Source: an optimization exercise on an open RTL-to-GDS flow (aim: small area, a short achievable clock period and few clock cycles per item). Production flows keep margins and buffers that such runs may drop. Where RTL was checked, it was by simulation tests only, not by an equivalence proof against the original. The series may have gaps, and a smaller design here may also do less where the tests do not look. For runs 3 to 7, only the layout was checked, not whether the RTL still works.

$ cat flow/run.sh
#!/bin/bash
# synth_recipe.tcl (not shown) runs the flow's synth.tcl, then flattens the netlist and writes it again
# the make line also repeats each setting of config.mk as NAME=value (left out here)
make -C /OpenROAD-flow-scripts/flow DESIGN_CONFIG=/design/flow/config.mk WORK_HOME=/design/flow/orfs CLKGATE_MAP_FILE= SYNTH_SCRIPT=/design/flow/synth_recipe.tcl finish
$ cat flow/design.v
module simple_generic_matrix_mult #(
    parameter integer M = 3,
    parameter integer N = 3,
    parameter integer P = 3,
    parameter integer DATA_WIDTH = 8
)(
    input  wire clk,
    input  wire rst,
    input  wire start,
    input  wire signed [DATA_WIDTH-1:0] a_in,
    input  wire [$clog2(M*N)-1:0] a_addr,
    input  wire a_wen,
    input  wire signed [DATA_WIDTH-1:0] b_in,
    input  wire [$clog2(N*P)-1:0] b_addr,
    input  wire b_wen,
    output reg [2*DATA_WIDTH-1:0] c_out,
    output reg c_valid,
    output reg done
);
    reg signed [DATA_WIDTH-1:0] A [0:M*N-1];
    reg signed [DATA_WIDTH-1:0] B [0:N*P-1];
    reg [$clog2(M):0] row;
    reg [$clog2(P):0] col;
    reg [$clog2(N):0] k_count;
    reg signed [2*DATA_WIDTH + $clog2(N):0] accumulator;
    localparam IDLE     = 0;
    localparam COMPUTE  = 1;
    localparam ACC_FINAL= 2;
    localparam OUTPUT   = 3;
    localparam DONE_ST  = 4;
    reg [2:0] state;
    wire signed [2*DATA_WIDTH-1:0] product;
    assign product = $signed(A[row*N + k_count]) * $signed(B[k_count*P + col]);
    always @(posedge clk) begin
        if (a_wen) A[a_addr] <= a_in;
        if (b_wen) B[b_addr] <= b_in;
    end
    always @(posedge clk or posedge rst) begin
        if (rst) begin
            state <= IDLE;
            row <= 0;
            col <= 0;
            k_count <= 0;
            accumulator <= 0;
            c_valid <= 0;
            done <= 0;
            c_out <= 0;
        end else begin
            c_valid <= 0;
            case (state)
                IDLE: begin
                    done <= 0;
                    if (start) begin
                        row <= 0;
                        col <= 0;
                        k_count <= 0;
                        accumulator <= 0;
                        state <= COMPUTE;
                    end
                end
                COMPUTE: begin
                    accumulator <= accumulator + product;
                    if (k_count == N-1) state <= ACC_FINAL;
                    else k_count <= k_count + 1;
                end
                ACC_FINAL: state <= OUTPUT;
                OUTPUT: begin
                    c_out <= accumulator[2*DATA_WIDTH-1:0];
                    c_valid <= 1;
                    accumulator <= 0;
                    k_count <= 0;
                    if (col == P-1) begin
                        col <= 0;
                        if (row == M-1) state <= DONE_ST;
                        else begin
                            row <= row + 1;
                            state <= COMPUTE;
                        end
                    end else begin
                        col <= col + 1;
                        state <= COMPUTE;
                    end
                end
                DONE_ST: begin
                    done <= 1;
                    if (!start) state <= IDLE;
                end
                default: state <= IDLE;
            endcase
        end
    end
endmodule
$ cat flow/constraint.sdc
create_clock -name core_clock -period 10.0 [get_ports {clk}]
set_input_delay 2.0000 -clock core_clock [delete_from_list [all_inputs] [get_ports {clk}]]
set_output_delay 2.0000 -clock core_clock [all_outputs]
set_load 0.01 [all_outputs]
$ cat flow/config.mk
export PLATFORM = sky130hd
export DESIGN_NAME = simple_generic_matrix_mult
export DESIGN_NICKNAME = simple_generic_matrix_mult
export VERILOG_FILES = /design/flow/design.v
export SDC_FILE = /design/flow/constraint.sdc
export NUM_CORES = 4
export LEC_CHECK = 0
export CAP_MARGIN = 20
export CORE_MARGIN = 2
export CORE_UTILIZATION = 40
export SLEW_MARGIN = 20
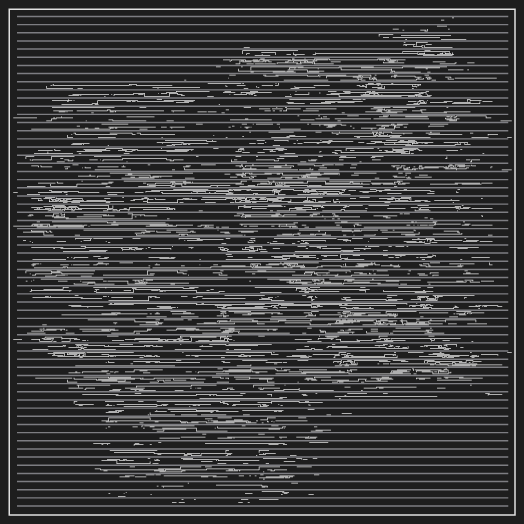
*Signal wires on met1, run 1*
Scale: 3 px per µm. Supply wires on this layer in gray.
longest straight run: 39.6 µm
nets with wire on the layer: 918
main direction: horizontal
share of all routed wire: 50%
wire length on this layer: 10100 µm
met1 global-route usage: 22.7%
Total Routed Length: 20.5 mm

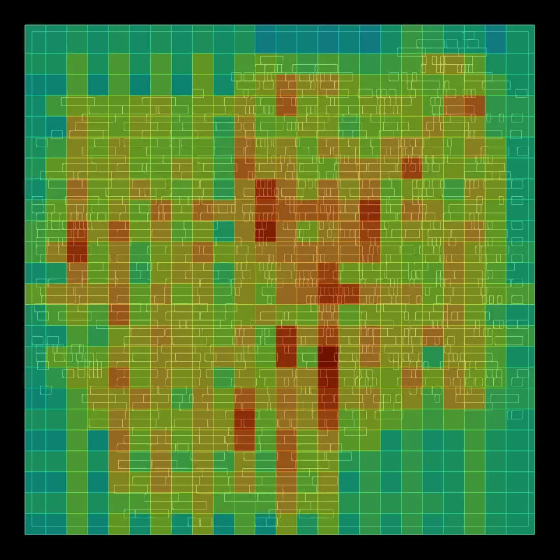
*Routing congestion map, run 1*
Top Usage Layer GRT: met2
DR WL/cell: 17.1 µm

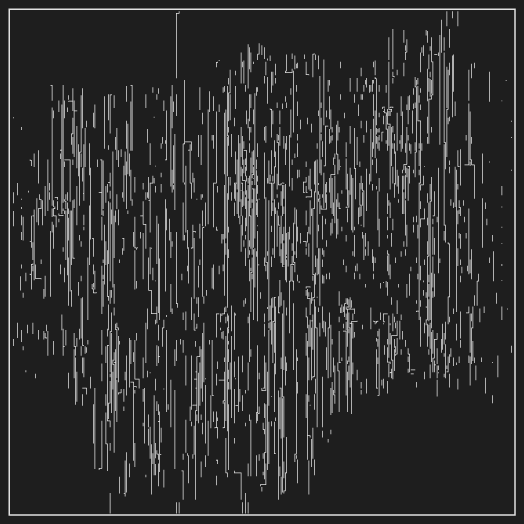
*Met2 routing, run 1*
Scale: 3 px per µm.
longest straight run: 47.3 µm
nets with wire on the layer: 815
wire length on this layer: 9420 µm
share of all routed wire: 46%
GR Util met2: 24.5%
Vias: 5969

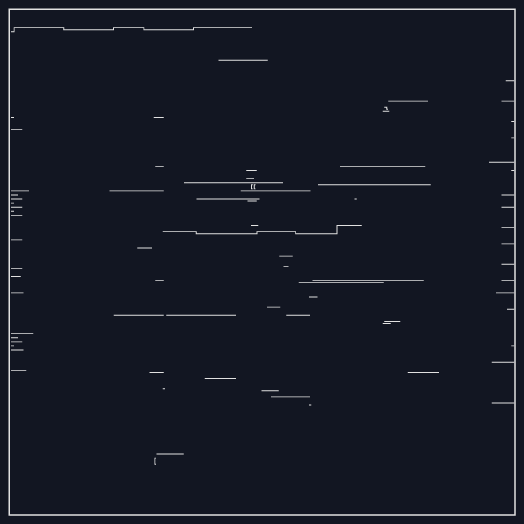
*M3 wires, run 1*
Scale: 3 px per µm.
wire length on this layer: 682 µm
longest straight run: 37.3 µm
nets with wire on the layer: 65
met3 usage: 2.44%

==> results.json, run 1 <==
{
  "numCtsBuffers": 17,
  "grt_pass1_vias": 6160,
  "core_area_um2": 26700,
  "start_util_pct": 40.3,
  "drive_gt1_share_pct": 9.84,
  "synth_area_um2": 10800,
  "rsz0062_at_grt": "false",
  "fmax_mhz": 135,
  "crit_type": "reg -> reg",
  "r2r-end": "accumulator[15]",
  "synthCells": 792,
  "setup-tns-final_ns": 0,
  "synth_nets": 943,
  "ant_nets": 0,
  "slew_headroom_pct": 32.3,
  "cts_hold_buf": 0,
  "fin_crit_sh_pct": 74.2,
  "dp_slack_ns": 2.48,
  "cts_tree": "done",
  "port_buffers": 46,
  "post-cts-setup-buffers": 0,
  "drtPass1Iterations": 4,
  "crit_top_cell": "fa_1",
  "grt_overflow_total": 0,
  "ys_seq_area_share_pct": 50.8,
  "path_clk_slew_ns": 0.08,
  "r2r_cells": 26,
  "insertion_delay_ns": 0.44,
  "reg2reg_slack_ns": 2.58,
  "synth-edff-count": 144,
  "min_path_type": "reg -> reg",
  "start_kind": "flip-flop",
  "cp_max_fo": 8,
  "hold_violations": 0,
  "hold_path_startpoint": "c_out[9]",
  "critical-path-max-stage-delay_ns": 0.92,
  "crit_path_top_delay_cell": "fa_1",
  "nNetsFinal": 993,
  "status": "no timing/DRC/antenna violations",
  "grt_max_degree": 47,
  "cp-end-kind": "flip-flop",
  "syn_area_per_cell_um2": 13.6,
  "hold_path_end": "c_out[9]",
  "synth.distinct_cells": 51,
  "die_y_um": 168,
  "worstReg2RegStart": "k_count[0]",
  "fin_crit_ns": 7.42,
  "ys_top_cells_by_count": "edfxtp_1, inv_1, fa_1, nand2_1, nor2_1",
  "post_cts_resized": 0,
  "yosys_warnings": 1,
  "drv_cap": 0,
  "cts_buffer_depth": 2,
  "row_count": 60,
  "slew_violations": 0,
  "die_w_um": 168,
  "drc": 0,
  "worst_clock_skew_ns": 0.0144,
  "cts_sinks": 190,
  "dp_hpwl_mm": 14.7,
  "timing.critical_path.buf_inv": 7,
  "synth_top_area_share_pct": 40.2,
  "htree_levels": 4,
  "synth-seq-cells": 190,
  "critPathArrivalTime_ns": 7.77,
  "setup_viol": 0,
  "io_pins": 47,
  "synth.most_common_cell": "edfxtp_1",
  "antenna_cells": 0,
  "die-area_um2": 28200,
  "critPathTopFamily": "adder cells",
  "viasPerCell": 4.99,
  "gp_congestion": 0.780,
  "min_path_cells": 2,
  "area.growth.synth_to_final_pct": 12.8,
  "n_fill_cell": 2386,
  "ys.flop_type": "edfxtp_1",
  "setup_ws_ns": 2.58,
  "worstPathRequired_ns": 10.35,
  "worstMarginPinSlew_ns": 1.01,
  "synth.largest_area_cell": "edfxtp_1",
  "drt_iter0_drc": 461,
  "cts_root_buf": "clkbuf_16",
  "ys_async_sr_fraction_pct": 24.2,
  "grt_pass1_wl_mm": 33.6,
  "grtUsageTotal_pct": 15.5,
  "antenna_found_initial": 0,
  "yosys-top-cells-area": "edfxtp_1, fa_1, dfrtp_1, ha_1, mux4_2"
}
Testbench counts for the RTL of run 1, summed over its fixed seeds: cycles 89,600, items 14,400.
run 1: worst max-delay path by stage:
| stage | from | end | slack (ns) | cells past startpoint |
|---|---|---|---|---|
| global placement | k_count[0] | accumulator[15] | 2.56 | 25 |
| finish | k_count[0] | accumulator[15] | 2.58 | 26 |
| detailed placement | k_count[0] | accumulator[15] | 2.48 | 25 |
| global route | row[1] | accumulator[15] | 2.03 | 24 |
| CTS | k_count[0] | accumulator[15] | 2.43 | 25 |
| floorplan | k_count[1] | accumulator[12] | 3.27 | 25 |
run 1: state kept, by name, summed over array words and instances (netlist names):
signal       flops
A               72
B               72
accumulator     16
c_out           16
col              3
k_count          3
row              3
state            3
c_valid          1
done             1
run 1: per-layer routing:
layer / up-vias / track usage (%) / part of all wire, %
met3: 17 / 2.44 / 3.3
met1: 3027 / 22.7 / 50
met4: 0 / 4.05 / 1.1
li1: 2817 / - / -
met5: - / 0 / 0
met2: 108 / 24.5 / 46
run 1: through the flow:
stage	hold WS [ns]	std cells	area (µm²)	utilization, %
2_1_floorplan	0.468	792	10800	-
3_3_place_gp	0.457	1163	11600	43.2
3_5_place_dp	0.466	1163	11600	43.2
4_1_cts	0.486	1194	12100	45.3
5_1_grt	0.526	1195	12100	45.4
6_report	0.479	1195	12100	45.4
run 1: area by class of cell:
cell class                 instances  area (µm²)  area share (%)
sequential                       190        5480            45.1
multi-input combinational        480        4800            39.5
timing repair buffer              51         510            4.20
tap                              341         427            3.51
clock buffer                      17         425            3.50
inverter                         102         383            3.15
clock inverter                    14         129            1.06
run 1: placed cells by master (no fill, tap or decap), types with 17 or more instances in the layout:
master / synthesis / final
edfxtp_1: 144 / 144
inv_1: 99 / 98
fa_1: 78 / 78
nand2_1: 74 / 74
nor2_1: 71 / 71
dfrtp_1: 46 / 46
clkdlybuf4s50_1: 0 / 46
ha_1: 44 / 43
o21ai_0: 28 / 28
mux4_2: 23 / 23
nand2b_1: 19 / 19
clkbuf_16: 0 / 17
run 1: kinds of logic (layout without fill, tap and decap cells):
logic type	Yosys count	count (layout)	share of synthesized area (%)
and+or+nand+nor	208	208	8.75
xor gates and xnor gates	21	21	2.02
AOI/OAI and AO/OA	80	80	5.29
DFF	190	190	50.8
buffers and inverters	122	184	4.88
adders and majority gates	122	122	19.6
muxes	49	49	8.60
run 1: worst min-delay path, cell delays in order, from the launching register on:
cell and delay (ns):
dfrtp_1 0.35, nand2_1 0.05, nand2_1 0.05
### Signal wires on met4, run 1

Scale: 3 px per µm. Supply wires on this layer in gray. Cells faint in the background.
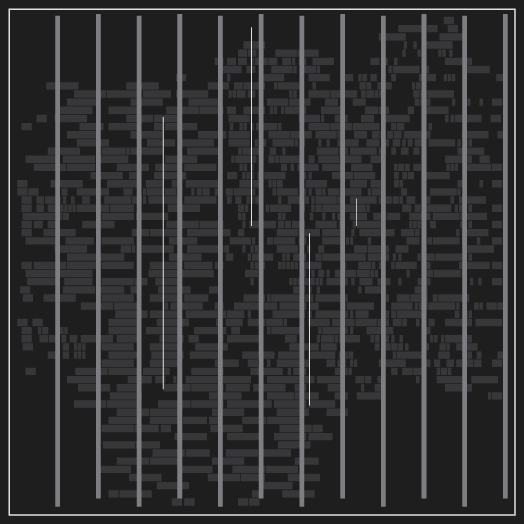

==> run 2, diff against run 1 <==
==> flow/design.v (replaced) <==
module simple_generic_matrix_mult #(
    parameter integer M = 3,
    parameter integer N = 3,
    parameter integer P = 3,
    parameter integer DATA_WIDTH = 8
)(
    input  wire clk,
    input  wire rst,
    input  wire start,
    input  wire signed [DATA_WIDTH-1:0] a_in,
    input  wire [$clog2(M*N)-1:0] a_addr,
    input  wire a_wen,
    input  wire signed [DATA_WIDTH-1:0] b_in,
    input  wire [$clog2(N*P)-1:0] b_addr,
    input  wire b_wen,
    output reg [2*DATA_WIDTH-1:0] c_out,
    output reg c_valid,
    output reg done
);
    reg [7:0] A [0:8];
    reg [7:0] B [0:8];
    always @(posedge clk) begin
        if (a_wen) A[a_addr] <= a_in;
        if (b_wen) B[b_addr] <= b_in;
    end
    reg [3:0] t;
    reg [2:0] row, col;    
    wire adv = start | (t != 0);
    always @(posedge clk or posedge rst) begin
        if (rst) begin
            t <= 0;
            row <= 3'b001;
            col <= 3'b001;
            c_valid <= 0;
            done <= 0;
        end else begin
            c_valid <= adv;
            done <= (t == 8);
            t <= (t == 8) ? 4'd0 : adv ? t + 4'd1 : 4'd0;
            if (adv) begin
                col <= {col[1:0], col[2]};
                if (col[2]) row <= {row[1:0], row[2]};
            end
        end
    end
    wire [7:0] a0 = ({8{row[0]}} & A[0]) | ({8{row[1]}} & A[3]) | ({8{row[2]}} & A[6]);
    wire [7:0] a1 = ({8{row[0]}} & A[1]) | ({8{row[1]}} & A[4]) | ({8{row[2]}} & A[7]);
    wire [7:0] a2 = ({8{row[0]}} & A[2]) | ({8{row[1]}} & A[5]) | ({8{row[2]}} & A[8]);
    wire [7:0] b0 = ({8{col[0]}} & B[0]) | ({8{col[1]}} & B[1]) | ({8{col[2]}} & B[2]);
    wire [7:0] b1 = ({8{col[0]}} & B[3]) | ({8{col[1]}} & B[4]) | ({8{col[2]}} & B[5]);
    wire [7:0] b2 = ({8{col[0]}} & B[6]) | ({8{col[1]}} & B[7]) | ({8{col[2]}} & B[8]);
    wire signed [15:0] p0 = $signed(a0) * $signed(b0);
    wire signed [15:0] p1 = $signed(a1) * $signed(b1);
    wire signed [15:0] p2 = $signed(a2) * $signed(b2);
    always @(posedge clk) c_out <= p0 + p1 + p2;
endmodule
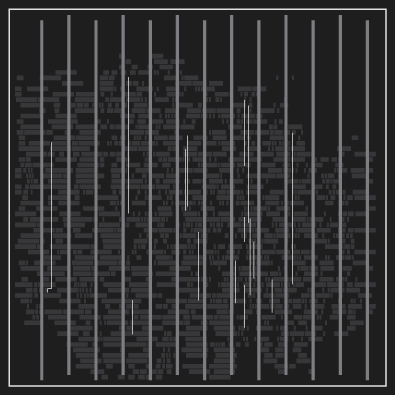
*Signal wires on met4, run 2*
Scale: 2 px per µm. Supply wires on this layer in gray. Cells faint in the background.
main direction: vertical
share of all routed wire: 1.8%
Vias: 8219
Total Routed Length: 30.2 mm

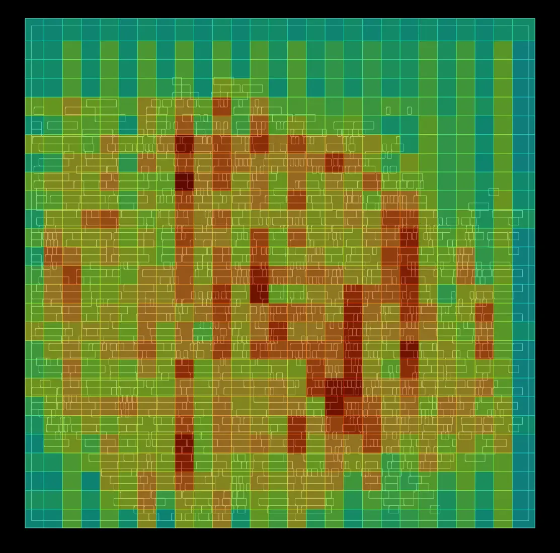
*Routing congestion map, run 2*
met3 usage: 2.83%
gr usage total: 18.4%
met1 global-route usage: 24.7%
fin util: 45.8%

==> run 2 against run 1 <==
Compared with the run above:
- clock skew shrank 0.0019 ns
- area after synthesis grew 25%
- still clean on timing, DRC and antenna
- final cell count grew 42%
==> results.json, run 2 <==
{
  "path_clk_slew_ns": 0.07,
  "cts_sinks": 172,
  "start_util_pct": 40.4,
  "crit_top_cell": "fa_1",
  "grt_max_degree": 27,
  "worstReg2RegStart": "row[1]",
  "ys_top_cells_by_count": "inv_1, fa_1, edfxtp_1, nor2_1, nand2_1",
  "wl_per_cell_um": 17.8,
  "drc": 0,
  "htree_levels": 4,
  "viasPerCell": 4.85,
  "cts_root_buf": "clkbuf_16",
  "die-area_um2": 35200,
  "synth.largest_area_cell": "edfxtp_1",
  "area.growth.synth_to_final_pct": 13.4,
  "post_cts_resized": 0,
  "yosys_warnings": 1,
  "synth_nets": 1467,
  "worstPathRequired_ns": 10.30,
  "fmax_mhz": 134,
  "insertion_delay_ns": 0.43,
  "numCtsBuffers": 17,
  "n_fill_cell": 3127,
  "nNetsFinal": 1550,
  "antenna_found_initial": 0,
  "biggestRegsByFlops": "A: 72 flops, B: 72 flops, c_out: 16 flops",
  "core_area_um2": 33400,
  "r2r-end": "c_out[15]",
  "grt_pass1_wl_mm": 49.4,
  "r2r_cells": 21,
  "setup_viol": 0,
  "gp_congestion": 0.883,
  "synth.distinct_cells": 39,
  "setup-tns-final_ns": 0,
  "fin_crit_ns": 7.47,
  "synth.most_common_cell": "inv_1",
  "worst_clock_skew_ns": 0.0125,
  "die_y_um": 188,
  "cts_tree": "done",
  "grt_overflow_total": 0,
  "io_pins": 47,
  "grt_pass1_vias": 9067,
  "status": "no timing/DRC/antenna violations",
  "crit_path_top_delay_cell": "dfrtp_1",
  "drive_gt1_share_pct": 6.50,
  "min_path_type": "reg -> reg",
  "cp_max_fo": 26,
  "synth-edff-count": 144,
  "row_count": 67,
  "startpoint": "row[1]",
  "cp-end-kind": "flip-flop",
  "ys.flop_type": "edfxtp_1",
  "rsz0062_at_grt": "false",
  "ant_nets": 0,
  "fin_crit_sh_pct": 74.7,
  "drv_cap": 0,
  "final_common_cell": "inv_1",
  "dp_hpwl_mm": 24.4,
  "layout_common_cells": "inv_1, fa_1, edfxtp_1",
  "hold_violations": 0,
  "worstMarginPinSlew_ns": 0.934,
  "multi_input_area_um2": 7500,
  "slew_headroom_pct": 37.5
}
Testbench counts for the RTL of run 2, summed over its fixed seeds: cycles 28,800, items 14,400.
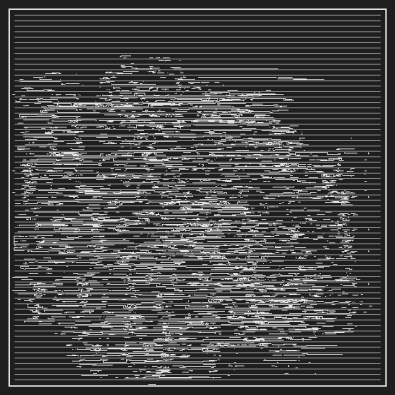
*Signal wires on met1, run 2*
Scale: 2 px per µm. Supply wires on this layer in gray.
share of all routed wire: 44%
wire length on this layer: 13200 µm
longest straight run: 52.4 µm

run 2: cell count changes after synthesis, moves of 31 or more:
cell	change
inv_1	+160
fa_1	+135
nor2_1	+40
dfrtp_1	-36
a222oi_1	+31
ha_1	+31
run 2: logic make-up (layout without fill, tap and decap cells):
| family | count (synthesis) | in the layout | synth area share (%) |
|---|---|---|---|
| fa+ha+maj | 288 | 288 | 38.6 |
| flops | 172 | 172 | 36.7 |
| simple gates | 299 | 299 | 10.0 |
| buf+inv | 280 | 376 | 7.79 |
| xor+xnor | 33 | 33 | 2.14 |
| mux | 4 | 4 | 0.325 |
| compound gates | 74 | 74 | 4.46 |
run 2: metrics by stage:
step	hold slack (ns)	setup slack (ns)	instance area (µm²)	std cells
final	0.497	2.53	15300	1694
after global routing	0.506	2.07	15300	1694
after CTS	0.497	2.45	15300	1691
after detailed placement	0.482	2.47	14700	1659
after global placement	0.475	2.60	14700	1657
after floorplan	0.448	2.98	13500	1150
run 2: worst max path at each step:
stage                endpoint  slack (ns)
finish              c_out[15]        2.53
global route        c_out[15]        2.07
CTS                 c_out[15]        2.45
detailed placement  c_out[15]        2.47
global placement    c_out[15]        2.60
floorplan           c_out[15]        2.98
run 2: cell type report:
| cell class | instances | share of cell area [%] |
|---|---|---|
| Clock buffer | 17 | 2.78 |
| Clock inverter | 15 | 0.949 |
| Inverter | 260 | 6.38 |
| Multi-Input combinational cell | 698 | 49.1 |
| Sequential cell | 172 | 32.3 |
| Tap cell | 448 | 3.66 |
| Timing Repair Buffer | 84 | 4.83 |
run 2: worst max-delay path: cells and delay by family, from the launching register on:
family	cells	cell delay [ns]
flops	1	0.95
fa+ha+maj	8	3.74
compound gates	5	1.03
buf+inv	5	0.50
xor+xnor	1	0.09
simple gates	2	1.02
run 2: routing by layer:
layer | routed length, µm | up-vias | track usage [%]
met3 | 1500 | 36 | 2.83
met1 | 13200 | 4158 | 24.7
met2 | 14900 | 223 | 31.3
met4 | 555 | 0 | 4.85
li1 | - | 3802 | -
met5 | 0 | - | 0
### Cell outlines without signal wires, run 2

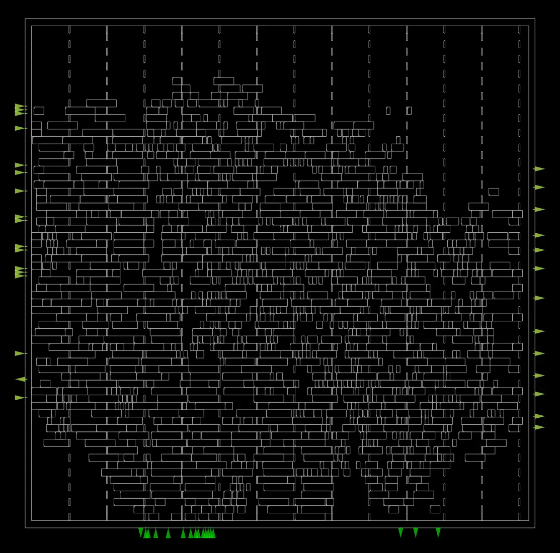

## Run 3: files that changed since run 2, shown whole
==> flow/design.v <==
module simple_generic_matrix_mult #(
    parameter integer M = 3,
    parameter integer N = 3,
    parameter integer P = 3,
    parameter integer DATA_WIDTH = 8
)(
    input  wire clk,
    input  wire rst,
    input  wire start,
    input  wire signed [DATA_WIDTH-1:0] a_in,
    input  wire [$clog2(M*N)-1:0] a_addr,
    input  wire a_wen,
    input  wire signed [DATA_WIDTH-1:0] b_in,
    input  wire [$clog2(N*P)-1:0] b_addr,
    input  wire b_wen,
    output reg [2*DATA_WIDTH-1:0] c_out,
    output reg c_valid,
    output reg done
);
    localparam integer E = 1;    
    reg [7:0] A [0:8];
    reg [7:0] B [0:8];
    always @(posedge clk) begin
        if (a_wen) A[a_addr] <= a_in;
        if (b_wen) B[b_addr] <= b_in;
    end
    reg [3:0] t;
    reg [2:0] row, col;    
    wire adv = start | (t != 0);
    always @(posedge clk or posedge rst) begin
        if (rst) begin
            t <= 0;
            row <= 3'b001;
            col <= 3'b001;
            c_valid <= 0;
            done <= 0;
        end else begin
            c_valid <= adv && (t >= E) && (t <= E + 8);
            done <= (t == E + 8);
            t <= (t == E + 8) ? 4'd0 : adv ? t + 4'd1 : 4'd0;
            if (adv && t <= 8) begin
                col <= {col[1:0], col[2]};
                if (col[2]) row <= {row[1:0], row[2]};
            end
        end
    end
    wire [7:0] a0 = ({8{row[0]}} & A[0]) | ({8{row[1]}} & A[3]) | ({8{row[2]}} & A[6]);
    wire [7:0] a1 = ({8{row[0]}} & A[1]) | ({8{row[1]}} & A[4]) | ({8{row[2]}} & A[7]);
    wire [7:0] a2 = ({8{row[0]}} & A[2]) | ({8{row[1]}} & A[5]) | ({8{row[2]}} & A[8]);
    wire [7:0] b0 = ({8{col[0]}} & B[0]) | ({8{col[1]}} & B[1]) | ({8{col[2]}} & B[2]);
    wire [7:0] b1 = ({8{col[0]}} & B[3]) | ({8{col[1]}} & B[4]) | ({8{col[2]}} & B[5]);
    wire [7:0] b2 = ({8{col[0]}} & B[6]) | ({8{col[1]}} & B[7]) | ({8{col[2]}} & B[8]);
    wire pp0_0_0, pp0_0_1, pp0_0_2, pp0_0_3, pp0_0_4, pp0_0_5, pp0_0_6, pp0_0_7, pp0_1_0, pp0_1_1, pp0_1_2, pp0_1_3, pp0_1_4, pp0_1_5, pp0_1_6, pp0_1_7, pp0_2_0, pp0_2_1, pp0_2_2, pp0_2_3, pp0_2_4, pp0_2_5, pp0_2_6, pp0_2_7, pp0_3_0, pp0_3_1, pp0_3_2, pp0_3_3, pp0_3_4, pp0_3_5, pp0_3_6, pp0_3_7, pp0_4_0, pp0_4_1, pp0_4_2, pp0_4_3, pp0_4_4, pp0_4_5, pp0_4_6, pp0_4_7, pp0_5_0, pp0_5_1, pp0_5_2, pp0_5_3, pp0_5_4, pp0_5_5, pp0_5_6, pp0_5_7, pp0_6_0, pp0_6_1, pp0_6_2, pp0_6_3, pp0_6_4, pp0_6_5, pp0_6_6, pp0_6_7, pp0_7_0, pp0_7_1, pp0_7_2, pp0_7_3, pp0_7_4, pp0_7_5, pp0_7_6, pp0_7_7, pp1_0_0, pp1_0_1, pp1_0_2, pp1_0_3, pp1_0_4, pp1_0_5, pp1_0_6, pp1_0_7, pp1_1_0, pp1_1_1, pp1_1_2, pp1_1_3, pp1_1_4, pp1_1_5, pp1_1_6, pp1_1_7, pp1_2_0, pp1_2_1, pp1_2_2, pp1_2_3, pp1_2_4, pp1_2_5, pp1_2_6, pp1_2_7, pp1_3_0, pp1_3_1, pp1_3_2, pp1_3_3, pp1_3_4, pp1_3_5, pp1_3_6, pp1_3_7, pp1_4_0, pp1_4_1, pp1_4_2, pp1_4_3, pp1_4_4, pp1_4_5, pp1_4_6, pp1_4_7, pp1_5_0, pp1_5_1, pp1_5_2, pp1_5_3, pp1_5_4, pp1_5_5, pp1_5_6, pp1_5_7, pp1_6_0, pp1_6_1, pp1_6_2, pp1_6_3, pp1_6_4, pp1_6_5, pp1_6_6, pp1_6_7, pp1_7_0, pp1_7_1, pp1_7_2, pp1_7_3, pp1_7_4, pp1_7_5, pp1_7_6, pp1_7_7, pp2_0_0, pp2_0_1, pp2_0_2, pp2_0_3, pp2_0_4, pp2_0_5, pp2_0_6, pp2_0_7, pp2_1_0, pp2_1_1, pp2_1_2, pp2_1_3, pp2_1_4, pp2_1_5, pp2_1_6, pp2_1_7, pp2_2_0, pp2_2_1, pp2_2_2, pp2_2_3, pp2_2_4, pp2_2_5, pp2_2_6, pp2_2_7, pp2_3_0, pp2_3_1, pp2_3_2, pp2_3_3, pp2_3_4, pp2_3_5, pp2_3_6, pp2_3_7, pp2_4_0, pp2_4_1, pp2_4_2, pp2_4_3, pp2_4_4, pp2_4_5, pp2_4_6, pp2_4_7, pp2_5_0, pp2_5_1, pp2_5_2, pp2_5_3, pp2_5_4, pp2_5_5, pp2_5_6, pp2_5_7, pp2_6_0, pp2_6_1, pp2_6_2, pp2_6_3, pp2_6_4, pp2_6_5, pp2_6_6, pp2_6_7, pp2_7_0, pp2_7_1, pp2_7_2, pp2_7_3, pp2_7_4, pp2_7_5, pp2_7_6, pp2_7_7, s1, c2, s3, c4, s5, c6, s7, c8, s9, c10, s11, c12, s13, c14, s15, c16, s17, c18, s19, c20, s21, c22, s23, c24, s25, c26, s27, c28, s29, c30, s31, c32, s33, c34, s35, c36, s37, c38, s39, c40, s41, c42, s43, c44, s45, c46, s47, c48, s49, c50, s51, c52, s53, c54, s55, c56, s57, c58, s59, c60, s61, c62, s63, c64, s65, c66, s67, c68, s69, c70, s71, c72, s73, c74, s75, c76, s77, c78, s79, c80, s81, c82, s83, c84, s85, c86, s87, c88, s89, c90, s91, c92, s93, c94, s95, c96, s97, c98, s99, c100, s101, c102, s103, c104, s105, c106, s107, c108, s109, c110, s111, c112, s113, c114, s115, c116, s117, c118, s119, c120, s121, c122, s123, c124, s125, c126, s127, c128, s129, c130, s131, c132, s133, c134, s135, c136, s137, c138, s139, c140, s141, c142, s143, c144, s145, c146, s147, c148, s149, c150, s151, c152, s153, c154, s155, c156, s157, c158, s159, c160, s161, c162, s163, c164, s165, c166, s167, c168, s169, c170, s171, c172, s173, c174, s175, c176, s177, c178, s179, c180, s181, c182, s183, c184, s185, c186, s187, c188, s189, c190, s191, c192, s193, c194, s195, c196, s197, c198, s199, c200, s201, c202, s203, c204, s205, c206, s207, c208, s209, c210, s211, c212, s213, c214, s215, c216, s217, c218, s219, c220, s221, c222, s223, c224, s225, c226, s227, c228, s229, c230, s231, c232, s233, c234, s235, c236, s237, c238, s239, c240, s241, c242, s243, c244, s245, c246, s247, c248, s249, c250, s251, c252, s253, c254, s255, c256, s257, c258, s259, c260, s261, c262, s263, c264, s265, c266, s267, c268, s269, c270, s271, c272, s273, c274, s275, c276, s277, c278, s279, c280, s281, c282, s283, c284, s285, c286, s287, c288, s289, c290, s291, c292, s293, c294, s295, c296, s297, c298, s299, c300, s301, c302, s303, c304, s305, c306, s307, c308, s309, c310, s311, s312, c313, s314, c315, s316, c317, s318, c319, s320, c321, s322, c323, s324, c325, s326, c327, s328, c329, s330, c331, s332, c333, s334, c335, s336, c337, s338, c339, s340, c341, s342;
    assign pp0_0_0 = a0[0] & b0[0];
    assign pp0_0_1 = a0[0] & b0[1];
    assign pp0_0_2 = a0[0] & b0[2];
    assign pp0_0_3 = a0[0] & b0[3];
    assign pp0_0_4 = a0[0] & b0[4];
    assign pp0_0_5 = a0[0] & b0[5];
    assign pp0_0_6 = a0[0] & b0[6];
    assign pp0_0_7 = ~(a0[0] & b0[7]);
    assign pp0_1_0 = a0[1] & b0[0];
    assign pp0_1_1 = a0[1] & b0[1];
    assign pp0_1_2 = a0[1] & b0[2];
    assign pp0_1_3 = a0[1] & b0[3];
    assign pp0_1_4 = a0[1] & b0[4];
    assign pp0_1_5 = a0[1] & b0[5];
    assign pp0_1_6 = a0[1] & b0[6];
    assign pp0_1_7 = ~(a0[1] & b0[7]);
    assign pp0_2_0 = a0[2] & b0[0];
    assign pp0_2_1 = a0[2] & b0[1];
    assign pp0_2_2 = a0[2] & b0[2];
    assign pp0_2_3 = a0[2] & b0[3];
    assign pp0_2_4 = a0[2] & b0[4];
    assign pp0_2_5 = a0[2] & b0[5];
    assign pp0_2_6 = a0[2] & b0[6];
    assign pp0_2_7 = ~(a0[2] & b0[7]);
    assign pp0_3_0 = a0[3] & b0[0];
    assign pp0_3_1 = a0[3] & b0[1];
    assign pp0_3_2 = a0[3] & b0[2];
    assign pp0_3_3 = a0[3] & b0[3];
    assign pp0_3_4 = a0[3] & b0[4];
    assign pp0_3_5 = a0[3] & b0[5];
    assign pp0_3_6 = a0[3] & b0[6];
    assign pp0_3_7 = ~(a0[3] & b0[7]);
    assign pp0_4_0 = a0[4] & b0[0];
    assign pp0_4_1 = a0[4] & b0[1];
    assign pp0_4_2 = a0[4] & b0[2];
    assign pp0_4_3 = a0[4] & b0[3];
    assign pp0_4_4 = a0[4] & b0[4];
    assign pp0_4_5 = a0[4] & b0[5];
    assign pp0_4_6 = a0[4] & b0[6];
    assign pp0_4_7 = ~(a0[4] & b0[7]);
    assign pp0_5_0 = a0[5] & b0[0];
    assign pp0_5_1 = a0[5] & b0[1];
    assign pp0_5_2 = a0[5] & b0[2];
    assign pp0_5_3 = a0[5] & b0[3];
    assign pp0_5_4 = a0[5] & b0[4];
    assign pp0_5_5 = a0[5] & b0[5];
    assign pp0_5_6 = a0[5] & b0[6];
    assign pp0_5_7 = ~(a0[5] & b0[7]);
    assign pp0_6_0 = a0[6] & b0[0];
    assign pp0_6_1 = a0[6] & b0[1];
    assign pp0_6_2 = a0[6] & b0[2];
    assign pp0_6_3 = a0[6] & b0[3];
    assign pp0_6_4 = a0[6] & b0[4];
    assign pp0_6_5 = a0[6] & b0[5];
    assign pp0_6_6 = a0[6] & b0[6];
    assign pp0_6_7 = ~(a0[6] & b0[7]);
    assign pp0_7_0 = ~(a0[7] & b0[0]);
    assign pp0_7_1 = ~(a0[7] & b0[1]);
    assign pp0_7_2 = ~(a0[7] & b0[2]);
    assign pp0_7_3 = ~(a0[7] & b0[3]);
    assign pp0_7_4 = ~(a0[7] & b0[4]);
    assign pp0_7_5 = ~(a0[7] & b0[5]);
    assign pp0_7_6 = ~(a0[7] & b0[6]);
    assign pp0_7_7 = a0[7] & b0[7];
    assign pp1_0_0 = a1[0] & b1[0];
    assign pp1_0_1 = a1[0] & b1[1];
    assign pp1_0_2 = a1[0] & b1[2];
    assign pp1_0_3 = a1[0] & b1[3];
    assign pp1_0_4 = a1[0] & b1[4];
    assign pp1_0_5 = a1[0] & b1[5];
    assign pp1_0_6 = a1[0] & b1[6];
    assign pp1_0_7 = ~(a1[0] & b1[7]);
    assign pp1_1_0 = a1[1] & b1[0];
    assign pp1_1_1 = a1[1] & b1[1];
    assign pp1_1_2 = a1[1] & b1[2];
    assign pp1_1_3 = a1[1] & b1[3];
    assign pp1_1_4 = a1[1] & b1[4];
    assign pp1_1_5 = a1[1] & b1[5];
    assign pp1_1_6 = a1[1] & b1[6];
    assign pp1_1_7 = ~(a1[1] & b1[7]);
    assign pp1_2_0 = a1[2] & b1[0];
    assign pp1_2_1 = a1[2] & b1[1];
    assign pp1_2_2 = a1[2] & b1[2];
    assign pp1_2_3 = a1[2] & b1[3];
    assign pp1_2_4 = a1[2] & b1[4];
    assign pp1_2_5 = a1[2] & b1[5];
    assign pp1_2_6 = a1[2] & b1[6];
    assign pp1_2_7 = ~(a1[2] & b1[7]);
    assign pp1_3_0 = a1[3] & b1[0];
    assign pp1_3_1 = a1[3] & b1[1];
    assign pp1_3_2 = a1[3] & b1[2];
    assign pp1_3_3 = a1[3] & b1[3];
    assign pp1_3_4 = a1[3] & b1[4];
    assign pp1_3_5 = a1[3] & b1[5];
    assign pp1_3_6 = a1[3] & b1[6];
    assign pp1_3_7 = ~(a1[3] & b1[7]);
    assign pp1_4_0 = a1[4] & b1[0];
    assign pp1_4_1 = a1[4] & b1[1];
    assign pp1_4_2 = a1[4] & b1[2];
    assign pp1_4_3 = a1[4] & b1[3];
    assign pp1_4_4 = a1[4] & b1[4];
    assign pp1_4_5 = a1[4] & b1[5];
    assign pp1_4_6 = a1[4] & b1[6];
    assign pp1_4_7 = ~(a1[4] & b1[7]);
    assign pp1_5_0 = a1[5] & b1[0];
    assign pp1_5_1 = a1[5] & b1[1];
    assign pp1_5_2 = a1[5] & b1[2];
    assign pp1_5_3 = a1[5] & b1[3];
    assign pp1_5_4 = a1[5] & b1[4];
    assign pp1_5_5 = a1[5] & b1[5];
    assign pp1_5_6 = a1[5] & b1[6];
    assign pp1_5_7 = ~(a1[5] & b1[7]);
    assign pp1_6_0 = a1[6] & b1[0];
    assign pp1_6_1 = a1[6] & b1[1];
    assign pp1_6_2 = a1[6] & b1[2];
    assign pp1_6_3 = a1[6] & b1[3];
    assign pp1_6_4 = a1[6] & b1[4];
    assign pp1_6_5 = a1[6] & b1[5];
    assign pp1_6_6 = a1[6] & b1[6];
    assign pp1_6_7 = ~(a1[6] & b1[7]);
    assign pp1_7_0 = ~(a1[7] & b1[0]);
    assign pp1_7_1 = ~(a1[7] & b1[1]);
    assign pp1_7_2 = ~(a1[7] & b1[2]);
    assign pp1_7_3 = ~(a1[7] & b1[3]);
    assign pp1_7_4 = ~(a1[7] & b1[4]);
    assign pp1_7_5 = ~(a1[7] & b1[5]);
    assign pp1_7_6 = ~(a1[7] & b1[6]);
    assign pp1_7_7 = a1[7] & b1[7];
    assign pp2_0_0 = a2[0] & b2[0];
    assign pp2_0_1 = a2[0] & b2[1];
    assign pp2_0_2 = a2[0] & b2[2];
    assign pp2_0_3 = a2[0] & b2[3];
    assign pp2_0_4 = a2[0] & b2[4];
    assign pp2_0_5 = a2[0] & b2[5];
    assign pp2_0_6 = a2[0] & b2[6];
    assign pp2_0_7 = ~(a2[0] & b2[7]);
    assign pp2_1_0 = a2[1] & b2[0];
    assign pp2_1_1 = a2[1] & b2[1];
    assign pp2_1_2 = a2[1] & b2[2];
    assign pp2_1_3 = a2[1] & b2[3];
    assign pp2_1_4 = a2[1] & b2[4];
    assign pp2_1_5 = a2[1] & b2[5];
    assign pp2_1_6 = a2[1] & b2[6];
    assign pp2_1_7 = ~(a2[1] & b2[7]);
    assign pp2_2_0 = a2[2] & b2[0];
    assign pp2_2_1 = a2[2] & b2[1];
    assign pp2_2_2 = a2[2] & b2[2];
    assign pp2_2_3 = a2[2] & b2[3];
    assign pp2_2_4 = a2[2] & b2[4];
    assign pp2_2_5 = a2[2] & b2[5];
    assign pp2_2_6 = a2[2] & b2[6];
    assign pp2_2_7 = ~(a2[2] & b2[7]);
    assign pp2_3_0 = a2[3] & b2[0];
    assign pp2_3_1 = a2[3] & b2[1];
    assign pp2_3_2 = a2[3] & b2[2];
    assign pp2_3_3 = a2[3] & b2[3];
    assign pp2_3_4 = a2[3] & b2[4];
    assign pp2_3_5 = a2[3] & b2[5];
    assign pp2_3_6 = a2[3] & b2[6];
    assign pp2_3_7 = ~(a2[3] & b2[7]);
    assign pp2_4_0 = a2[4] & b2[0];
    assign pp2_4_1 = a2[4] & b2[1];
    assign pp2_4_2 = a2[4] & b2[2];
    assign pp2_4_3 = a2[4] & b2[3];
    assign pp2_4_4 = a2[4] & b2[4];
    assign pp2_4_5 = a2[4] & b2[5];
    assign pp2_4_6 = a2[4] & b2[6];
    assign pp2_4_7 = ~(a2[4] & b2[7]);
    assign pp2_5_0 = a2[5] & b2[0];
    assign pp2_5_1 = a2[5] & b2[1];
    assign pp2_5_2 = a2[5] & b2[2];
    assign pp2_5_3 = a2[5] & b2[3];
    assign pp2_5_4 = a2[5] & b2[4];
    assign pp2_5_5 = a2[5] & b2[5];
    assign pp2_5_6 = a2[5] & b2[6];
    assign pp2_5_7 = ~(a2[5] & b2[7]);
    assign pp2_6_0 = a2[6] & b2[0];
    assign pp2_6_1 = a2[6] & b2[1];
    assign pp2_6_2 = a2[6] & b2[2];
    assign pp2_6_3 = a2[6] & b2[3];
    assign pp2_6_4 = a2[6] & b2[4];
    assign pp2_6_5 = a2[6] & b2[5];
    assign pp2_6_6 = a2[6] & b2[6];
    assign pp2_6_7 = ~(a2[6] & b2[7]);
    assign pp2_7_0 = ~(a2[7] & b2[0]);
    assign pp2_7_1 = ~(a2[7] & b2[1]);
    assign pp2_7_2 = ~(a2[7] & b2[2]);
    assign pp2_7_3 = ~(a2[7] & b2[3]);
    assign pp2_7_4 = ~(a2[7] & b2[4]);
    assign pp2_7_5 = ~(a2[7] & b2[5]);
    assign pp2_7_6 = ~(a2[7] & b2[6]);
    assign pp2_7_7 = a2[7] & b2[7];
    mm_fa u_s1 (.a(pp0_0_6), .b(pp0_1_5), .c(pp0_2_4), .s(s1), .co(c2));
    mm_fa u_s3 (.a(pp0_0_7), .b(pp0_1_6), .c(pp0_2_5), .s(s3), .co(c4));
    mm_fa u_s5 (.a(pp0_3_4), .b(pp0_4_3), .c(pp0_5_2), .s(s5), .co(c6));
    mm_fa u_s7 (.a(pp0_6_1), .b(pp0_7_0), .c(pp1_0_7), .s(s7), .co(c8));
    mm_fa u_s9 (.a(pp0_1_7), .b(pp0_2_6), .c(pp0_3_5), .s(s9), .co(c10));
    mm_fa u_s11 (.a(pp0_4_4), .b(pp0_5_3), .c(pp0_6_2), .s(s11), .co(c12));
    mm_fa u_s13 (.a(pp0_7_1), .b(pp1_1_7), .c(pp1_2_6), .s(s13), .co(c14));
    mm_fa u_s15 (.a(pp0_2_7), .b(pp0_3_6), .c(pp0_4_5), .s(s15), .co(c16));
    mm_ha u_s17 (.a(pp0_5_4), .b(pp0_6_3), .s(s17), .co(c18));
    mm_fa u_s19 (.a(pp0_0_4), .b(pp0_1_3), .c(pp0_2_2), .s(s19), .co(c20));
    mm_fa u_s21 (.a(pp0_0_5), .b(pp0_1_4), .c(pp0_2_3), .s(s21), .co(c22));
    mm_fa u_s23 (.a(pp0_3_2), .b(pp0_4_1), .c(pp0_5_0), .s(s23), .co(c24));
    mm_fa u_s25 (.a(pp1_0_5), .b(pp1_1_4), .c(pp1_2_3), .s(s25), .co(c26));
    mm_fa u_s27 (.a(s1), .b(pp0_3_3), .c(pp0_4_2), .s(s27), .co(c28));
    mm_fa u_s29 (.a(pp0_5_1), .b(pp0_6_0), .c(pp1_0_6), .s(s29), .co(c30));
    mm_fa u_s31 (.a(pp1_1_5), .b(pp1_2_4), .c(pp1_3_3), .s(s31), .co(c32));
    mm_fa u_s33 (.a(pp1_4_2), .b(pp1_5_1), .c(pp1_6_0), .s(s33), .co(c34));
    mm_ha u_s35 (.a(pp2_0_6), .b(pp2_1_5), .s(s35), .co(c36));
    mm_fa u_s37 (.a(c2), .b(s3), .c(s5), .s(s37), .co(c38));
    mm_fa u_s39 (.a(s7), .b(pp1_1_6), .c(pp1_2_5), .s(s39), .co(c40));
    mm_fa u_s41 (.a(pp1_3_4), .b(pp1_4_3), .c(pp1_5_2), .s(s41), .co(c42));
    mm_fa u_s43 (.a(pp1_6_1), .b(pp1_7_0), .c(pp2_0_7), .s(s43), .co(c44));
    mm_fa u_s45 (.a(pp2_1_6), .b(pp2_2_5), .c(pp2_3_4), .s(s45), .co(c46));
    mm_ha u_s47 (.a(pp2_4_3), .b(pp2_5_2), .s(s47), .co(c48));
    mm_fa u_s49 (.a(c4), .b(c6), .c(c8), .s(s49), .co(c50));
    mm_fa u_s51 (.a(s9), .b(s11), .c(s13), .s(s51), .co(c52));
    mm_fa u_s53 (.a(pp1_3_5), .b(pp1_4_4), .c(pp1_5_3), .s(s53), .co(c54));
    mm_fa u_s55 (.a(pp1_6_2), .b(pp1_7_1), .c(pp2_1_7), .s(s55), .co(c56));
    mm_fa u_s57 (.a(pp2_2_6), .b(pp2_3_5), .c(pp2_4_4), .s(s57), .co(c58));
    mm_fa u_s59 (.a(pp2_5_3), .b(pp2_6_2), .c(pp2_7_1), .s(s59), .co(c60));
    mm_fa u_s61 (.a(c10), .b(c12), .c(c14), .s(s61), .co(c62));
    mm_fa u_s63 (.a(s15), .b(s17), .c(pp0_7_2), .s(s63), .co(c64));
    mm_fa u_s65 (.a(pp1_2_7), .b(pp1_3_6), .c(pp1_4_5), .s(s65), .co(c66));
    mm_fa u_s67 (.a(pp1_5_4), .b(pp1_6_3), .c(pp1_7_2), .s(s67), .co(c68));
    mm_fa u_s69 (.a(pp2_2_7), .b(pp2_3_6), .c(pp2_4_5), .s(s69), .co(c70));
    mm_fa u_s71 (.a(pp2_5_4), .b(pp2_6_3), .c(pp2_7_2), .s(s71), .co(c72));
    mm_fa u_s73 (.a(c16), .b(c18), .c(pp0_3_7), .s(s73), .co(c74));
    mm_fa u_s75 (.a(pp0_4_6), .b(pp0_5_5), .c(pp0_6_4), .s(s75), .co(c76));
    mm_fa u_s77 (.a(pp0_7_3), .b(pp1_3_7), .c(pp1_4_6), .s(s77), .co(c78));
    mm_fa u_s79 (.a(pp1_5_5), .b(pp1_6_4), .c(pp1_7_3), .s(s79), .co(c80));
    mm_fa u_s81 (.a(pp2_3_7), .b(pp2_4_6), .c(pp2_5_5), .s(s81), .co(c82));
    mm_fa u_s83 (.a(pp0_4_7), .b(pp0_5_6), .c(pp0_6_5), .s(s83), .co(c84));
    mm_fa u_s85 (.a(pp0_7_4), .b(pp1_4_7), .c(pp1_5_6), .s(s85), .co(c86));
    mm_fa u_s87 (.a(pp0_0_3), .b(pp0_1_2), .c(pp0_2_1), .s(s87), .co(c88));
    mm_ha u_s89 (.a(pp0_3_0), .b(pp1_0_3), .s(s89), .co(c90));
    mm_fa u_s91 (.a(s19), .b(pp0_3_1), .c(pp0_4_0), .s(s91), .co(c92));
    mm_fa u_s93 (.a(pp1_0_4), .b(pp1_1_3), .c(pp1_2_2), .s(s93), .co(c94));
    mm_fa u_s95 (.a(pp1_3_1), .b(pp1_4_0), .c(pp2_0_4), .s(s95), .co(c96));
    mm_fa u_s97 (.a(c20), .b(s21), .c(s23), .s(s97), .co(c98));
    mm_fa u_s99 (.a(s25), .b(pp1_3_2), .c(pp1_4_1), .s(s99), .co(c100));
    mm_fa u_s101 (.a(pp1_5_0), .b(pp2_0_5), .c(pp2_1_4), .s(s101), .co(c102));
    mm_ha u_s103 (.a(pp2_2_3), .b(pp2_3_2), .s(s103), .co(c104));
    mm_fa u_s105 (.a(c22), .b(c24), .c(c26), .s(s105), .co(c106));
    mm_fa u_s107 (.a(s27), .b(s29), .c(s31), .s(s107), .co(c108));
    mm_fa u_s109 (.a(s33), .b(s35), .c(pp2_2_4), .s(s109), .co(c110));
    mm_fa u_s111 (.a(pp2_3_3), .b(pp2_4_2), .c(pp2_5_1), .s(s111), .co(c112));
    mm_fa u_s113 (.a(c28), .b(c30), .c(c32), .s(s113), .co(c114));
    mm_fa u_s115 (.a(c34), .b(c36), .c(s37), .s(s115), .co(c116));
    mm_fa u_s117 (.a(s39), .b(s41), .c(s43), .s(s117), .co(c118));
    mm_fa u_s119 (.a(s45), .b(s47), .c(pp2_6_1), .s(s119), .co(c120));
    mm_fa u_s121 (.a(c38), .b(c40), .c(c42), .s(s121), .co(c122));
    mm_fa u_s123 (.a(c44), .b(c46), .c(c48), .s(s123), .co(c124));
    mm_fa u_s125 (.a(s49), .b(s51), .c(s53), .s(s125), .co(c126));
    mm_fa u_s127 (.a(s55), .b(s57), .c(s59), .s(s127), .co(c128));
    mm_fa u_s129 (.a(c50), .b(c52), .c(c54), .s(s129), .co(c130));
    mm_fa u_s131 (.a(c56), .b(c58), .c(c60), .s(s131), .co(c132));
    mm_fa u_s133 (.a(s61), .b(s63), .c(s65), .s(s133), .co(c134));
    mm_fa u_s135 (.a(s67), .b(s69), .c(s71), .s(s135), .co(c136));
    mm_fa u_s137 (.a(c62), .b(c64), .c(c66), .s(s137), .co(c138));
    mm_fa u_s139 (.a(c68), .b(c70), .c(c72), .s(s139), .co(c140));
    mm_fa u_s141 (.a(s73), .b(s75), .c(s77), .s(s141), .co(c142));
    mm_fa u_s143 (.a(s79), .b(s81), .c(pp2_6_4), .s(s143), .co(c144));
    mm_fa u_s145 (.a(c74), .b(c76), .c(c78), .s(s145), .co(c146));
    mm_fa u_s147 (.a(c80), .b(c82), .c(s83), .s(s147), .co(c148));
    mm_fa u_s149 (.a(s85), .b(pp1_6_5), .c(pp1_7_4), .s(s149), .co(c150));
    mm_fa u_s151 (.a(pp2_4_7), .b(pp2_5_6), .c(pp2_6_5), .s(s151), .co(c152));
    mm_fa u_s153 (.a(c84), .b(c86), .c(pp0_5_7), .s(s153), .co(c154));
    mm_fa u_s155 (.a(pp0_6_6), .b(pp0_7_5), .c(pp1_5_7), .s(s155), .co(c156));
    mm_fa u_s157 (.a(pp1_6_6), .b(pp1_7_5), .c(pp2_5_7), .s(s157), .co(c158));
    mm_fa u_s159 (.a(pp0_0_2), .b(pp0_1_1), .c(pp0_2_0), .s(s159), .co(c160));
    mm_ha u_s161 (.a(pp1_0_2), .b(pp1_1_1), .s(s161), .co(c162));
    mm_fa u_s163 (.a(s87), .b(s89), .c(pp1_1_2), .s(s163), .co(c164));
    mm_fa u_s165 (.a(pp1_2_1), .b(pp1_3_0), .c(pp2_0_3), .s(s165), .co(c166));
    mm_ha u_s167 (.a(pp2_1_2), .b(pp2_2_1), .s(s167), .co(c168));
    mm_fa u_s169 (.a(c88), .b(c90), .c(s91), .s(s169), .co(c170));
    mm_fa u_s171 (.a(s93), .b(s95), .c(pp2_1_3), .s(s171), .co(c172));
    mm_fa u_s173 (.a(pp2_2_2), .b(pp2_3_1), .c(pp2_4_0), .s(s173), .co(c174));
    mm_fa u_s175 (.a(c92), .b(c94), .c(c96), .s(s175), .co(c176));
    mm_fa u_s177 (.a(s97), .b(s99), .c(s101), .s(s177), .co(c178));
    mm_fa u_s179 (.a(s103), .b(pp2_4_1), .c(pp2_5_0), .s(s179), .co(c180));
    mm_fa u_s181 (.a(c98), .b(c100), .c(c102), .s(s181), .co(c182));
    mm_fa u_s183 (.a(c104), .b(s105), .c(s107), .s(s183), .co(c184));
    mm_fa u_s185 (.a(s109), .b(s111), .c(pp2_6_0), .s(s185), .co(c186));
    mm_fa u_s187 (.a(c106), .b(c108), .c(c110), .s(s187), .co(c188));
    mm_fa u_s189 (.a(c112), .b(s113), .c(s115), .s(s189), .co(c190));
    mm_fa u_s191 (.a(s117), .b(s119), .c(pp2_7_0), .s(s191), .co(c192));
    mm_fa u_s193 (.a(c114), .b(c116), .c(c118), .s(s193), .co(c194));
    mm_fa u_s195 (.a(c120), .b(s121), .c(s123), .s(s195), .co(c196));
    assign s197 = ~(s125 ^ s127);
    assign c198 = s125 | s127;
    mm_fa u_s199 (.a(c122), .b(c124), .c(c126), .s(s199), .co(c200));
    mm_fa u_s201 (.a(c128), .b(s129), .c(s131), .s(s201), .co(c202));
    assign s203 = ~(s133 ^ s135);
    assign c204 = s133 | s135;
    mm_fa u_s205 (.a(c130), .b(c132), .c(c134), .s(s205), .co(c206));
    mm_fa u_s207 (.a(c136), .b(s137), .c(s139), .s(s207), .co(c208));
    mm_fa u_s209 (.a(s141), .b(s143), .c(pp2_7_3), .s(s209), .co(c210));
    mm_fa u_s211 (.a(c138), .b(c140), .c(c142), .s(s211), .co(c212));
    mm_fa u_s213 (.a(c144), .b(s145), .c(s147), .s(s213), .co(c214));
    mm_fa u_s215 (.a(s149), .b(s151), .c(pp2_7_4), .s(s215), .co(c216));
    mm_fa u_s217 (.a(c146), .b(c148), .c(c150), .s(s217), .co(c218));
    mm_fa u_s219 (.a(c152), .b(s153), .c(s155), .s(s219), .co(c220));
    mm_fa u_s221 (.a(s157), .b(pp2_6_6), .c(pp2_7_5), .s(s221), .co(c222));
    mm_fa u_s223 (.a(c154), .b(c156), .c(c158), .s(s223), .co(c224));
    mm_fa u_s225 (.a(pp0_6_7), .b(pp0_7_6), .c(pp1_6_7), .s(s225), .co(c226));
    mm_fa u_s227 (.a(pp1_7_6), .b(pp2_6_7), .c(pp2_7_6), .s(s227), .co(c228));
    mm_fa u_s229 (.a(pp0_0_1), .b(pp0_1_0), .c(pp1_0_1), .s(s229), .co(c230));
    mm_fa u_s231 (.a(s159), .b(s161), .c(pp1_2_0), .s(s231), .co(c232));
    mm_ha u_s233 (.a(pp2_0_2), .b(pp2_1_1), .s(s233), .co(c234));
    mm_fa u_s235 (.a(c160), .b(c162), .c(s163), .s(s235), .co(c236));
    mm_fa u_s237 (.a(s165), .b(s167), .c(pp2_3_0), .s(s237), .co(c238));
    mm_fa u_s239 (.a(c164), .b(c166), .c(c168), .s(s239), .co(c240));
    mm_fa u_s241 (.a(s169), .b(s171), .c(s173), .s(s241), .co(c242));
    mm_fa u_s243 (.a(c170), .b(c172), .c(c174), .s(s243), .co(c244));
    mm_fa u_s245 (.a(s175), .b(s177), .c(s179), .s(s245), .co(c246));
    mm_fa u_s247 (.a(c176), .b(c178), .c(c180), .s(s247), .co(c248));
    mm_fa u_s249 (.a(s181), .b(s183), .c(s185), .s(s249), .co(c250));
    mm_fa u_s251 (.a(c182), .b(c184), .c(c186), .s(s251), .co(c252));
    mm_fa u_s253 (.a(s187), .b(s189), .c(s191), .s(s253), .co(c254));
    mm_fa u_s255 (.a(c188), .b(c190), .c(c192), .s(s255), .co(c256));
    mm_fa u_s257 (.a(s193), .b(s195), .c(s197), .s(s257), .co(c258));
    mm_fa u_s259 (.a(c194), .b(c196), .c(c198), .s(s259), .co(c260));
    mm_fa u_s261 (.a(s199), .b(s201), .c(s203), .s(s261), .co(c262));
    mm_fa u_s263 (.a(c200), .b(c202), .c(c204), .s(s263), .co(c264));
    mm_fa u_s265 (.a(s205), .b(s207), .c(s209), .s(s265), .co(c266));
    mm_fa u_s267 (.a(c206), .b(c208), .c(c210), .s(s267), .co(c268));
    mm_fa u_s269 (.a(s211), .b(s213), .c(s215), .s(s269), .co(c270));
    mm_fa u_s271 (.a(c212), .b(c214), .c(c216), .s(s271), .co(c272));
    mm_fa u_s273 (.a(s217), .b(s219), .c(s221), .s(s273), .co(c274));
    mm_fa u_s275 (.a(c218), .b(c220), .c(c222), .s(s275), .co(c276));
    mm_fa u_s277 (.a(s223), .b(s225), .c(s227), .s(s277), .co(c278));
    mm_fa u_s279 (.a(c224), .b(c226), .c(c228), .s(s279), .co(c280));
    mm_fa u_s281 (.a(pp0_7_7), .b(pp1_7_7), .c(pp2_7_7), .s(s281), .co(c282));
    mm_ha u_s283 (.a(s229), .b(pp1_1_0), .s(s283), .co(c284));
    mm_fa u_s285 (.a(c230), .b(s231), .c(s233), .s(s285), .co(c286));
    mm_fa u_s287 (.a(c232), .b(c234), .c(s235), .s(s287), .co(c288));
    mm_fa u_s289 (.a(c236), .b(c238), .c(s239), .s(s289), .co(c290));
    mm_fa u_s291 (.a(c240), .b(c242), .c(s243), .s(s291), .co(c292));
    mm_fa u_s293 (.a(c244), .b(c246), .c(s247), .s(s293), .co(c294));
    mm_fa u_s295 (.a(c248), .b(c250), .c(s251), .s(s295), .co(c296));
    mm_fa u_s297 (.a(c252), .b(c254), .c(s255), .s(s297), .co(c298));
    mm_fa u_s299 (.a(c256), .b(c258), .c(s259), .s(s299), .co(c300));
    mm_fa u_s301 (.a(c260), .b(c262), .c(s263), .s(s301), .co(c302));
    mm_fa u_s303 (.a(c264), .b(c266), .c(s267), .s(s303), .co(c304));
    mm_fa u_s305 (.a(c268), .b(c270), .c(s271), .s(s305), .co(c306));
    mm_fa u_s307 (.a(c272), .b(c274), .c(s275), .s(s307), .co(c308));
    mm_fa u_s309 (.a(c276), .b(c278), .c(s279), .s(s309), .co(c310));
    assign s311 = c280 ^ c282;
    mm_ha u_s312 (.a(pp0_0_0), .b(pp1_0_0), .s(s312), .co(c313));
    mm_fa u_s314 (.a(s283), .b(pp2_0_1), .c(pp2_1_0), .s(s314), .co(c315));
    mm_fa u_s316 (.a(c284), .b(s285), .c(pp2_2_0), .s(s316), .co(c317));
    mm_fa u_s318 (.a(c286), .b(s287), .c(s237), .s(s318), .co(c319));
    mm_fa u_s320 (.a(c288), .b(s289), .c(s241), .s(s320), .co(c321));
    mm_fa u_s322 (.a(c290), .b(s291), .c(s245), .s(s322), .co(c323));
    mm_fa u_s324 (.a(c292), .b(s293), .c(s249), .s(s324), .co(c325));
    mm_fa u_s326 (.a(c294), .b(s295), .c(s253), .s(s326), .co(c327));
    mm_fa u_s328 (.a(c296), .b(s297), .c(s257), .s(s328), .co(c329));
    mm_fa u_s330 (.a(c298), .b(s299), .c(s261), .s(s330), .co(c331));
    mm_fa u_s332 (.a(c300), .b(s301), .c(s265), .s(s332), .co(c333));
    mm_fa u_s334 (.a(c302), .b(s303), .c(s269), .s(s334), .co(c335));
    mm_fa u_s336 (.a(c304), .b(s305), .c(s273), .s(s336), .co(c337));
    mm_fa u_s338 (.a(c306), .b(s307), .c(s277), .s(s338), .co(c339));
    mm_fa u_s340 (.a(c308), .b(s309), .c(s281), .s(s340), .co(c341));
    assign s342 = c310 ^ s311 ^ 1'b1;
    reg ra_s312, ra_pp2_0_0, ra_c313, ra_s314, ra_c315, ra_s316, ra_c317, ra_s318, ra_c319, ra_s320, ra_c321, ra_s322, ra_c323, ra_s324, ra_c325, ra_s326, ra_c327, ra_s328, ra_c329, ra_s330, ra_c331, ra_s332, ra_c333, ra_s334, ra_c335, ra_s336, ra_c337, ra_s338, ra_c339, ra_s340, ra_c341, ra_s342;
    always @(posedge clk) begin
        ra_s312 <= s312;
        ra_pp2_0_0 <= pp2_0_0;
        ra_c313 <= c313;
        ra_s314 <= s314;
        ra_c315 <= c315;
        ra_s316 <= s316;
        ra_c317 <= c317;
        ra_s318 <= s318;
        ra_c319 <= c319;
        ra_s320 <= s320;
        ra_c321 <= c321;
        ra_s322 <= s322;
        ra_c323 <= c323;
        ra_s324 <= s324;
        ra_c325 <= c325;
        ra_s326 <= s326;
        ra_c327 <= c327;
        ra_s328 <= s328;
        ra_c329 <= c329;
        ra_s330 <= s330;
        ra_c331 <= c331;
        ra_s332 <= s332;
        ra_c333 <= c333;
        ra_s334 <= s334;
        ra_c335 <= c335;
        ra_s336 <= s336;
        ra_c337 <= c337;
        ra_s338 <= s338;
        ra_c339 <= c339;
        ra_s340 <= s340;
        ra_c341 <= c341;
        ra_s342 <= s342;
    end
    wire [15:0] row1 = {ra_c341, ra_c339, ra_c337, ra_c335, ra_c333, ra_c331, ra_c329, ra_c327, ra_c325, ra_c323, ra_c321, ra_c319, ra_c317, ra_c315, ra_c313, ra_s312};
    wire [15:0] row2 = {ra_s342, ra_s340, ra_s338, ra_s336, ra_s334, ra_s332, ra_s330, ra_s328, ra_s326, ra_s324, ra_s322, ra_s320, ra_s318, ra_s316, ra_s314, ra_pp2_0_0};
    always @(posedge clk) c_out <= row1 + row2;
endmodule
module mm_fa (input wire a, input wire b, input wire c, output wire s, output wire co);
    assign s = a ^ b ^ c;
    assign co = (a & b) | (a & c) | (b & c);
endmodule
module mm_ha (input wire a, input wire b, output wire s, output wire co);
    assign s = a ^ b;
    assign co = a & b;
endmodule
==> flow/config.mk <==
export PLATFORM = sky130hd
export DESIGN_NAME = simple_generic_matrix_mult
export DESIGN_NICKNAME = simple_generic_matrix_mult
export VERILOG_FILES = /design/flow/design.v
export SDC_FILE = /design/flow/constraint.sdc
export NUM_CORES = 4
export LEC_CHECK = 0
export CAP_MARGIN = 20
export CORE_MARGIN = 2
export CORE_UTILIZATION = 40
export SLEW_MARGIN = 20
export SYNTH_HIERARCHICAL = 1
export SYNTH_MINIMUM_KEEP_SIZE = 0
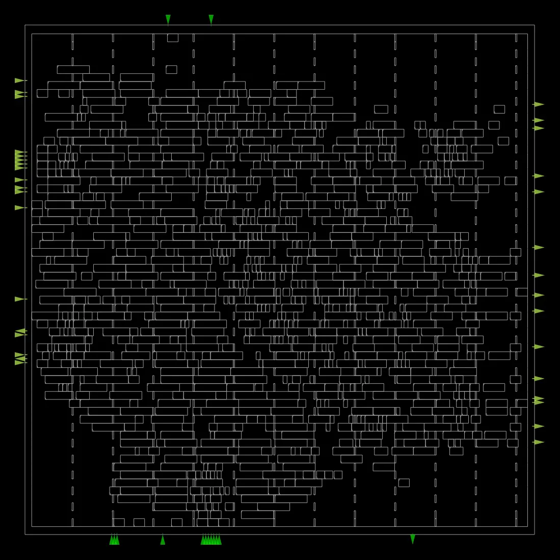
*Cell outlines without signal wires, run 3*
num rows: 62
num sequential: 204

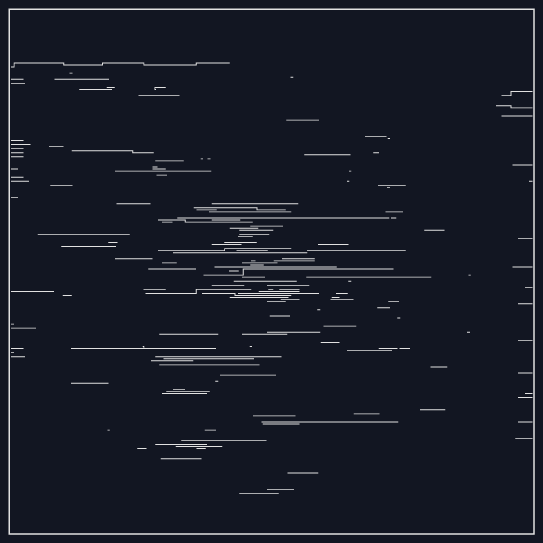
*M3 wires, run 3*
Scale: 3 px per µm.
share of all routed wire: 7.2%
main direction: horizontal
wire length on this layer: 1900 µm
nets with wire on the layer: 108
longest straight run: 70.4 µm
met3 usage: 3.28%
Vias: 6982
Total Routed Length: 26.5 mm

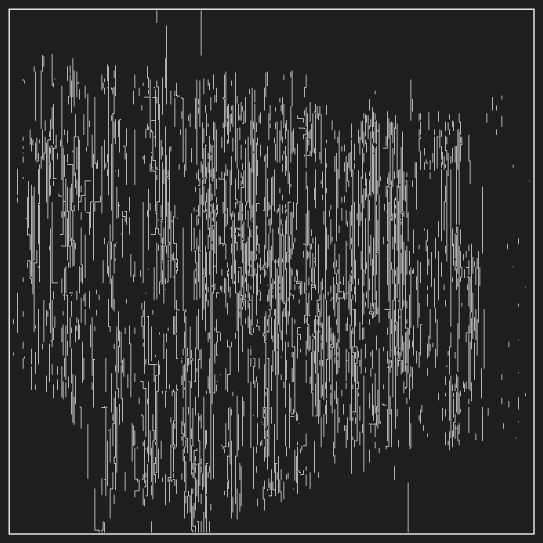
*Met2 routing, run 3*
Scale: 3 px per µm.
nets with wire on the layer: 966
longest straight run: 89.2 µm
GR Util met2: 29.4%

==> run 3 against run 2 <==
Compared with the run above:
- die area decreased by 14%
- area after synthesis shrank 14%
- global-route usage is 0.42 points lower
- largest cell class unchanged
- final area is 12% lower
- synthesized cell count down 28%
- final cell count decreased by 22%
- critical path depth shrank 12
- hold slack got worse by 0.060 ns
- critical endpoint is now ra_s328
==> results.json, run 3 <==
{
  "status": "no timing/DRC/antenna violations",
  "syn_area_per_cell_um2": 14.1,
  "fin_crit_sh_pct": 55.3,
  "drv_cap": 0,
  "start_kind": "flip-flop",
  "multi_input_area_share_pct": 43.0,
  "fin_crit_ns": 5.53,
  "cts_buffer_depth": 3,
  "hold_violations": 0,
  "multi_input_area_um2": 5770,
  "gp_congestion": 0.879,
  "io_pins": 47,
  "cts_root_buf": "clkbuf_16",
  "cp_max_fo": 26,
  "htree_levels": 1,
  "signal_buffers": 93,
  "core_area_um2": 28600,
  "synth.largest_area_cell": "edfxtp_1",
  "numCtsBuffers": 22,
  "grt_overflow_total": 0,
  "clkbuf_count": 31,
  "yosys-top-cells-area": "edfxtp_1, fa_1, dfxtp_1, nor2_1, a222oi_1",
  "wl_per_cell_um": 20.1,
  "synth_area_um2": 11600,
  "cts_hold_buf": 0,
  "post_cts_resized": 0,
  "drtPass1Iterations": 6,
  "cts_sinks": 204,
  "worstPathRequired_ns": 10.40,
  "start_util_pct": 40.6,
  "post-cts-setup-buffers": 0,
  "ys.flop_type": "edfxtp_1",
  "setup_viol": 0,
  "taps": 384,
  "final_common_cell": "nor2_1",
  "drive_gt1_share_pct": 9.96,
  "ys_top_cells_by_count": "nor2_1, fa_1, edfxtp_1, dfxtp_1, a222oi_1",
  "ys_seq_area_share_pct": 48.1,
  "nNonClkInverters": 21,
  "cp-end-kind": "flip-flop",
  "die_y_um": 174,
  "dp_hpwl_mm": 19.3,
  "grtUsageTotal_pct": 18.0,
  "viasPerCell": 5.30,
  "layout_common_cells": "nor2_1, fa_1, edfxtp_1",
  "worst_clock_skew_ns": 0.0158,
  "synth_top_area_share_pct": 37.2,
  "multi_input_gates": 577,
  "antenna_found_initial": 0,
  "setup-tns-final_ns": 0,
  "ant_nets": 0,
  "crit_type": "reg -> reg",
  "seqCellArea_um2": 5590,
  "synth.most_common_cell": "nor2_1",
  "nNetsFinal": 1138,
  "synth.distinct_cells": 50,
  "slew_headroom_pct": 25.2,
  "area.growth.synth_to_final_pct": 15.5,
  "synth_nets": 1042,
  "path_clk_slew_ns": 0.06,
  "critPathArrivalTime_ns": 5.93,
  "worstMarginPinSlew_ns": 1.12,
  "cts_tree": "done",
  "grt_pass1_vias": 7552,
  "antenna_cells": 0,
  "drt_iter0_drc": 716,
  "grt_pass1_wl_mm": 42.5,
  "reg2reg_slack_ns": 4.47,
  "ys_async_sr_fraction_pct": 5.88,
  "insertion_delay_ns": 0.53,
  "biggestRegsByFlops": "A: 72 flops, B: 72 flops, c_out: 16 flops",
  "buffer_area_share_pct": 6.03,
  "die-area_um2": 30400,
  "port_buffers": 46,
  "synthCells": 823,
  "grt_max_degree": 27,
  "fmax_mhz": 181,
  "sh_seq_area_pct": 41.7,
  "drc": 0,
  "die_w_um": 174,
  "largest_cell_class": "multi-input combinational cells",
  "n_fill_cell": 2521,
  "yosys_warnings": 7,
  "rsz0062_at_grt": "false",
  "synth-edff-count": 144,
  "min_path_type": "reg -> reg",
  "clock_area_share_pct": 5.09,
  "synth-seq-cells": 204,
  "hold_ws_ns": 0.437,
  "slew_violations": 0
}
run 3: changes by cell type in the layout (fill, tap and decap cells not counted), moves of 12 or more:
| cell | previous run | this run |
|---|---|---|
| nand2_1 | 93 | 33 |
| or2_1 | 27 | 0 |
| fa_1 | 213 | 159 |
| ha_1 | 75 | 31 |
| xnor2_1 | 30 | 8 |
| nand2b_1 | 18 | 41 |
| buf_4 | 33 | 45 |
| nor2_1 | 111 | 167 |
| inv_1 | 259 | 15 |
| dfxtp_1 | 16 | 48 |
run 3: logic make-up (layout without fill, tap and decap cells):
kind of cell,count (synthesis),in the layout,share of synthesized area (%)
compound gates,93,93,6.66
xor+xnor,13,13,0.980
fa+ha+maj,190,190,30.7
buf+inv,42,153,2.23
flops,204,204,48.1
mux,8,8,0.754
simple gates,273,273,10.5
run 3: final timing paths:
kind,depth (start not counted),from,endpoint
hold / removal,1,ra_pp2_0_0,c_out[0]
setup / recovery,9,col[1],ra_s328
min in group asynchronous,2,rst,c_valid
setup reg to reg,9,col[1],ra_s328
max in group asynchronous,2,rst,row[0]
hold reg to reg,1,ra_pp2_0_0,c_out[0]
run 3: critical path: stages, from the launching register on:
cell and delay [ns]:
dfrtp_1 0.72, a222oi_1 1.04, nor2_1 0.18, fa_1 0.55
fa_1 0.53, fa_1 0.54, fa_1 0.52, fa_1 0.40
fa_1 0.54, fa_1 0.41
run 3: stage by stage:
step / std cells / area [µm²] / util (%) / setup WS [ns]
after CTS: 1318 / 13400 / 46.8 / 4.45
after global routing: 1318 / 13400 / 46.8 / 4.10
after detailed placement: 1279 / 12700 / 44.5 / 4.47
after global placement: 1277 / 12700 / 44.4 / 4.52
final: 1318 / 13400 / 46.8 / 4.47
after floorplan: 823 / 11600 / - / 5.03
run 3: per-layer routing:
layer / global-route usage, % / vias up / part of all wire, %
met1: 24.8 / 3553 / 43
met4: 4.87 / 0 / 2.6
li1: - / 3110 / -
met5: 0 / - / 0
met3: 3.28 / 48 / 7.2
met2: 29.4 / 271 / 47
run 3: modules after synthesis, one instance, submodules excluded:
module                      cells inside  times used  flip-flops and latches
mm_fa                                  1         158                       0
simple_generic_matrix_mult           655           1                     204
mm_ha                                  1          10                       0
### Signal wires on met1, run 3

Scale: 3 px per µm. Supply wires on this layer in gray.
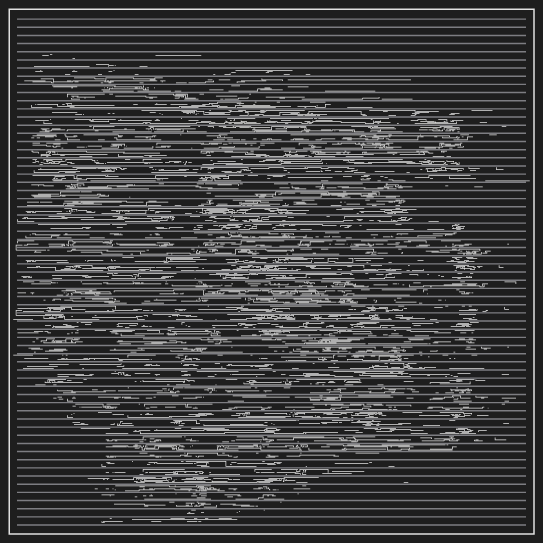

==> run 4, diff against run 3 <==
--- a/flow/config.mk
+++ b/flow/config.mk
@@ -5,9 +5,11 @@
 export SDC_FILE = /design/flow/constraint.sdc
 export NUM_CORES = 4
 export LEC_CHECK = 0
+export ABC_CLOCK_PERIOD_IN_PS = 3000
 export CAP_MARGIN = 20
 export CORE_MARGIN = 2
 export CORE_UTILIZATION = 40
+export SETUP_SLACK_MARGIN = 5
 export SLEW_MARGIN = 20
 export SYNTH_HIERARCHICAL = 1
 export SYNTH_MINIMUM_KEEP_SIZE = 0
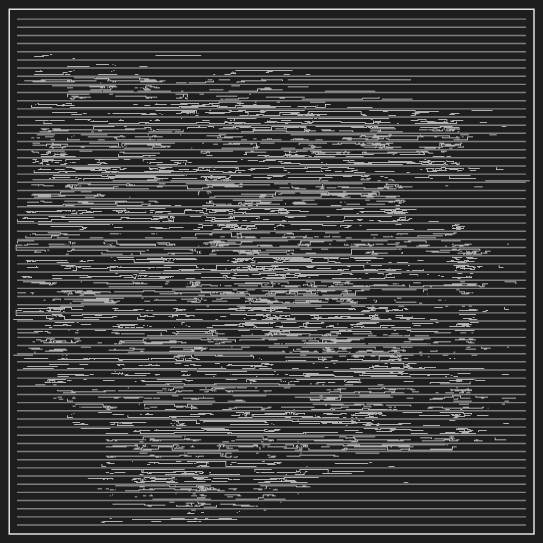
*Signal wires on met1, run 4*
Scale: 3 px per µm. Supply wires on this layer in gray.
nets with wire on the layer: 1050
longest straight run: 52.4 µm
main direction: horizontal
wire length on this layer: 11700 µm
met1 global-route usage: 24.9%
Vias: 7027
Total Routed Length: 26.9 mm

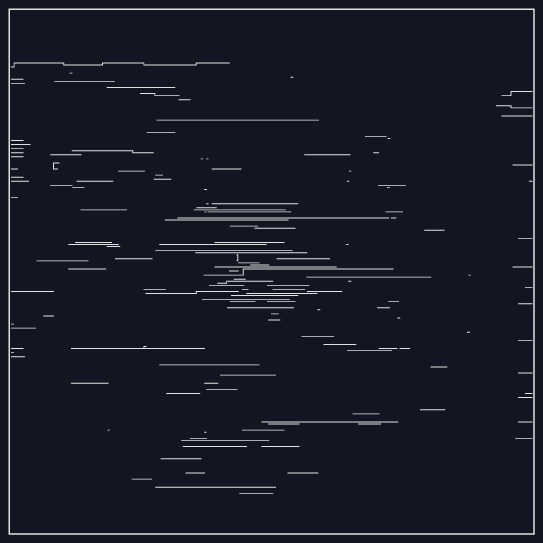
*M3 wires, run 4*
Scale: 3 px per µm.
main direction: horizontal
nets with wire on the layer: 106
share of all routed wire: 6.8%
met3 usage: 3.35%

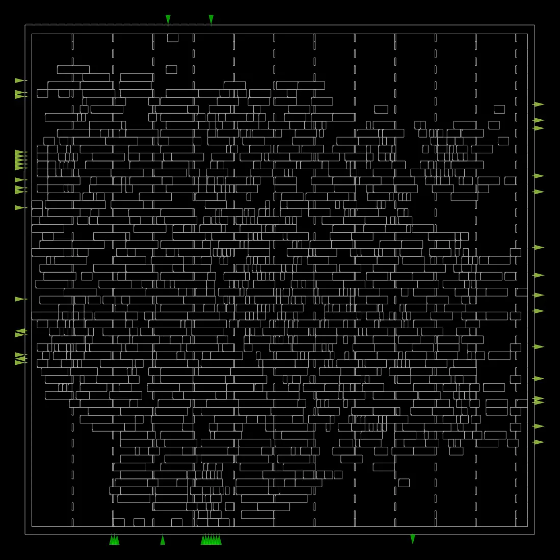
*Cell outlines without signal wires, run 4*
fin util: 47.4%
sequential share of cell area: 41.3%

==> run 4 against run 3 <==
Compared with the run above:
- area after synthesis stayed put
- via count rose by 0.64%
- maximum frequency rose by 14%
- final area is 1.2% higher
- non-clock buffer count increased by 17
- synthesized cell count unchanged
- flip-flop and latch count did not move
- first-iteration DRC count rose by 7.4%
==> results.json, run 4 <==
{
  "drc": 0,
  "critPathArrivalTime_ns": 5.25,
  "ys.flop_type": "edfxtp_1",
  "setup-tns-final_ns": 0,
  "nNetsFinal": 1155,
  "port_buffers": 46,
  "synth-seq-cells": 204,
  "crit_path_top_delay_cell": "fa_1",
  "critical-path-max-stage-delay_ns": 0.56,
  "antenna_found_initial": 0,
  "synth_top_area_share_pct": 37.2,
  "viasPerCell": 5.26,
  "drv_cap": 0,
  "synth.largest_area_cell": "edfxtp_1",
  "worst_clock_skew_ns": 0.0152,
  "ant_nets": 0,
  "cts_hold_buf": 0,
  "synthCells": 823,
  "synth_nets": 1042,
  "htree_levels": 1,
  "grt_pass1_wl_mm": 42.6,
  "numCtsBuffers": 22,
  "core_area_um2": 28600,
  "area.growth.synth_to_final_pct": 16.9,
  "row_count": 62,
  "synth.distinct_cells": 50,
  "yosys-top-cells-area": "edfxtp_1, fa_1, dfxtp_1, nor2_1, a222oi_1",
  "grt_max_degree": 27,
  "crit_type": "reg -> reg",
  "io_pins": 47,
  "reg2reg_slack_ns": 5.16,
  "ys_top_cells_by_count": "nor2_1, fa_1, edfxtp_1, dfxtp_1, a222oi_1",
  "drt_iter0_drc": 769,
  "layout_common_cells": "nor2_1, fa_1, edfxtp_1",
  "fin_crit_ns": 4.84,
  "post-cts-setup-buffers": 6,
  "crit_path_cell_trace": "buf_6 > a222oi_1 > buf_4 > nor2_1 > fa_1 > fa_1 > fa_1 > fa_1 > fa_1 > fa_1 > fa_1",
  "synth-edff-count": 144,
  "grtUsageTotal_pct": 18.0,
  "crit_top_cell": "fa_1",
  "biggestRegsByFlops": "A: 72 flops, B: 72 flops, c_out: 16 flops",
  "min_path_type": "reg -> reg",
  "worstPathRequired_ns": 10.40,
  "ys_seq_area_share_pct": 48.1,
  "start_util_pct": 40.6,
  "hold_violations": 0,
  "status": "no timing/DRC/antenna violations",
  "ys_async_sr_fraction_pct": 5.88,
  "syn_area_per_cell_um2": 14.1,
  "die_y_um": 174,
  "cp-end-kind": "flip-flop",
  "cts_root_buf": "clkbuf_16",
  "die-area_um2": 30400,
  "worstMarginPinSlew_ns": 0.965,
  "synth.most_common_cell": "nor2_1",
  "start_kind": "flip-flop",
  "fin_crit_sh_pct": 48.4,
  "grt_overflow_total": 0,
  "gp_congestion": 0.879,
  "antenna_cells": 0,
  "grt_pass1_vias": 7592,
  "drtPass1Iterations": 7,
  "synth_area_um2": 11600,
  "wl_per_cell_um": 20.2,
  "slew_headroom_pct": 35.5,
  "die_w_um": 174,
  "final_common_cell": "nor2_1",
  "setup_viol": 0,
  "insertion_delay_ns": 0.53,
  "cp_max_fo": 23,
  "yosys_warnings": 7,
  "slew_violations": 0,
  "drive_gt1_share_pct": 12.1,
  "path_clk_slew_ns": 0.06,
  "rsz0062_at_grt": "false",
  "cts_sinks": 204,
  "dp_hpwl_mm": 19.3,
  "cts_buffer_depth": 3,
  "cts_tree": "done",
  "post_cts_resized": 4,
  "fmax_mhz": 206
}
==> run 4: area by class of cell <==
| class | count | area (µm²) |
|---|---|---|
| Multi-Input combinational cell | 577 | 5780 |
| Sequential cell | 204 | 5600 |
| Timing Repair Buffer | 110 | 951 |
| Tap cell | 384 | 480 |
| Clock buffer | 31 | 594 |
| Fill cell | 2515 | 15100 |
| Inverter | 21 | 78.8 |
| Clock inverter | 8 | 88.8 |
==> run 4: final timing paths <==
kind,startpoint,to,depth (start not counted)
setup reg to reg,row[1],ra_s330,11
min in group asynchronous,rst,c_valid,2
hold / removal,ra_pp2_0_0,c_out[0],1
setup / recovery,row[1],ra_s330,11
max in group asynchronous,rst,col[1],2
hold reg to reg,ra_pp2_0_0,c_out[0],1
==> run 4: kinds of logic after synthesis <==
kind of cell / synth area share (%)
adder cells (fa/ha/maj): 30.7
buffers and inverters: 2.23
AO/OA/AOI/OAI: 6.66
XOR/XNOR: 0.980
multiplexers: 0.754
flip-flops: 48.1
AND/OR/NAND/NOR: 10.5
==> run 4: metrics by stage <==
stage	instances	setup WS [ns]	cell area [µm²]	hold slack, ns
after floorplan	823	5.03	11600	0.420
after global placement	1277	4.52	12700	0.433
after detailed placement	1279	4.47	12700	0.434
after CTS	1324	5.04	13500	0.446
after global routing	1335	5.01	13600	0.459
final	1335	5.16	13600	0.437
==> run 4: metal layers <==
metal,vias up,track usage (%),wire length [µm]
met5,-,0,0
met4,0,4.90,678
met3,49,3.35,1820
met2,244,29.5,12700
met1,3593,24.9,11700
li1,3141,-,-
==> run 4: Yosys stat by module (local to each module, per instance) <==
module,times used,area [µm²]
mm_fa,158,20.0
simple_generic_matrix_mult,1,8330
mm_ha,10,12.5
==> run 4: critical path, delay by kind of cell (launching register included) <==
kind | cells | cell delay [ns]
adders and majority gates | 7 | 3.46
AOI/OAI and AO/OA | 1 | 0.33
and+or+nand+nor | 1 | 0.07
buffers and inverters | 2 | 0.44
DFF | 1 | 0.42
### Signal wires on met4, run 4

Scale: 3 px per µm. Supply wires on this layer in gray. Cells faint in the background.
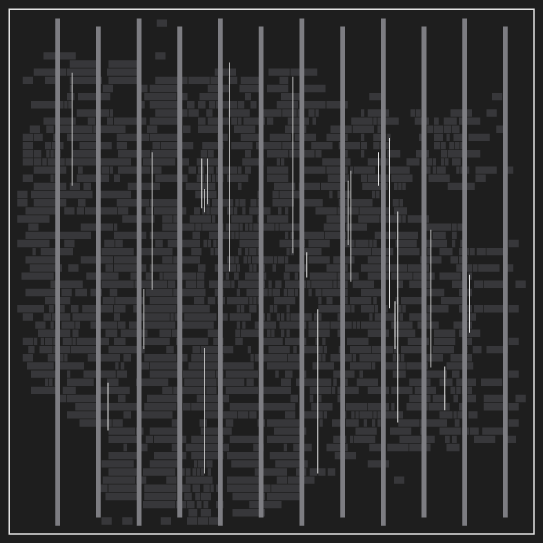

## Run 5: large edit since run 4, in outline
flow/design.v: 466 -> 472 lines; modules unchanged: 2
  simple_generic_matrix_mult: edited, 458 -> 464 lines
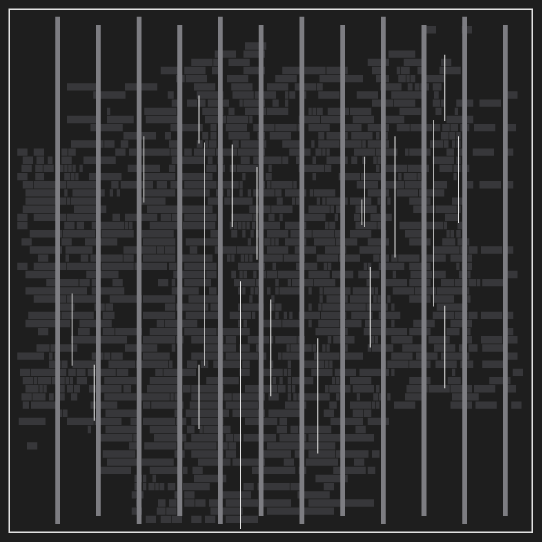
*Signal wires on met4, run 5*
Scale: 3 px per µm. Supply wires on this layer in gray. Cells faint in the background.
nets with wire on the layer: 11
main direction: vertical
longest straight run: 82.3 µm
Vias: 6744
Total Routed Length: 25.4 mm

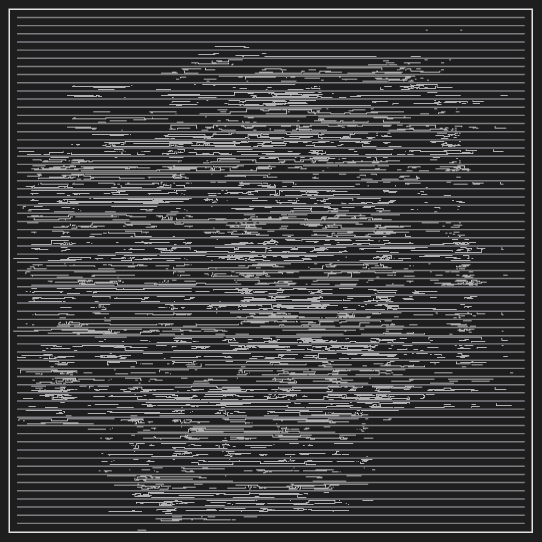
*Signal wires on met1, run 5*
Scale: 3 px per µm. Supply wires on this layer in gray.
longest straight run: 65.3 µm
share of all routed wire: 44%
main direction: horizontal
wire length on this layer: 11100 µm
nets with wire on the layer: 1001
met1 global-route usage: 23.7%

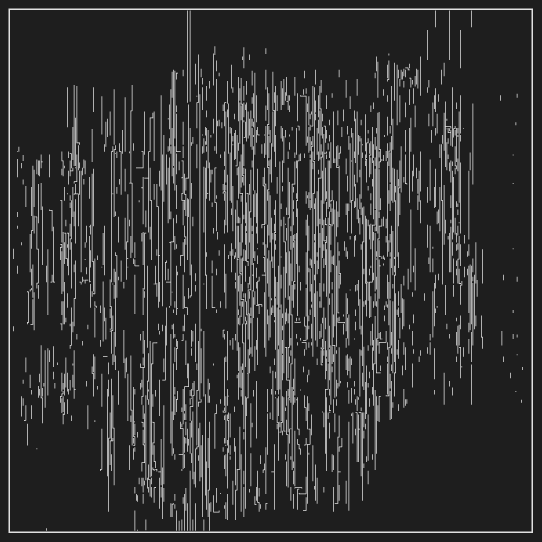
*Met2 routing, run 5*
Scale: 3 px per µm.
main direction: vertical
wire length on this layer: 12300 µm
GR Util met2: 29.4%

==> run 5 against run 4 <==
Compared with the run above:
- critical path depth fell by 3
- wire length fell by 5.7%
- non-clock buffer count fell by 20
- flip-flop and latch count rose by 7
- hold slack worse by 0.11 ns
- final area down 0.63%
- core utilization is 0.17 points lower
==> results.json, run 5 <==
{
  "status": "no timing/DRC/antenna violations",
  "hold_ws_ns": 0.326,
  "cp_max_fo": 14,
  "critPathArrivalTime_ns": 5.06,
  "synth-seq-cells": 211,
  "synth.largest_area_cell": "edfxtp_1",
  "insertion_delay_ns": 0.53,
  "worstPathRequired_ns": 10.40,
  "slew_violations": 0,
  "post_cts_resized": 0,
  "synth-edff-count": 144,
  "drv_cap": 0,
  "nNetsFinal": 1111,
  "dp_hpwl_mm": 18.8,
  "min_path_cells": 0,
  "path_clk_slew_ns": 0.06,
  "cts_sinks": 211,
  "synth_nets": 1014,
  "drive_gt1_share_pct": 11.0,
  "crit_type": "reg -> reg",
  "syn_area_per_cell_um2": 14.4,
  "layout_common_cells": "nor2_1, fa_1, edfxtp_1",
  "worstReg2RegStart": "col[1]",
  "r2r-end": "ra_s290",
  "grt_pass1_wl_mm": 41.1,
  "ys_async_sr_fraction_pct": 5.69,
  "hold_violations": 0,
  "timing.critical_path.buf_inv": 1,
  "synth.distinct_cells": 40,
  "core_area_um2": 28500,
  "wl_per_cell_um": 19.5,
  "grt_max_degree": 27,
  "crit_path_top_delay_cell": "a222oi_1",
  "min_path_type": "reg -> reg",
  "area.growth.synth_to_final_pct": 16.9,
  "critPathTopFamily": "adder cells",
  "port_buffers": 46,
  "ys.flop_type": "edfxtp_1",
  "grt_pass1_vias": 7448,
  "post-cts-setup-buffers": 0,
  "viasPerCell": 5.19,
  "start_util_pct": 40.4,
  "die_y_um": 174,
  "fin_crit_sh_pct": 46.6
}
run 5: cell count changes after synthesis, sizes merged, moves of 3 or more:
cell	before	now
fa	159	162
a21oi	15	11
ha	31	22
nor2b	1	4
nor3	12	7
dfxtp	48	55
a211o	3	0
nand2	33	24
run 5: layout make-up:
class / instances / area, µm²
fill: 2543 / 15100
sequential: 211 / 5730
multi-input combinational: 552 / 5580
timing repair buffer: 90 / 783
clock buffer: 29 / 629
tap: 384 / 480
clock inverter: 15 / 211
inverter: 19 / 71.3
run 5: kinds of logic after synthesis:
logic type / count (synthesis) / share of synthesized area [%]
fa+ha+maj: 184 / 30.5
buf+inv: 38 / 2.06
mux: 8 / 0.770
compound gates: 80 / 5.75
xor+xnor: 13 / 0.987
flops: 211 / 49.6
simple gates: 267 / 10.3
run 5: per-stage QoR:
stage / instance area (µm²) / utilization (%) / instances
final: 13500 / 47.2 / 1300
after global routing: 13500 / 47.2 / 1300
after CTS: 13500 / 47.2 / 1297
after detailed placement: 12600 / 44.2 / 1253
after global placement: 12600 / 44.2 / 1251
after floorplan: 11500 / - / 801
run 5: per-module statistics from Yosys, one instance, submodules excluded:
module                      copies in the design  flops+latches  cell area [µm²]
mm_fa                                        162              0             20.0
mm_ha                                          4              0             12.5
simple_generic_matrix_mult                     1            211             8250
run 5: how the worst max path moves through the flow:
stage,startpoint,to,depth (start not counted)
after floorplan,row[1],ra_s290,9
after global placement,row[1],ra_s290,7
after detailed placement,row[1],ra_s290,7
after CTS,row[1],ra_s290,7
after global routing,col[1],ra_s290,8
final,col[1],ra_s290,8
run 5: worst register-to-register path: stages, from the launching register on:
cell	delay (ns)
dfrtp_1	0.55
buf_4	0.28
a222oi_1	0.96
nor2_1	0.18
fa_1	0.55
fa_1	0.59
fa_1	0.46
fa_1	0.57
fa_1	0.40
run 5: per-layer routing:
metal / track usage [%] / up-vias / share of wire, %
met5: 0 / - / 0
met4: 4.76 / 0 / 2.5
met3: 2.74 / 42 / 5.0
met2: 29.4 / 183 / 49
met1: 23.7 / 3504 / 44
li1: - / 3015 / -
### Cell outlines without signal wires, run 5

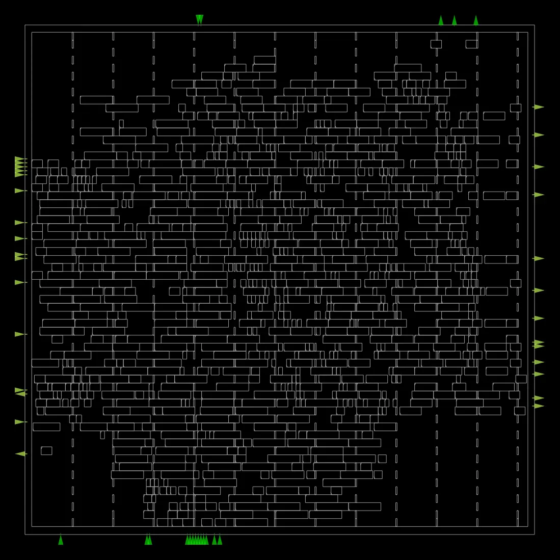

==> run 6, diff against run 5 <==
--- a/flow/design.v
+++ b/flow/design.v
@@ -18,38 +18,34 @@
     output reg done
 );
     localparam integer E = 1;    
-    reg [7:0] A [0:8];
-    reg [7:0] B [0:8];
-    always @(posedge clk) begin
-        if (a_wen) A[a_addr] <= a_in;
-        if (b_wen) B[b_addr] <= b_in;
-    end
     reg [3:0] t;
-    reg [2:0] row, col;    
-    wire adv = start | (t != 0);
+    wire rd = start | ((t != 0) & (t <= 8));           
+    wire rot_b = rd;                                    
+    wire rot_a = rd & ((t == 2) | (t == 5) | (t == 8));  
     always @(posedge clk or posedge rst) begin
         if (rst) begin
             t <= 0;
-            row <= 3'b001;
-            col <= 3'b001;
             c_valid <= 0;
             done <= 0;
         end else begin
-            c_valid <= adv && (t >= E) && (t <= E + 8);
+            c_valid <= (t >= E) && (t <= E + 8) && (t != 0 || start);
             done <= (t == E + 8);
-            t <= (t == E + 8) ? 4'd0 : adv ? t + 4'd1 : 4'd0;
-            if (adv && t <= 8) begin
-                col <= {col[1:0], col[2]};
-                if (col[2]) row <= {row[1:0], row[2]};
-            end
+            t <= (t == E + 8) ? 4'd0 : (start || t != 0) ? t + 4'd1 : 4'd0;
+        end
+    end
+    reg [7:0] A [0:8];
+    reg [7:0] B [0:8];
+    integer x;
+    always @(posedge clk) begin
+        for (x = 0; x < 9; x = x + 1) begin
+            if (rot_a) A[x] <= A[(x + 3) % 9];
+            else if (a_wen && a_addr == x) A[x] <= a_in;
+            if (rot_b) B[x] <= B[(x % 3 == 2) ? x - 2 : x + 1];
+            else if (b_wen && b_addr == x) B[x] <= b_in;
         end
     end
-    wire [7:0] ma0 = ({8{row[0]}} & A[0]) | ({8{row[1]}} & A[3]) | ({8{row[2]}} & A[6]);
-    wire [7:0] ma1 = ({8{row[0]}} & A[1]) | ({8{row[1]}} & A[4]) | ({8{row[2]}} & A[7]);
-    wire [7:0] ma2 = ({8{row[0]}} & A[2]) | ({8{row[1]}} & A[5]) | ({8{row[2]}} & A[8]);
-    wire [7:0] mb0 = ({8{col[0]}} & B[0]) | ({8{col[1]}} & B[1]) | ({8{col[2]}} & B[2]);
-    wire [7:0] mb1 = ({8{col[0]}} & B[3]) | ({8{col[1]}} & B[4]) | ({8{col[2]}} & B[5]);
-    wire [7:0] mb2 = ({8{col[0]}} & B[6]) | ({8{col[1]}} & B[7]) | ({8{col[2]}} & B[8]);
+    wire [7:0] ma0 = A[0], ma1 = A[1], ma2 = A[2];
+    wire [7:0] mb0 = B[0], mb1 = B[3], mb2 = B[6];
     wire [7:0] a0 = ma0, a1 = ma1, a2 = ma2, b0 = mb0, b1 = mb1, b2 = mb2;
     wire pp0_0_0, pp0_0_1, pp0_0_2, pp0_0_3, pp0_0_4, pp0_0_5, pp0_0_6, pp0_0_7, pp0_1_0, pp0_1_1, pp0_1_2, pp0_1_3, pp0_1_4, pp0_1_5, pp0_1_6, pp0_1_7, pp0_2_0, pp0_2_1, pp0_2_2, pp0_2_3, pp0_2_4, pp0_2_5, pp0_2_6, pp0_2_7, pp0_3_0, pp0_3_1, pp0_3_2, pp0_3_3, pp0_3_4, pp0_3_5, pp0_3_6, pp0_3_7, pp0_4_0, pp0_4_1, pp0_4_2, pp0_4_3, pp0_4_4, pp0_4_5, pp0_4_6, pp0_4_7, pp0_5_0, pp0_5_1, pp0_5_2, pp0_5_3, pp0_5_4, pp0_5_5, pp0_5_6, pp0_5_7, pp0_6_0, pp0_6_1, pp0_6_2, pp0_6_3, pp0_6_4, pp0_6_5, pp0_6_6, pp0_6_7, pp0_7_0, pp0_7_1, pp0_7_2, pp0_7_3, pp0_7_4, pp0_7_5, pp0_7_6, pp0_7_7, pp1_0_0, pp1_0_1, pp1_0_2, pp1_0_3, pp1_0_4, pp1_0_5, pp1_0_6, pp1_0_7, pp1_1_0, pp1_1_1, pp1_1_2, pp1_1_3, pp1_1_4, pp1_1_5, pp1_1_6, pp1_1_7, pp1_2_0, pp1_2_1, pp1_2_2, pp1_2_3, pp1_2_4, pp1_2_5, pp1_2_6, pp1_2_7, pp1_3_0, pp1_3_1, pp1_3_2, pp1_3_3, pp1_3_4, pp1_3_5, pp1_3_6, pp1_3_7, pp1_4_0, pp1_4_1, pp1_4_2, pp1_4_3, pp1_4_4, pp1_4_5, pp1_4_6, pp1_4_7, pp1_5_0, pp1_5_1, pp1_5_2, pp1_5_3, pp1_5_4, pp1_5_5, pp1_5_6, pp1_5_7, pp1_6_0, pp1_6_1, pp1_6_2, pp1_6_3, pp1_6_4, pp1_6_5, pp1_6_6, pp1_6_7, pp1_7_0, pp1_7_1, pp1_7_2, pp1_7_3, pp1_7_4, pp1_7_5, pp1_7_6, pp1_7_7, pp2_0_0, pp2_0_1, pp2_0_2, pp2_0_3, pp2_0_4, pp2_0_5, pp2_0_6, pp2_0_7, pp2_1_0, pp2_1_1, pp2_1_2, pp2_1_3, pp2_1_4, pp2_1_5, pp2_1_6, pp2_1_7, pp2_2_0, pp2_2_1, pp2_2_2, pp2_2_3, pp2_2_4, pp2_2_5, pp2_2_6, pp2_2_7, pp2_3_0, pp2_3_1, pp2_3_2, pp2_3_3, pp2_3_4, pp2_3_5, pp2_3_6, pp2_3_7, pp2_4_0, pp2_4_1, pp2_4_2, pp2_4_3, pp2_4_4, pp2_4_5, pp2_4_6, pp2_4_7, pp2_5_0, pp2_5_1, pp2_5_2, pp2_5_3, pp2_5_4, pp2_5_5, pp2_5_6, pp2_5_7, pp2_6_0, pp2_6_1, pp2_6_2, pp2_6_3, pp2_6_4, pp2_6_5, pp2_6_6, pp2_6_7, pp2_7_0, pp2_7_1, pp2_7_2, pp2_7_3, pp2_7_4, pp2_7_5, pp2_7_6, pp2_7_7, s1, c2, s3, c4, s5, c6, s7, c8, s9, c10, s11, c12, s13, c14, s15, c16, s17, c18, s19, c20, s21, c22, s23, c24, s25, c26, s27, c28, s29, c30, s31, c32, s33, c34, s35, c36, s37, c38, s39, c40, s41, c42, s43, c44, s45, c46, s47, c48, s49, c50, s51, c52, s53, c54, s55, c56, s57, c58, s59, c60, s61, c62, s63, c64, s65, c66, s67, c68, s69, c70, s71, c72, s73, c74, s75, c76, s77, c78, s79, c80, s81, c82, s83, c84, s85, c86, s87, c88, s89, c90, s91, c92, s93, c94, s95, c96, s97, c98, s99, c100, s101, c102, s103, c104, s105, c106, s107, c108, s109, c110, s111, c112, s113, c114, s115, c116, s117, c118, s119, c120, s121, c122, s123, c124, s125, c126, s127, c128, s129, c130, s131, c132, s133, c134, s135, c136, s137, c138, s139, c140, s141, c142, s143, c144, s145, c146, s147, c148, s149, c150, s151, c152, s153, c154, s155, c156, s157, c158, s159, c160, s161, c162, s163, c164, s165, c166, s167, c168, s169, c170, s171, c172, s173, c174, s175, c176, s177, c178, s179, c180, s181, c182, s183, c184, s185, c186, s187, c188, s189, c190, s191, c192, s193, c194, s195, c196, s197, c198, s199, c200, s201, c202, s203, c204, s205, c206, s207, c208, s209, c210, s211, c212, s213, c214, s215, c216, s217, c218, s219, c220, s221, c222, s223, c224, s225, c226, s227, c228, s229, c230, s231, c232, s233, c234, s235, c236, s237, c238, s239, c240, s241, c242, s243, c244, s245, c246, s247, c248, s249, c250, s251, c252, s253, s254, c255, s256, c257, s258, c259, s260, c261, s262, c263, s264, c265, s266, c267, s268, c269, s270, c271, s272, c273, s274, c275, s276, c277, s278, c279, s280, c281, s282, c283, s284, c285, s286, c287, s288, c289, s290, c291, s292, c293, s294, c295, s296, c297, s298, c299, s300, c301, s302, c303, s304, c305, s306, c307, s308, c309, s310, c311, s312, c313, s314, c315, s316, c317, s318, c319, s320, c321, s322, c323, s324, c325, s326, c327, s328, c329, s330, c331, s332, c333, s334, c335, s336, c337, s338;
     assign pp0_0_0 = a0[0] & b0[0];
==> flow/flow/run.sh (new file) <==
#!/bin/bash
set -euo pipefail
bash standard.sh SETUP_SLACK_MARGIN=7 finish > standard_flow.log 2>&1
==> flow/standard.sh (new file) <==
#!/bin/bash
# synth_recipe.tcl (not shown) runs the flow's synth.tcl, then flattens the netlist and writes it again
# the make line also repeats each setting of config.mk as NAME=value (left out here)
make -C /OpenROAD-flow-scripts/flow DESIGN_CONFIG=/design/flow/config.mk WORK_HOME=/design/flow/orfs CLKGATE_MAP_FILE= SYNTH_SCRIPT=/design/flow/synth_recipe.tcl "${@:-finish}"
--- a/flow/config.mk
+++ b/flow/config.mk
@@ -9,7 +9,6 @@
 export CAP_MARGIN = 20
 export CORE_MARGIN = 2
 export CORE_UTILIZATION = 40
-export SETUP_SLACK_MARGIN = 5
 export SLEW_MARGIN = 20
 export SYNTH_HIERARCHICAL = 1
 export SYNTH_MINIMUM_KEEP_SIZE = 0
removed: flow/run.sh
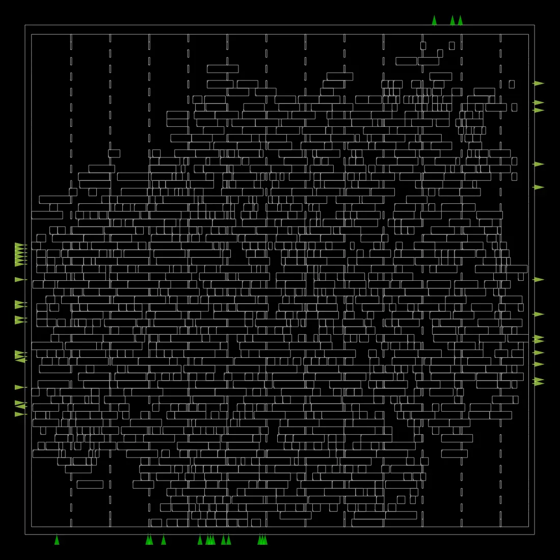
*Cell outlines without signal wires, run 6*
fill count: 2609
num rows: 64
num sequential: 205
sequential share of cell area: 35.0%

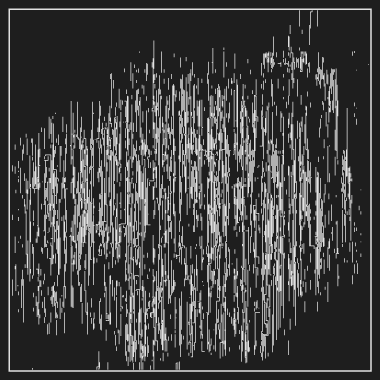
*Met2 routing, run 6*
Scale: 2 px per µm.
share of all routed wire: 49%
longest straight run: 70.9 µm
Vias: 7869
Total Routed Length: 31.0 mm
GR Util met2: 31.5%

==> run 6 against run 5 <==
Compared with the run above:
- wire length increased by 22%
- area after synthesis grew 7.5%
- die area rose by 7.3%
- via count increased by 17%
- largest cell class is now multi-input combinational cells
==> results.json, run 6 <==
{
  "status": "no timing/DRC/antenna violations",
  "yosys-top-cells-area": "edfxtp_1, fa_1, dfxtp_1, a21o_1, and2_1",
  "final_common_cell": "a21o_1",
  "critPathTopFamily": "adder cells",
  "r2r-end": "ra_s294",
  "grt_max_degree": 73,
  "fin_cells": 1509,
  "hold_path_end": "c_out[0]",
  "cts_tree": "done",
  "fin_crit_ns": 3.36,
  "gp_congestion": 0.800,
  "yosys_warnings": 9,
  "slew_violations": 0,
  "dp_hpwl_mm": 19.8,
  "io_pins": 47,
  "port_buffers": 46,
  "critPathArrivalTime_ns": 3.77,
  "crit_path_cell_trace": "and2_4 > fa_2 > fa_1 > fa_2 > fa_2 > fa_1",
  "layout_common_cells": "a21o_1, edfxtp_1, and2_1",
  "synth_top_area_share_pct": 34.9,
  "crit_path_top_delay_cell": "fa_2",
  "cts_root_buf": "clkbuf_16",
  "setup_ws_ns": 6.64,
  "synth.most_common_cell": "and2_1",
  "synth-seq-cells": 205,
  "synth.distinct_cells": 42,
  "dp_slack_ns": 5.85,
  "numCtsBuffers": 24,
  "met1_length_mm": 13.6,
  "synth_area_um2": 12400,
  "biggestRegsByFlops": "A: 72 flops, B: 72 flops, c_out: 16 flops",
  "dp.cells": 1320,
  "reg2reg_slack_ns": 6.64,
  "synth_nets": 1130,
  "cp_max_fo": 7,
  "setup-tns-final_ns": 0,
  "drtPass1Iterations": 5,
  "slew_headroom_pct": 52.5,
  "synthCells": 916,
  "antenna_cells": 0,
  "ys.flop_type": "edfxtp_1",
  "ys_top_cells_by_count": "and2_1, fa_1, a21o_1, edfxtp_1, dfxtp_1",
  "htree_levels": 1,
  "ys_async_sr_fraction_pct": 2.93,
  "setup_viol": 0,
  "synth-edff-count": 144,
  "worst_clock_skew_ns": 0.0164,
  "hold_path_startpoint": "ra_s1",
  "die-area_um2": 32400,
  "min_path_cells": 0,
  "grt_overflow_total": 0,
  "drt_iter0_drc": 665,
  "min_path_type": "reg -> reg",
  "wl_met3_mm": 1.49,
  "die_y_um": 180,
  "antenna_found_initial": 0,
  "grtUsageTotal_pct": 19.0,
  "worstReg2RegStart": "B[0][6]",
  "worstPathRequired_ns": 10.41,
  "worstMarginPinSlew_ns": 0.712,
  "grt_pass1_vias": 8367,
  "area.growth.synth_to_final_pct": 28.4,
  "critical-path-max-stage-delay_ns": 0.58,
  "ys_seq_area_share_pct": 45.0
}
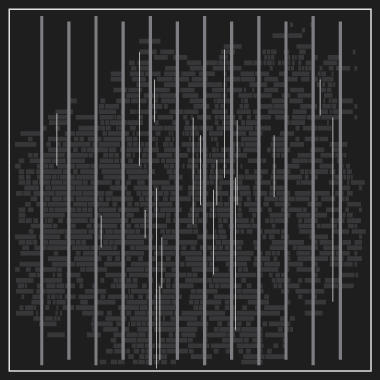
*Signal wires on met4, run 6*
Scale: 2 px per µm. Supply wires on this layer in gray. Cells faint in the background.
longest straight run: 91.8 µm
wire length on this layer: 759 µm
main direction: vertical
share of all routed wire: 2.5%
nets with wire on the layer: 12

-- run 6: modules after synthesis, one instance, submodules excluded --
| module | copies in the design | cells inside | cell area (µm²) | flops+latches |
|---|---|---|---|---|
| simple_generic_matrix_mult | 1 | 750 | 9110 | 205 |
| mm_fa | 162 | 1 | 20.0 | 0 |
| mm_ha | 4 | 1 | 12.5 | 0 |
-- run 6: metal layers --
| metal | up-vias | track usage, % |
|---|---|---|
| li1 | 3524 | - |
| met1 | 4114 | 26.2 |
| met2 | 189 | 31.5 |
| met3 | 42 | 2.79 |
| met4 | 0 | 5.19 |
| met5 | - | 0 |
-- run 6: timing repair --
item                                    in CTS  in global routing
gates cloned                                 2                 14
endpoints found under the setup margin     329                247
gates resized for setup                    154                 55
hold endpoints to repair                     0                  0
pin swaps                                   33                 13
setup buffers                              114                 18
-- run 6: kinds of logic after synthesis --
group                      count (synthesis)  share of synthesized area [%]
adders and majority gates                185                           28.5
DFF                                      205                           45.0
buffers and inverters                     54                           2.12
and+or+nand+nor                          263                           12.1
xor gates and xnor gates                  12                          0.908
AOI/OAI and AO/OA                        197                           11.4
-- run 6: area by class of cell --
| cell class | instances | area [µm²] | area share [%] |
|---|---|---|---|
| Tap cell | 396 | 495 | 3.11 |
| Clock buffer | 28 | 616 | 3.87 |
| Multi-Input combinational cell | 660 | 7180 | 45.1 |
| Inverter | 14 | 52.6 | 0.330 |
| Clock inverter | 13 | 178 | 1.12 |
| Sequential cell | 205 | 5580 | 35.0 |
| Timing Repair Buffer | 193 | 1830 | 11.5 |
-- run 6: stage by stage --
stage          instance area, µm²  utilization [%]
2_1_floorplan               12700                -
3_3_place_gp                13500             44.0
3_5_place_dp                13500             44.0
4_1_cts                     15400             50.4
5_1_grt                     15900             52.1
6_report                    15900             52.1
-- run 6: how the worst max path moves through the flow --
stage / from / slack, ns / endpoint / cells past startpoint
floorplan: start / 6.80 / A[5][0] / 5
global placement: start / 5.90 / A[5][2] / 5
detailed placement: start / 5.85 / A[5][0] / 5
CTS: B[0][6] / 6.63 / ra_s304 / 7
global route: B[0][1] / 6.57 / ra_s288 / 7
finish: B[0][6] / 6.64 / ra_s294 / 6
### Signal wires on met1, run 6

Scale: 2 px per µm. Supply wires on this layer in gray.
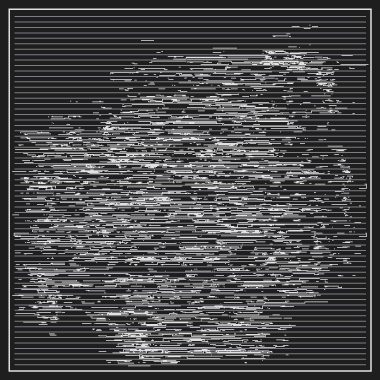

==> run 7, diff against run 6 <==
--- a/flow/design.v
+++ b/flow/design.v
@@ -383,79 +383,89 @@
     mm_fa u_s280 (.a(c244), .b(c246), .c(s247), .s(s280), .co(c281));
     mm_fa u_s282 (.a(c248), .b(c250), .c(s251), .s(s282), .co(c283));
     mm_fa u_s284 (.a(c252), .b(c202), .c(s203), .s(s284), .co(c285));
-    mm_fa u_s286 (.a(c255), .b(s256), .c(s141), .s(s286), .co(c287));
-    mm_fa u_s288 (.a(c257), .b(s258), .c(s39), .s(s288), .co(c289));
-    mm_fa u_s290 (.a(c259), .b(s260), .c(s262), .s(s290), .co(c291));
-    mm_fa u_s292 (.a(c261), .b(c263), .c(s264), .s(s292), .co(c293));
-    mm_fa u_s294 (.a(c265), .b(s266), .c(s268), .s(s294), .co(c295));
-    mm_fa u_s296 (.a(c267), .b(c269), .c(s270), .s(s296), .co(c297));
-    assign s298 = ~(s272 ^ s97);
-    assign c299 = s272 | s97;
-    mm_fa u_s300 (.a(c271), .b(c273), .c(s274), .s(s300), .co(c301));
-    mm_fa u_s302 (.a(c275), .b(c277), .c(s278), .s(s302), .co(c303));
-    mm_fa u_s304 (.a(c279), .b(s280), .c(s249), .s(s304), .co(c305));
-    mm_fa u_s306 (.a(c281), .b(s282), .c(s123), .s(s306), .co(c307));
-    mm_ha u_s308 (.a(ra_c291), .b(ra_s292), .s(s308), .co(c309));
-    mm_fa u_s310 (.a(ra_c293), .b(ra_s294), .c(ra_s175), .s(s310), .co(c311));
-    mm_ha u_s312 (.a(ra_c295), .b(ra_s296), .s(s312), .co(c313));
-    mm_fa u_s314 (.a(ra_c297), .b(ra_c299), .c(ra_s300), .s(s314), .co(c315));
-    mm_fa u_s316 (.a(ra_c301), .b(ra_s302), .c(ra_s243), .s(s316), .co(c317));
-    mm_ha u_s318 (.a(ra_c287), .b(ra_s288), .s(s318), .co(c319));
-    mm_ha u_s320 (.a(ra_c289), .b(ra_s290), .s(s320), .co(c321));
-    mm_fa u_s322 (.a(s308), .b(ra_s221), .c(ra_s223), .s(s322), .co(c323));
-    assign s324 = ~(c309 ^ s310);
-    assign c325 = c309 | s310;
-    mm_fa u_s326 (.a(c311), .b(s312), .c(ra_s298), .s(s326), .co(c327));
-    mm_fa u_s328 (.a(c313), .b(s314), .c(ra_s276), .s(s328), .co(c329));
-    mm_fa u_s330 (.a(c315), .b(s316), .c(ra_s245), .s(s330), .co(c331));
-    mm_fa u_s332 (.a(c317), .b(ra_c303), .c(ra_s304), .s(s332), .co(c333));
-    mm_fa u_s334 (.a(ra_c305), .b(ra_s306), .c(ra_s125), .s(s334), .co(c335));
-    mm_fa u_s336 (.a(ra_c307), .b(ra_c283), .c(ra_s284), .s(s336), .co(c337));
+    mm_ha u_s286 (.a(ra_c261), .b(ra_c263), .s(s286), .co(c287));
+    mm_fa u_s288 (.a(ra_c265), .b(ra_s266), .c(ra_s268), .s(s288), .co(c289));
+    mm_fa u_s290 (.a(ra_c267), .b(ra_c269), .c(ra_s270), .s(s290), .co(c291));
+    mm_ha u_s292 (.a(ra_s272), .b(ra_s97), .s(s292), .co(c293));
+    mm_fa u_s294 (.a(ra_c271), .b(ra_c273), .c(ra_s274), .s(s294), .co(c295));
+    mm_fa u_s296 (.a(ra_c275), .b(ra_c277), .c(ra_s278), .s(s296), .co(c297));
+    mm_ha u_s298 (.a(ra_c257), .b(ra_s258), .s(s298), .co(c299));
+    mm_ha u_s300 (.a(ra_c259), .b(ra_s260), .s(s300), .co(c301));
+    mm_fa u_s302 (.a(s286), .b(ra_s264), .c(ra_s221), .s(s302), .co(c303));
+    mm_fa u_s304 (.a(c287), .b(s288), .c(ra_s175), .s(s304), .co(c305));
+    mm_fa u_s306 (.a(c289), .b(s290), .c(s292), .s(s306), .co(c307));
+    mm_fa u_s308 (.a(c291), .b(c293), .c(s294), .s(s308), .co(c309));
+    mm_fa u_s310 (.a(c295), .b(s296), .c(ra_s243), .s(s310), .co(c311));
+    mm_fa u_s312 (.a(c297), .b(ra_c279), .c(ra_s280), .s(s312), .co(c313));
+    mm_fa u_s314 (.a(ra_c281), .b(ra_s282), .c(ra_s123), .s(s314), .co(c315));
+    mm_ha u_s316 (.a(ra_c255), .b(ra_s256), .s(s316), .co(c317));
+    mm_fa u_s318 (.a(s298), .b(ra_s39), .c(ra_s41), .s(s318), .co(c319));
+    mm_fa u_s320 (.a(c299), .b(s300), .c(ra_s262), .s(s320), .co(c321));
+    mm_fa u_s322 (.a(c301), .b(s302), .c(ra_s223), .s(s322), .co(c323));
+    assign s324 = ~(c303 ^ s304);
+    assign c325 = c303 | s304;
+    assign s326 = ~(c305 ^ s306);
+    assign c327 = c305 | s306;
+    mm_fa u_s328 (.a(c307), .b(s308), .c(ra_s276), .s(s328), .co(c329));
+    mm_fa u_s330 (.a(c309), .b(s310), .c(ra_s245), .s(s330), .co(c331));
+    mm_fa u_s332 (.a(c311), .b(s312), .c(ra_s249), .s(s332), .co(c333));
+    mm_fa u_s334 (.a(c313), .b(s314), .c(ra_s125), .s(s334), .co(c335));
+    mm_fa u_s336 (.a(c315), .b(ra_c283), .c(ra_s284), .s(s336), .co(c337));
     assign s338 = ra_c285 ^ ra_s253;
-    reg ra_s1, ra_s129, ra_s205, ra_s11, ra_s254, ra_s286, ra_c287, ra_s288, ra_s41, ra_c289, ra_s290, ra_c291, ra_s292, ra_s221, ra_s223, ra_c293, ra_s294, ra_s175, ra_c295, ra_s296, ra_s298, ra_c297, ra_c299, ra_s300, ra_s276, ra_c301, ra_s302, ra_s243, ra_s245, ra_c303, ra_s304, ra_c305, ra_s306, ra_s125, ra_c307, ra_c283, ra_s284, ra_c285, ra_s253;
+    reg ra_s1, ra_s129, ra_s205, ra_s11, ra_s254, ra_c255, ra_s256, ra_s141, ra_c257, ra_s258, ra_s39, ra_s41, ra_c259, ra_s260, ra_s262, ra_c261, ra_c263, ra_s264, ra_s221, ra_s223, ra_c265, ra_s266, ra_s268, ra_s175, ra_c267, ra_c269, ra_s270, ra_s272, ra_s97, ra_c271, ra_c273, ra_s274, ra_s276, ra_c275, ra_c277, ra_s278, ra_s243, ra_s245, ra_c279, ra_s280, ra_s249, ra_c281, ra_s282, ra_s123, ra_s125, ra_c283, ra_s284, ra_c285, ra_s253;
     always @(posedge clk) begin
         ra_s1 <= s1;
         ra_s129 <= s129;
         ra_s205 <= s205;
         ra_s11 <= s11;
         ra_s254 <= s254;
-        ra_s286 <= s286;
-        ra_c287 <= c287;
-        ra_s288 <= s288;
+        ra_c255 <= c255;
+        ra_s256 <= s256;
+        ra_s141 <= s141;
+        ra_c257 <= c257;
+        ra_s258 <= s258;
+        ra_s39 <= s39;
         ra_s41 <= s41;
-        ra_c289 <= c289;
-        ra_s290 <= s290;
-        ra_c291 <= c291;
-        ra_s292 <= s292;
+        ra_c259 <= c259;
+        ra_s260 <= s260;
+        ra_s262 <= s262;
+        ra_c261 <= c261;
+        ra_c263 <= c263;
+        ra_s264 <= s264;
         ra_s221 <= s221;
         ra_s223 <= s223;
-        ra_c293 <= c293;
-        ra_s294 <= s294;
+        ra_c265 <= c265;
+        ra_s266 <= s266;
+        ra_s268 <= s268;
         ra_s175 <= s175;
-        ra_c295 <= c295;
-        ra_s296 <= s296;
-        ra_s298 <= s298;
-        ra_c297 <= c297;
-        ra_c299 <= c299;
-        ra_s300 <= s300;
+        ra_c267 <= c267;
+        ra_c269 <= c269;
+        ra_s270 <= s270;
+        ra_s272 <= s272;
+        ra_s97 <= s97;
+        ra_c271 <= c271;
+        ra_c273 <= c273;
+        ra_s274 <= s274;
         ra_s276 <= s276;
-        ra_c301 <= c301;
-        ra_s302 <= s302;
+        ra_c275 <= c275;
+        ra_c277 <= c277;
+        ra_s278 <= s278;
         ra_s243 <= s243;
         ra_s245 <= s245;
-        ra_c303 <= c303;
-        ra_s304 <= s304;
-        ra_c305 <= c305;
-        ra_s306 <= s306;
+        ra_c279 <= c279;
+        ra_s280 <= s280;
+        ra_s249 <= s249;
+        ra_c281 <= c281;
+        ra_s282 <= s282;
+        ra_s123 <= s123;
         ra_s125 <= s125;
-        ra_c307 <= c307;
         ra_c283 <= c283;
         ra_s284 <= s284;
         ra_c285 <= c285;
         ra_s253 <= s253;
     end
-    wire [15:0] row1 = {c337, c335, c333, c331, c329, c327, c325, c323, c321, c319, s318, ra_s286, ra_s254, ra_s205, ra_s129, ra_s1};
-    wire [15:0] row2 = {s338, s336, s334, s332, s330, s328, s326, s324, s322, s320, ra_s41, 1'b0, 1'b0, ra_s11, 1'b0, 1'b0};
+    wire [15:0] row1 = {c337, c335, c333, c331, c329, c327, c325, c323, c321, c319, c317, s316, ra_s254, ra_s205, ra_s129, ra_s1};
+    wire [15:0] row2 = {s338, s336, s334, s332, s330, s328, s326, s324, s322, s320, s318, ra_s141, 1'b0, ra_s11, 1'b0, 1'b0};
     always @(posedge clk) c_out <= row1 + row2;
 endmodule
 module mm_fa (input wire a, input wire b, input wire c, output wire s, output wire co);
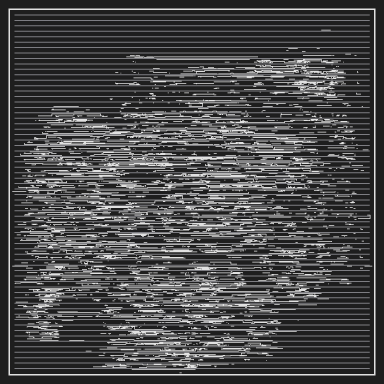
*Signal wires on met1, run 7*
Scale: 2 px per µm. Supply wires on this layer in gray.
main direction: horizontal
nets with wire on the layer: 1179
met1 global-route usage: 24.9%
Total Routed Length: 31.0 mm
Vias: 7916

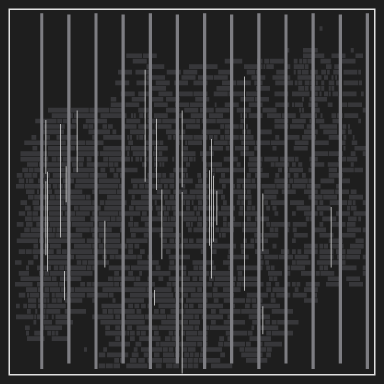
*Signal wires on met4, run 7*
Scale: 2 px per µm. Supply wires on this layer in gray. Cells faint in the background.
share of all routed wire: 2.8%
wire length on this layer: 852 µm
main direction: vertical

==> run 7 against run 6 <==
Compared with the run above:
- maximum frequency is 6.9% higher
- critical endpoint is now c_out[15]
- die area rose by 2.1%
- sequential share of layout area increased by 1.4 points
- highest routed layer unchanged
- wire length about the same
==> results.json, run 7 <==
{
  "status": "no timing/DRC/antenna violations",
  "synth-seq-cells": 215,
  "hold_ws_ns": 0.328,
  "biggestRegsByFlops": "A: 72 flops, B: 72 flops, c_out: 16 flops",
  "dp.cells": 1340,
  "setup-tns-final_ns": 0,
  "synth.most_common_cell": "and2_1",
  "worstReg2RegStart": "ra_c271",
  "r2r_cells": 9,
  "rsz0062_at_grt": "true",
  "grt_overflow_total": 0,
  "hold_path_startpoint": "ra_s129",
  "synthCells": 932,
  "worstPathRequired_ns": 10.46,
  "cp_max_fo": 6,
  "r2r-end": "c_out[15]",
  "cp-end-kind": "flip-flop",
  "syn_area_per_cell_um2": 13.6,
  "ant_nets": 0,
  "min_path_type": "reg -> reg",
  "drt_iter0_drc": 547,
  "grt_max_degree": 73,
  "cts_buffer_depth": 3,
  "synth_compound_gate_area_share_pct": 11.3,
  "drive_gt1_share_pct": 21.5,
  "htree_levels": 1,
  "insertion_delay_ns": 0.54,
  "wl_per_cell_um": 20.7,
  "fin_crit_sh_pct": 31.4,
  "drtPass1Iterations": 5,
  "grtUsageTotal_pct": 18.7,
  "synth_top_family_by_area": "adder cells",
  "drv_cap": 0,
  "fin_cells": 1499,
  "synthAdderAreaFrac_pct": 27.9,
  "setup_viol": 0,
  "synth.distinct_cells": 48,
  "slew_headroom_pct": 51.2,
  "grt_pass1_wl_mm": 47.4,
  "synth_xor_area_share_pct": 1.07,
  "cts_sinks": 215,
  "min_path_cells": 0,
  "cts_root_buf": "clkbuf_16",
  "row_count": 65,
  "fmax_mhz": 318,
  "slew_violations": 0,
  "start_kind": "flip-flop",
  "hold_path_end": "c_out[1]"
}
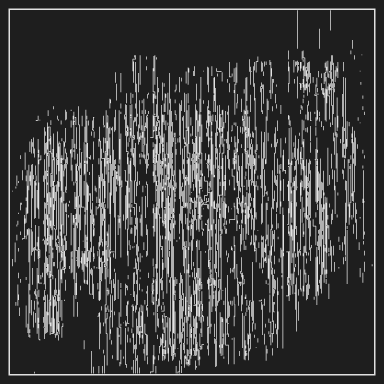
*Met2 routing, run 7*
Scale: 2 px per µm.
wire length on this layer: 15500 µm
longest straight run: 87.7 µm
share of all routed wire: 50%
GR Util met2: 32.5%

-- run 7: cell count changes in the layout (fill, tap and decap cells not counted), sizes merged, moves of 3 or more --
cell,change
nor2b,+3
dfxtp,+10
a211oi,-3
a21o,+3
buf,-28
o21ai,-4
-- run 7: modules after synthesis (local to each module, per instance) --
module | cells | cell area, µm² | flip-flops and latches | times used
simple_generic_matrix_mult | 766 | 9390 | 215 | 1
mm_fa | 1 | 20.0 | 0 | 161
mm_ha | 1 | 12.5 | 0 | 5
-- run 7: how the worst max path moves through the flow --
stage,startpoint,cells after the start,endpoint,slack (ns)
3_3_place_gp,start,3,B[8][1],5.86
3_5_place_dp,start,3,B[8][4],5.85
6_report,ra_c271,9,c_out[15],6.86
5_1_grt,ra_c275,9,c_out[15],6.74
4_1_cts,ra_c275,9,c_out[15],6.84
2_1_floorplan,start,5,A[5][0],6.80
-- run 7: metal layers --
layer	GRT usage (%)	part of all wire, %	wire length [µm]
met3	2.09	4.3	1340
met4	5.35	2.7	852
met5	0	0	0
met2	32.5	50	15500
met1	24.9	43	13300
-- run 7: cell families after synthesis --
family,Yosys count
compound gates,197
xor+xnor,13
buf+inv,57
fa+ha+maj,186
mux,1
simple gates,263
flops,215
-- run 7: timing repair --
action | in CTS | in global routing
endpoints found under the setup margin | 311 | 139
hold buffers | 0 | 0
pin swaps | 20 | 24
gates cloned | 6 | 8
resized for setup | 132 | 19
buffers inserted | 51 | 52
-- run 7: layout make-up --
cell class                      count  area [µm²]
Timing Repair Buffer              164        1660
Fill cell                        2670       15600
Sequential cell                   215        5780
Clock inverter                     13         189
Clock buffer                       29         629
Inverter                           14        52.6
Multi-Input combinational cell    662        7020
Tap cell                          402         503
-- run 7: worst max-delay path, cell delays in order (launching register included) --
cell and delay (ns):
dfxtp_1 0.32, fa_2 0.57, fa_1 0.43, fa_1 0.49
ha_4 0.33, and4_4 0.25, nand4_1 0.12, a2bb2oi_2 0.17
mux2_1 0.32, o211ai_1 0.08
-- run 7: metrics by stage --
stage               worst slack (ns)  area [µm²]
floorplan                       6.80       12800
CTS                             6.84       15200
global route                    6.74       15800
global placement                5.86       13600
detailed placement              5.85       13600
finish                          6.86       15800

==> screenshots <==
M3 wires.
Scale: 3 px per µm.
picture 1
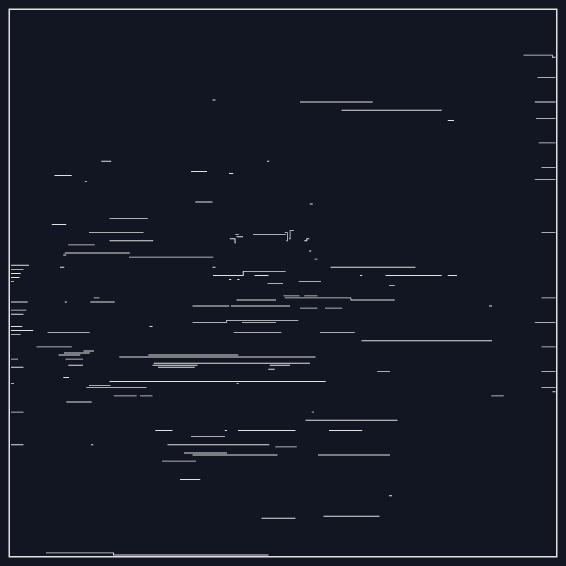
picture 2
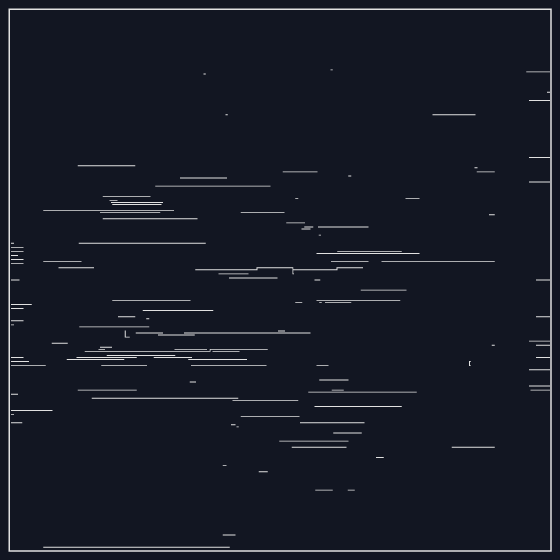
picture 3
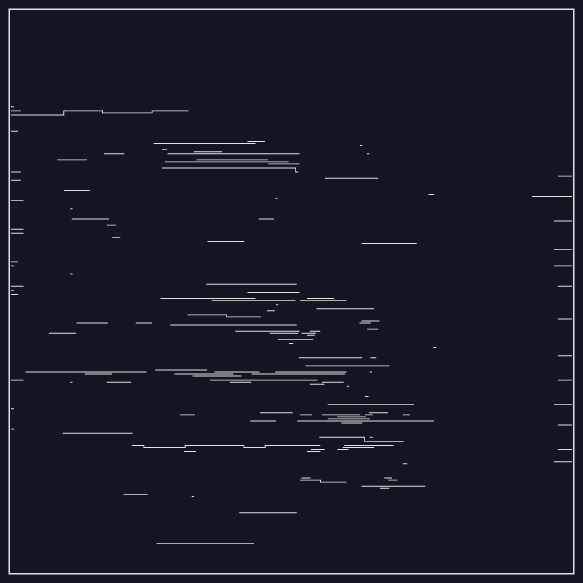
run 7 -> picture 1
run 2 -> picture 3
run 6 -> picture 2


==> gallery <==
Routing congestion map.
Plate I
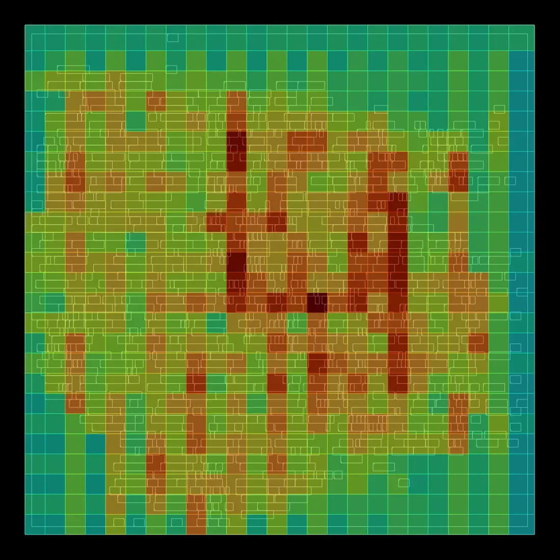
Plate II
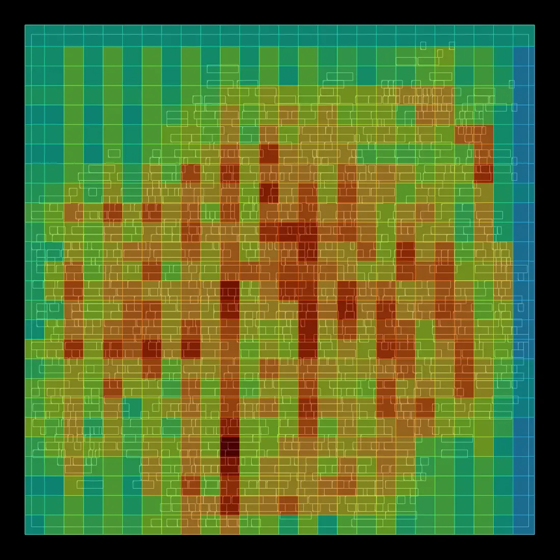
Plate III
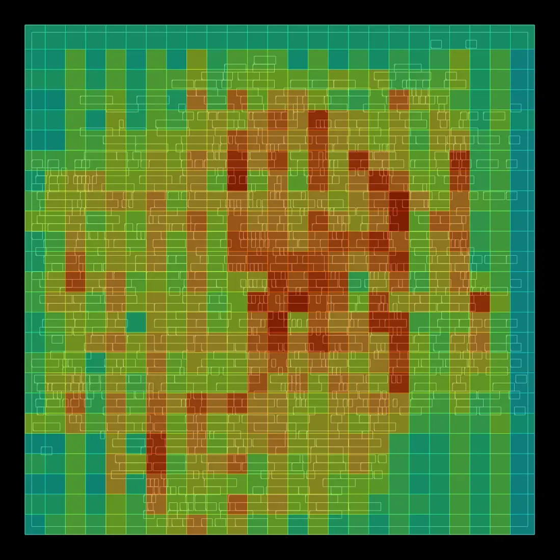
| from | picture |
|---|---|
| run 3 | Plate I |
| run 6 | Plate II |
| run 5 | Plate III |

==> separate check: timing with driven ports <==
Ports are ideal in the flow. The routed layouts listed here were re-timed in OpenROAD.
Step 1 assumes that a clkbuf_16 drives the clock port and a buf_2 every other input.
Step 2 moves the port delays by t, midway between the first and last clock arrival at a register: inputs arrive t later, outputs are due t later. That takes back most of the time a late clock gives input paths.
Three values: ideal, step 1, step 2; two values: the first two.
run | t (ns) | setup WS [ns] | hold slack, ns | pins driven straight from the clock port
run 1 | 0.477 | 2.580 / 2.580 / 2.580 | 0.479 / 0.479 / 0.479 | 1
run 2 | 0.478 | 2.529 / 2.529 / 2.529 | 0.497 / 0.497 / 0.497 | 1
run 3 | 0.569 | 4.473 / 4.473 / 4.473 | 0.437 / 0.437 / 0.437 | 1
run 4 | 0.569 | 5.155 / 5.155 / 5.155 | 0.437 / 0.437 / 0.437 | 1
run 5 | 0.571 | 5.340 / 5.340 / 5.340 | 0.326 / 0.326 / 0.326 | 1
run 6 | 0.570 | 6.639 / 6.639 / 6.457 | 0.326 / 0.326 / 0.326 | 1
run 7 | 0.579 | 6.857 / 6.857 / 6.442 | 0.328 / 0.328 / 0.328 | 1
After both steps every run listed still meets setup and hold. For run 7, which loses most, drivers alone change the setup slack by 0.000 ns; drivers and shift together by -0.415 ns.
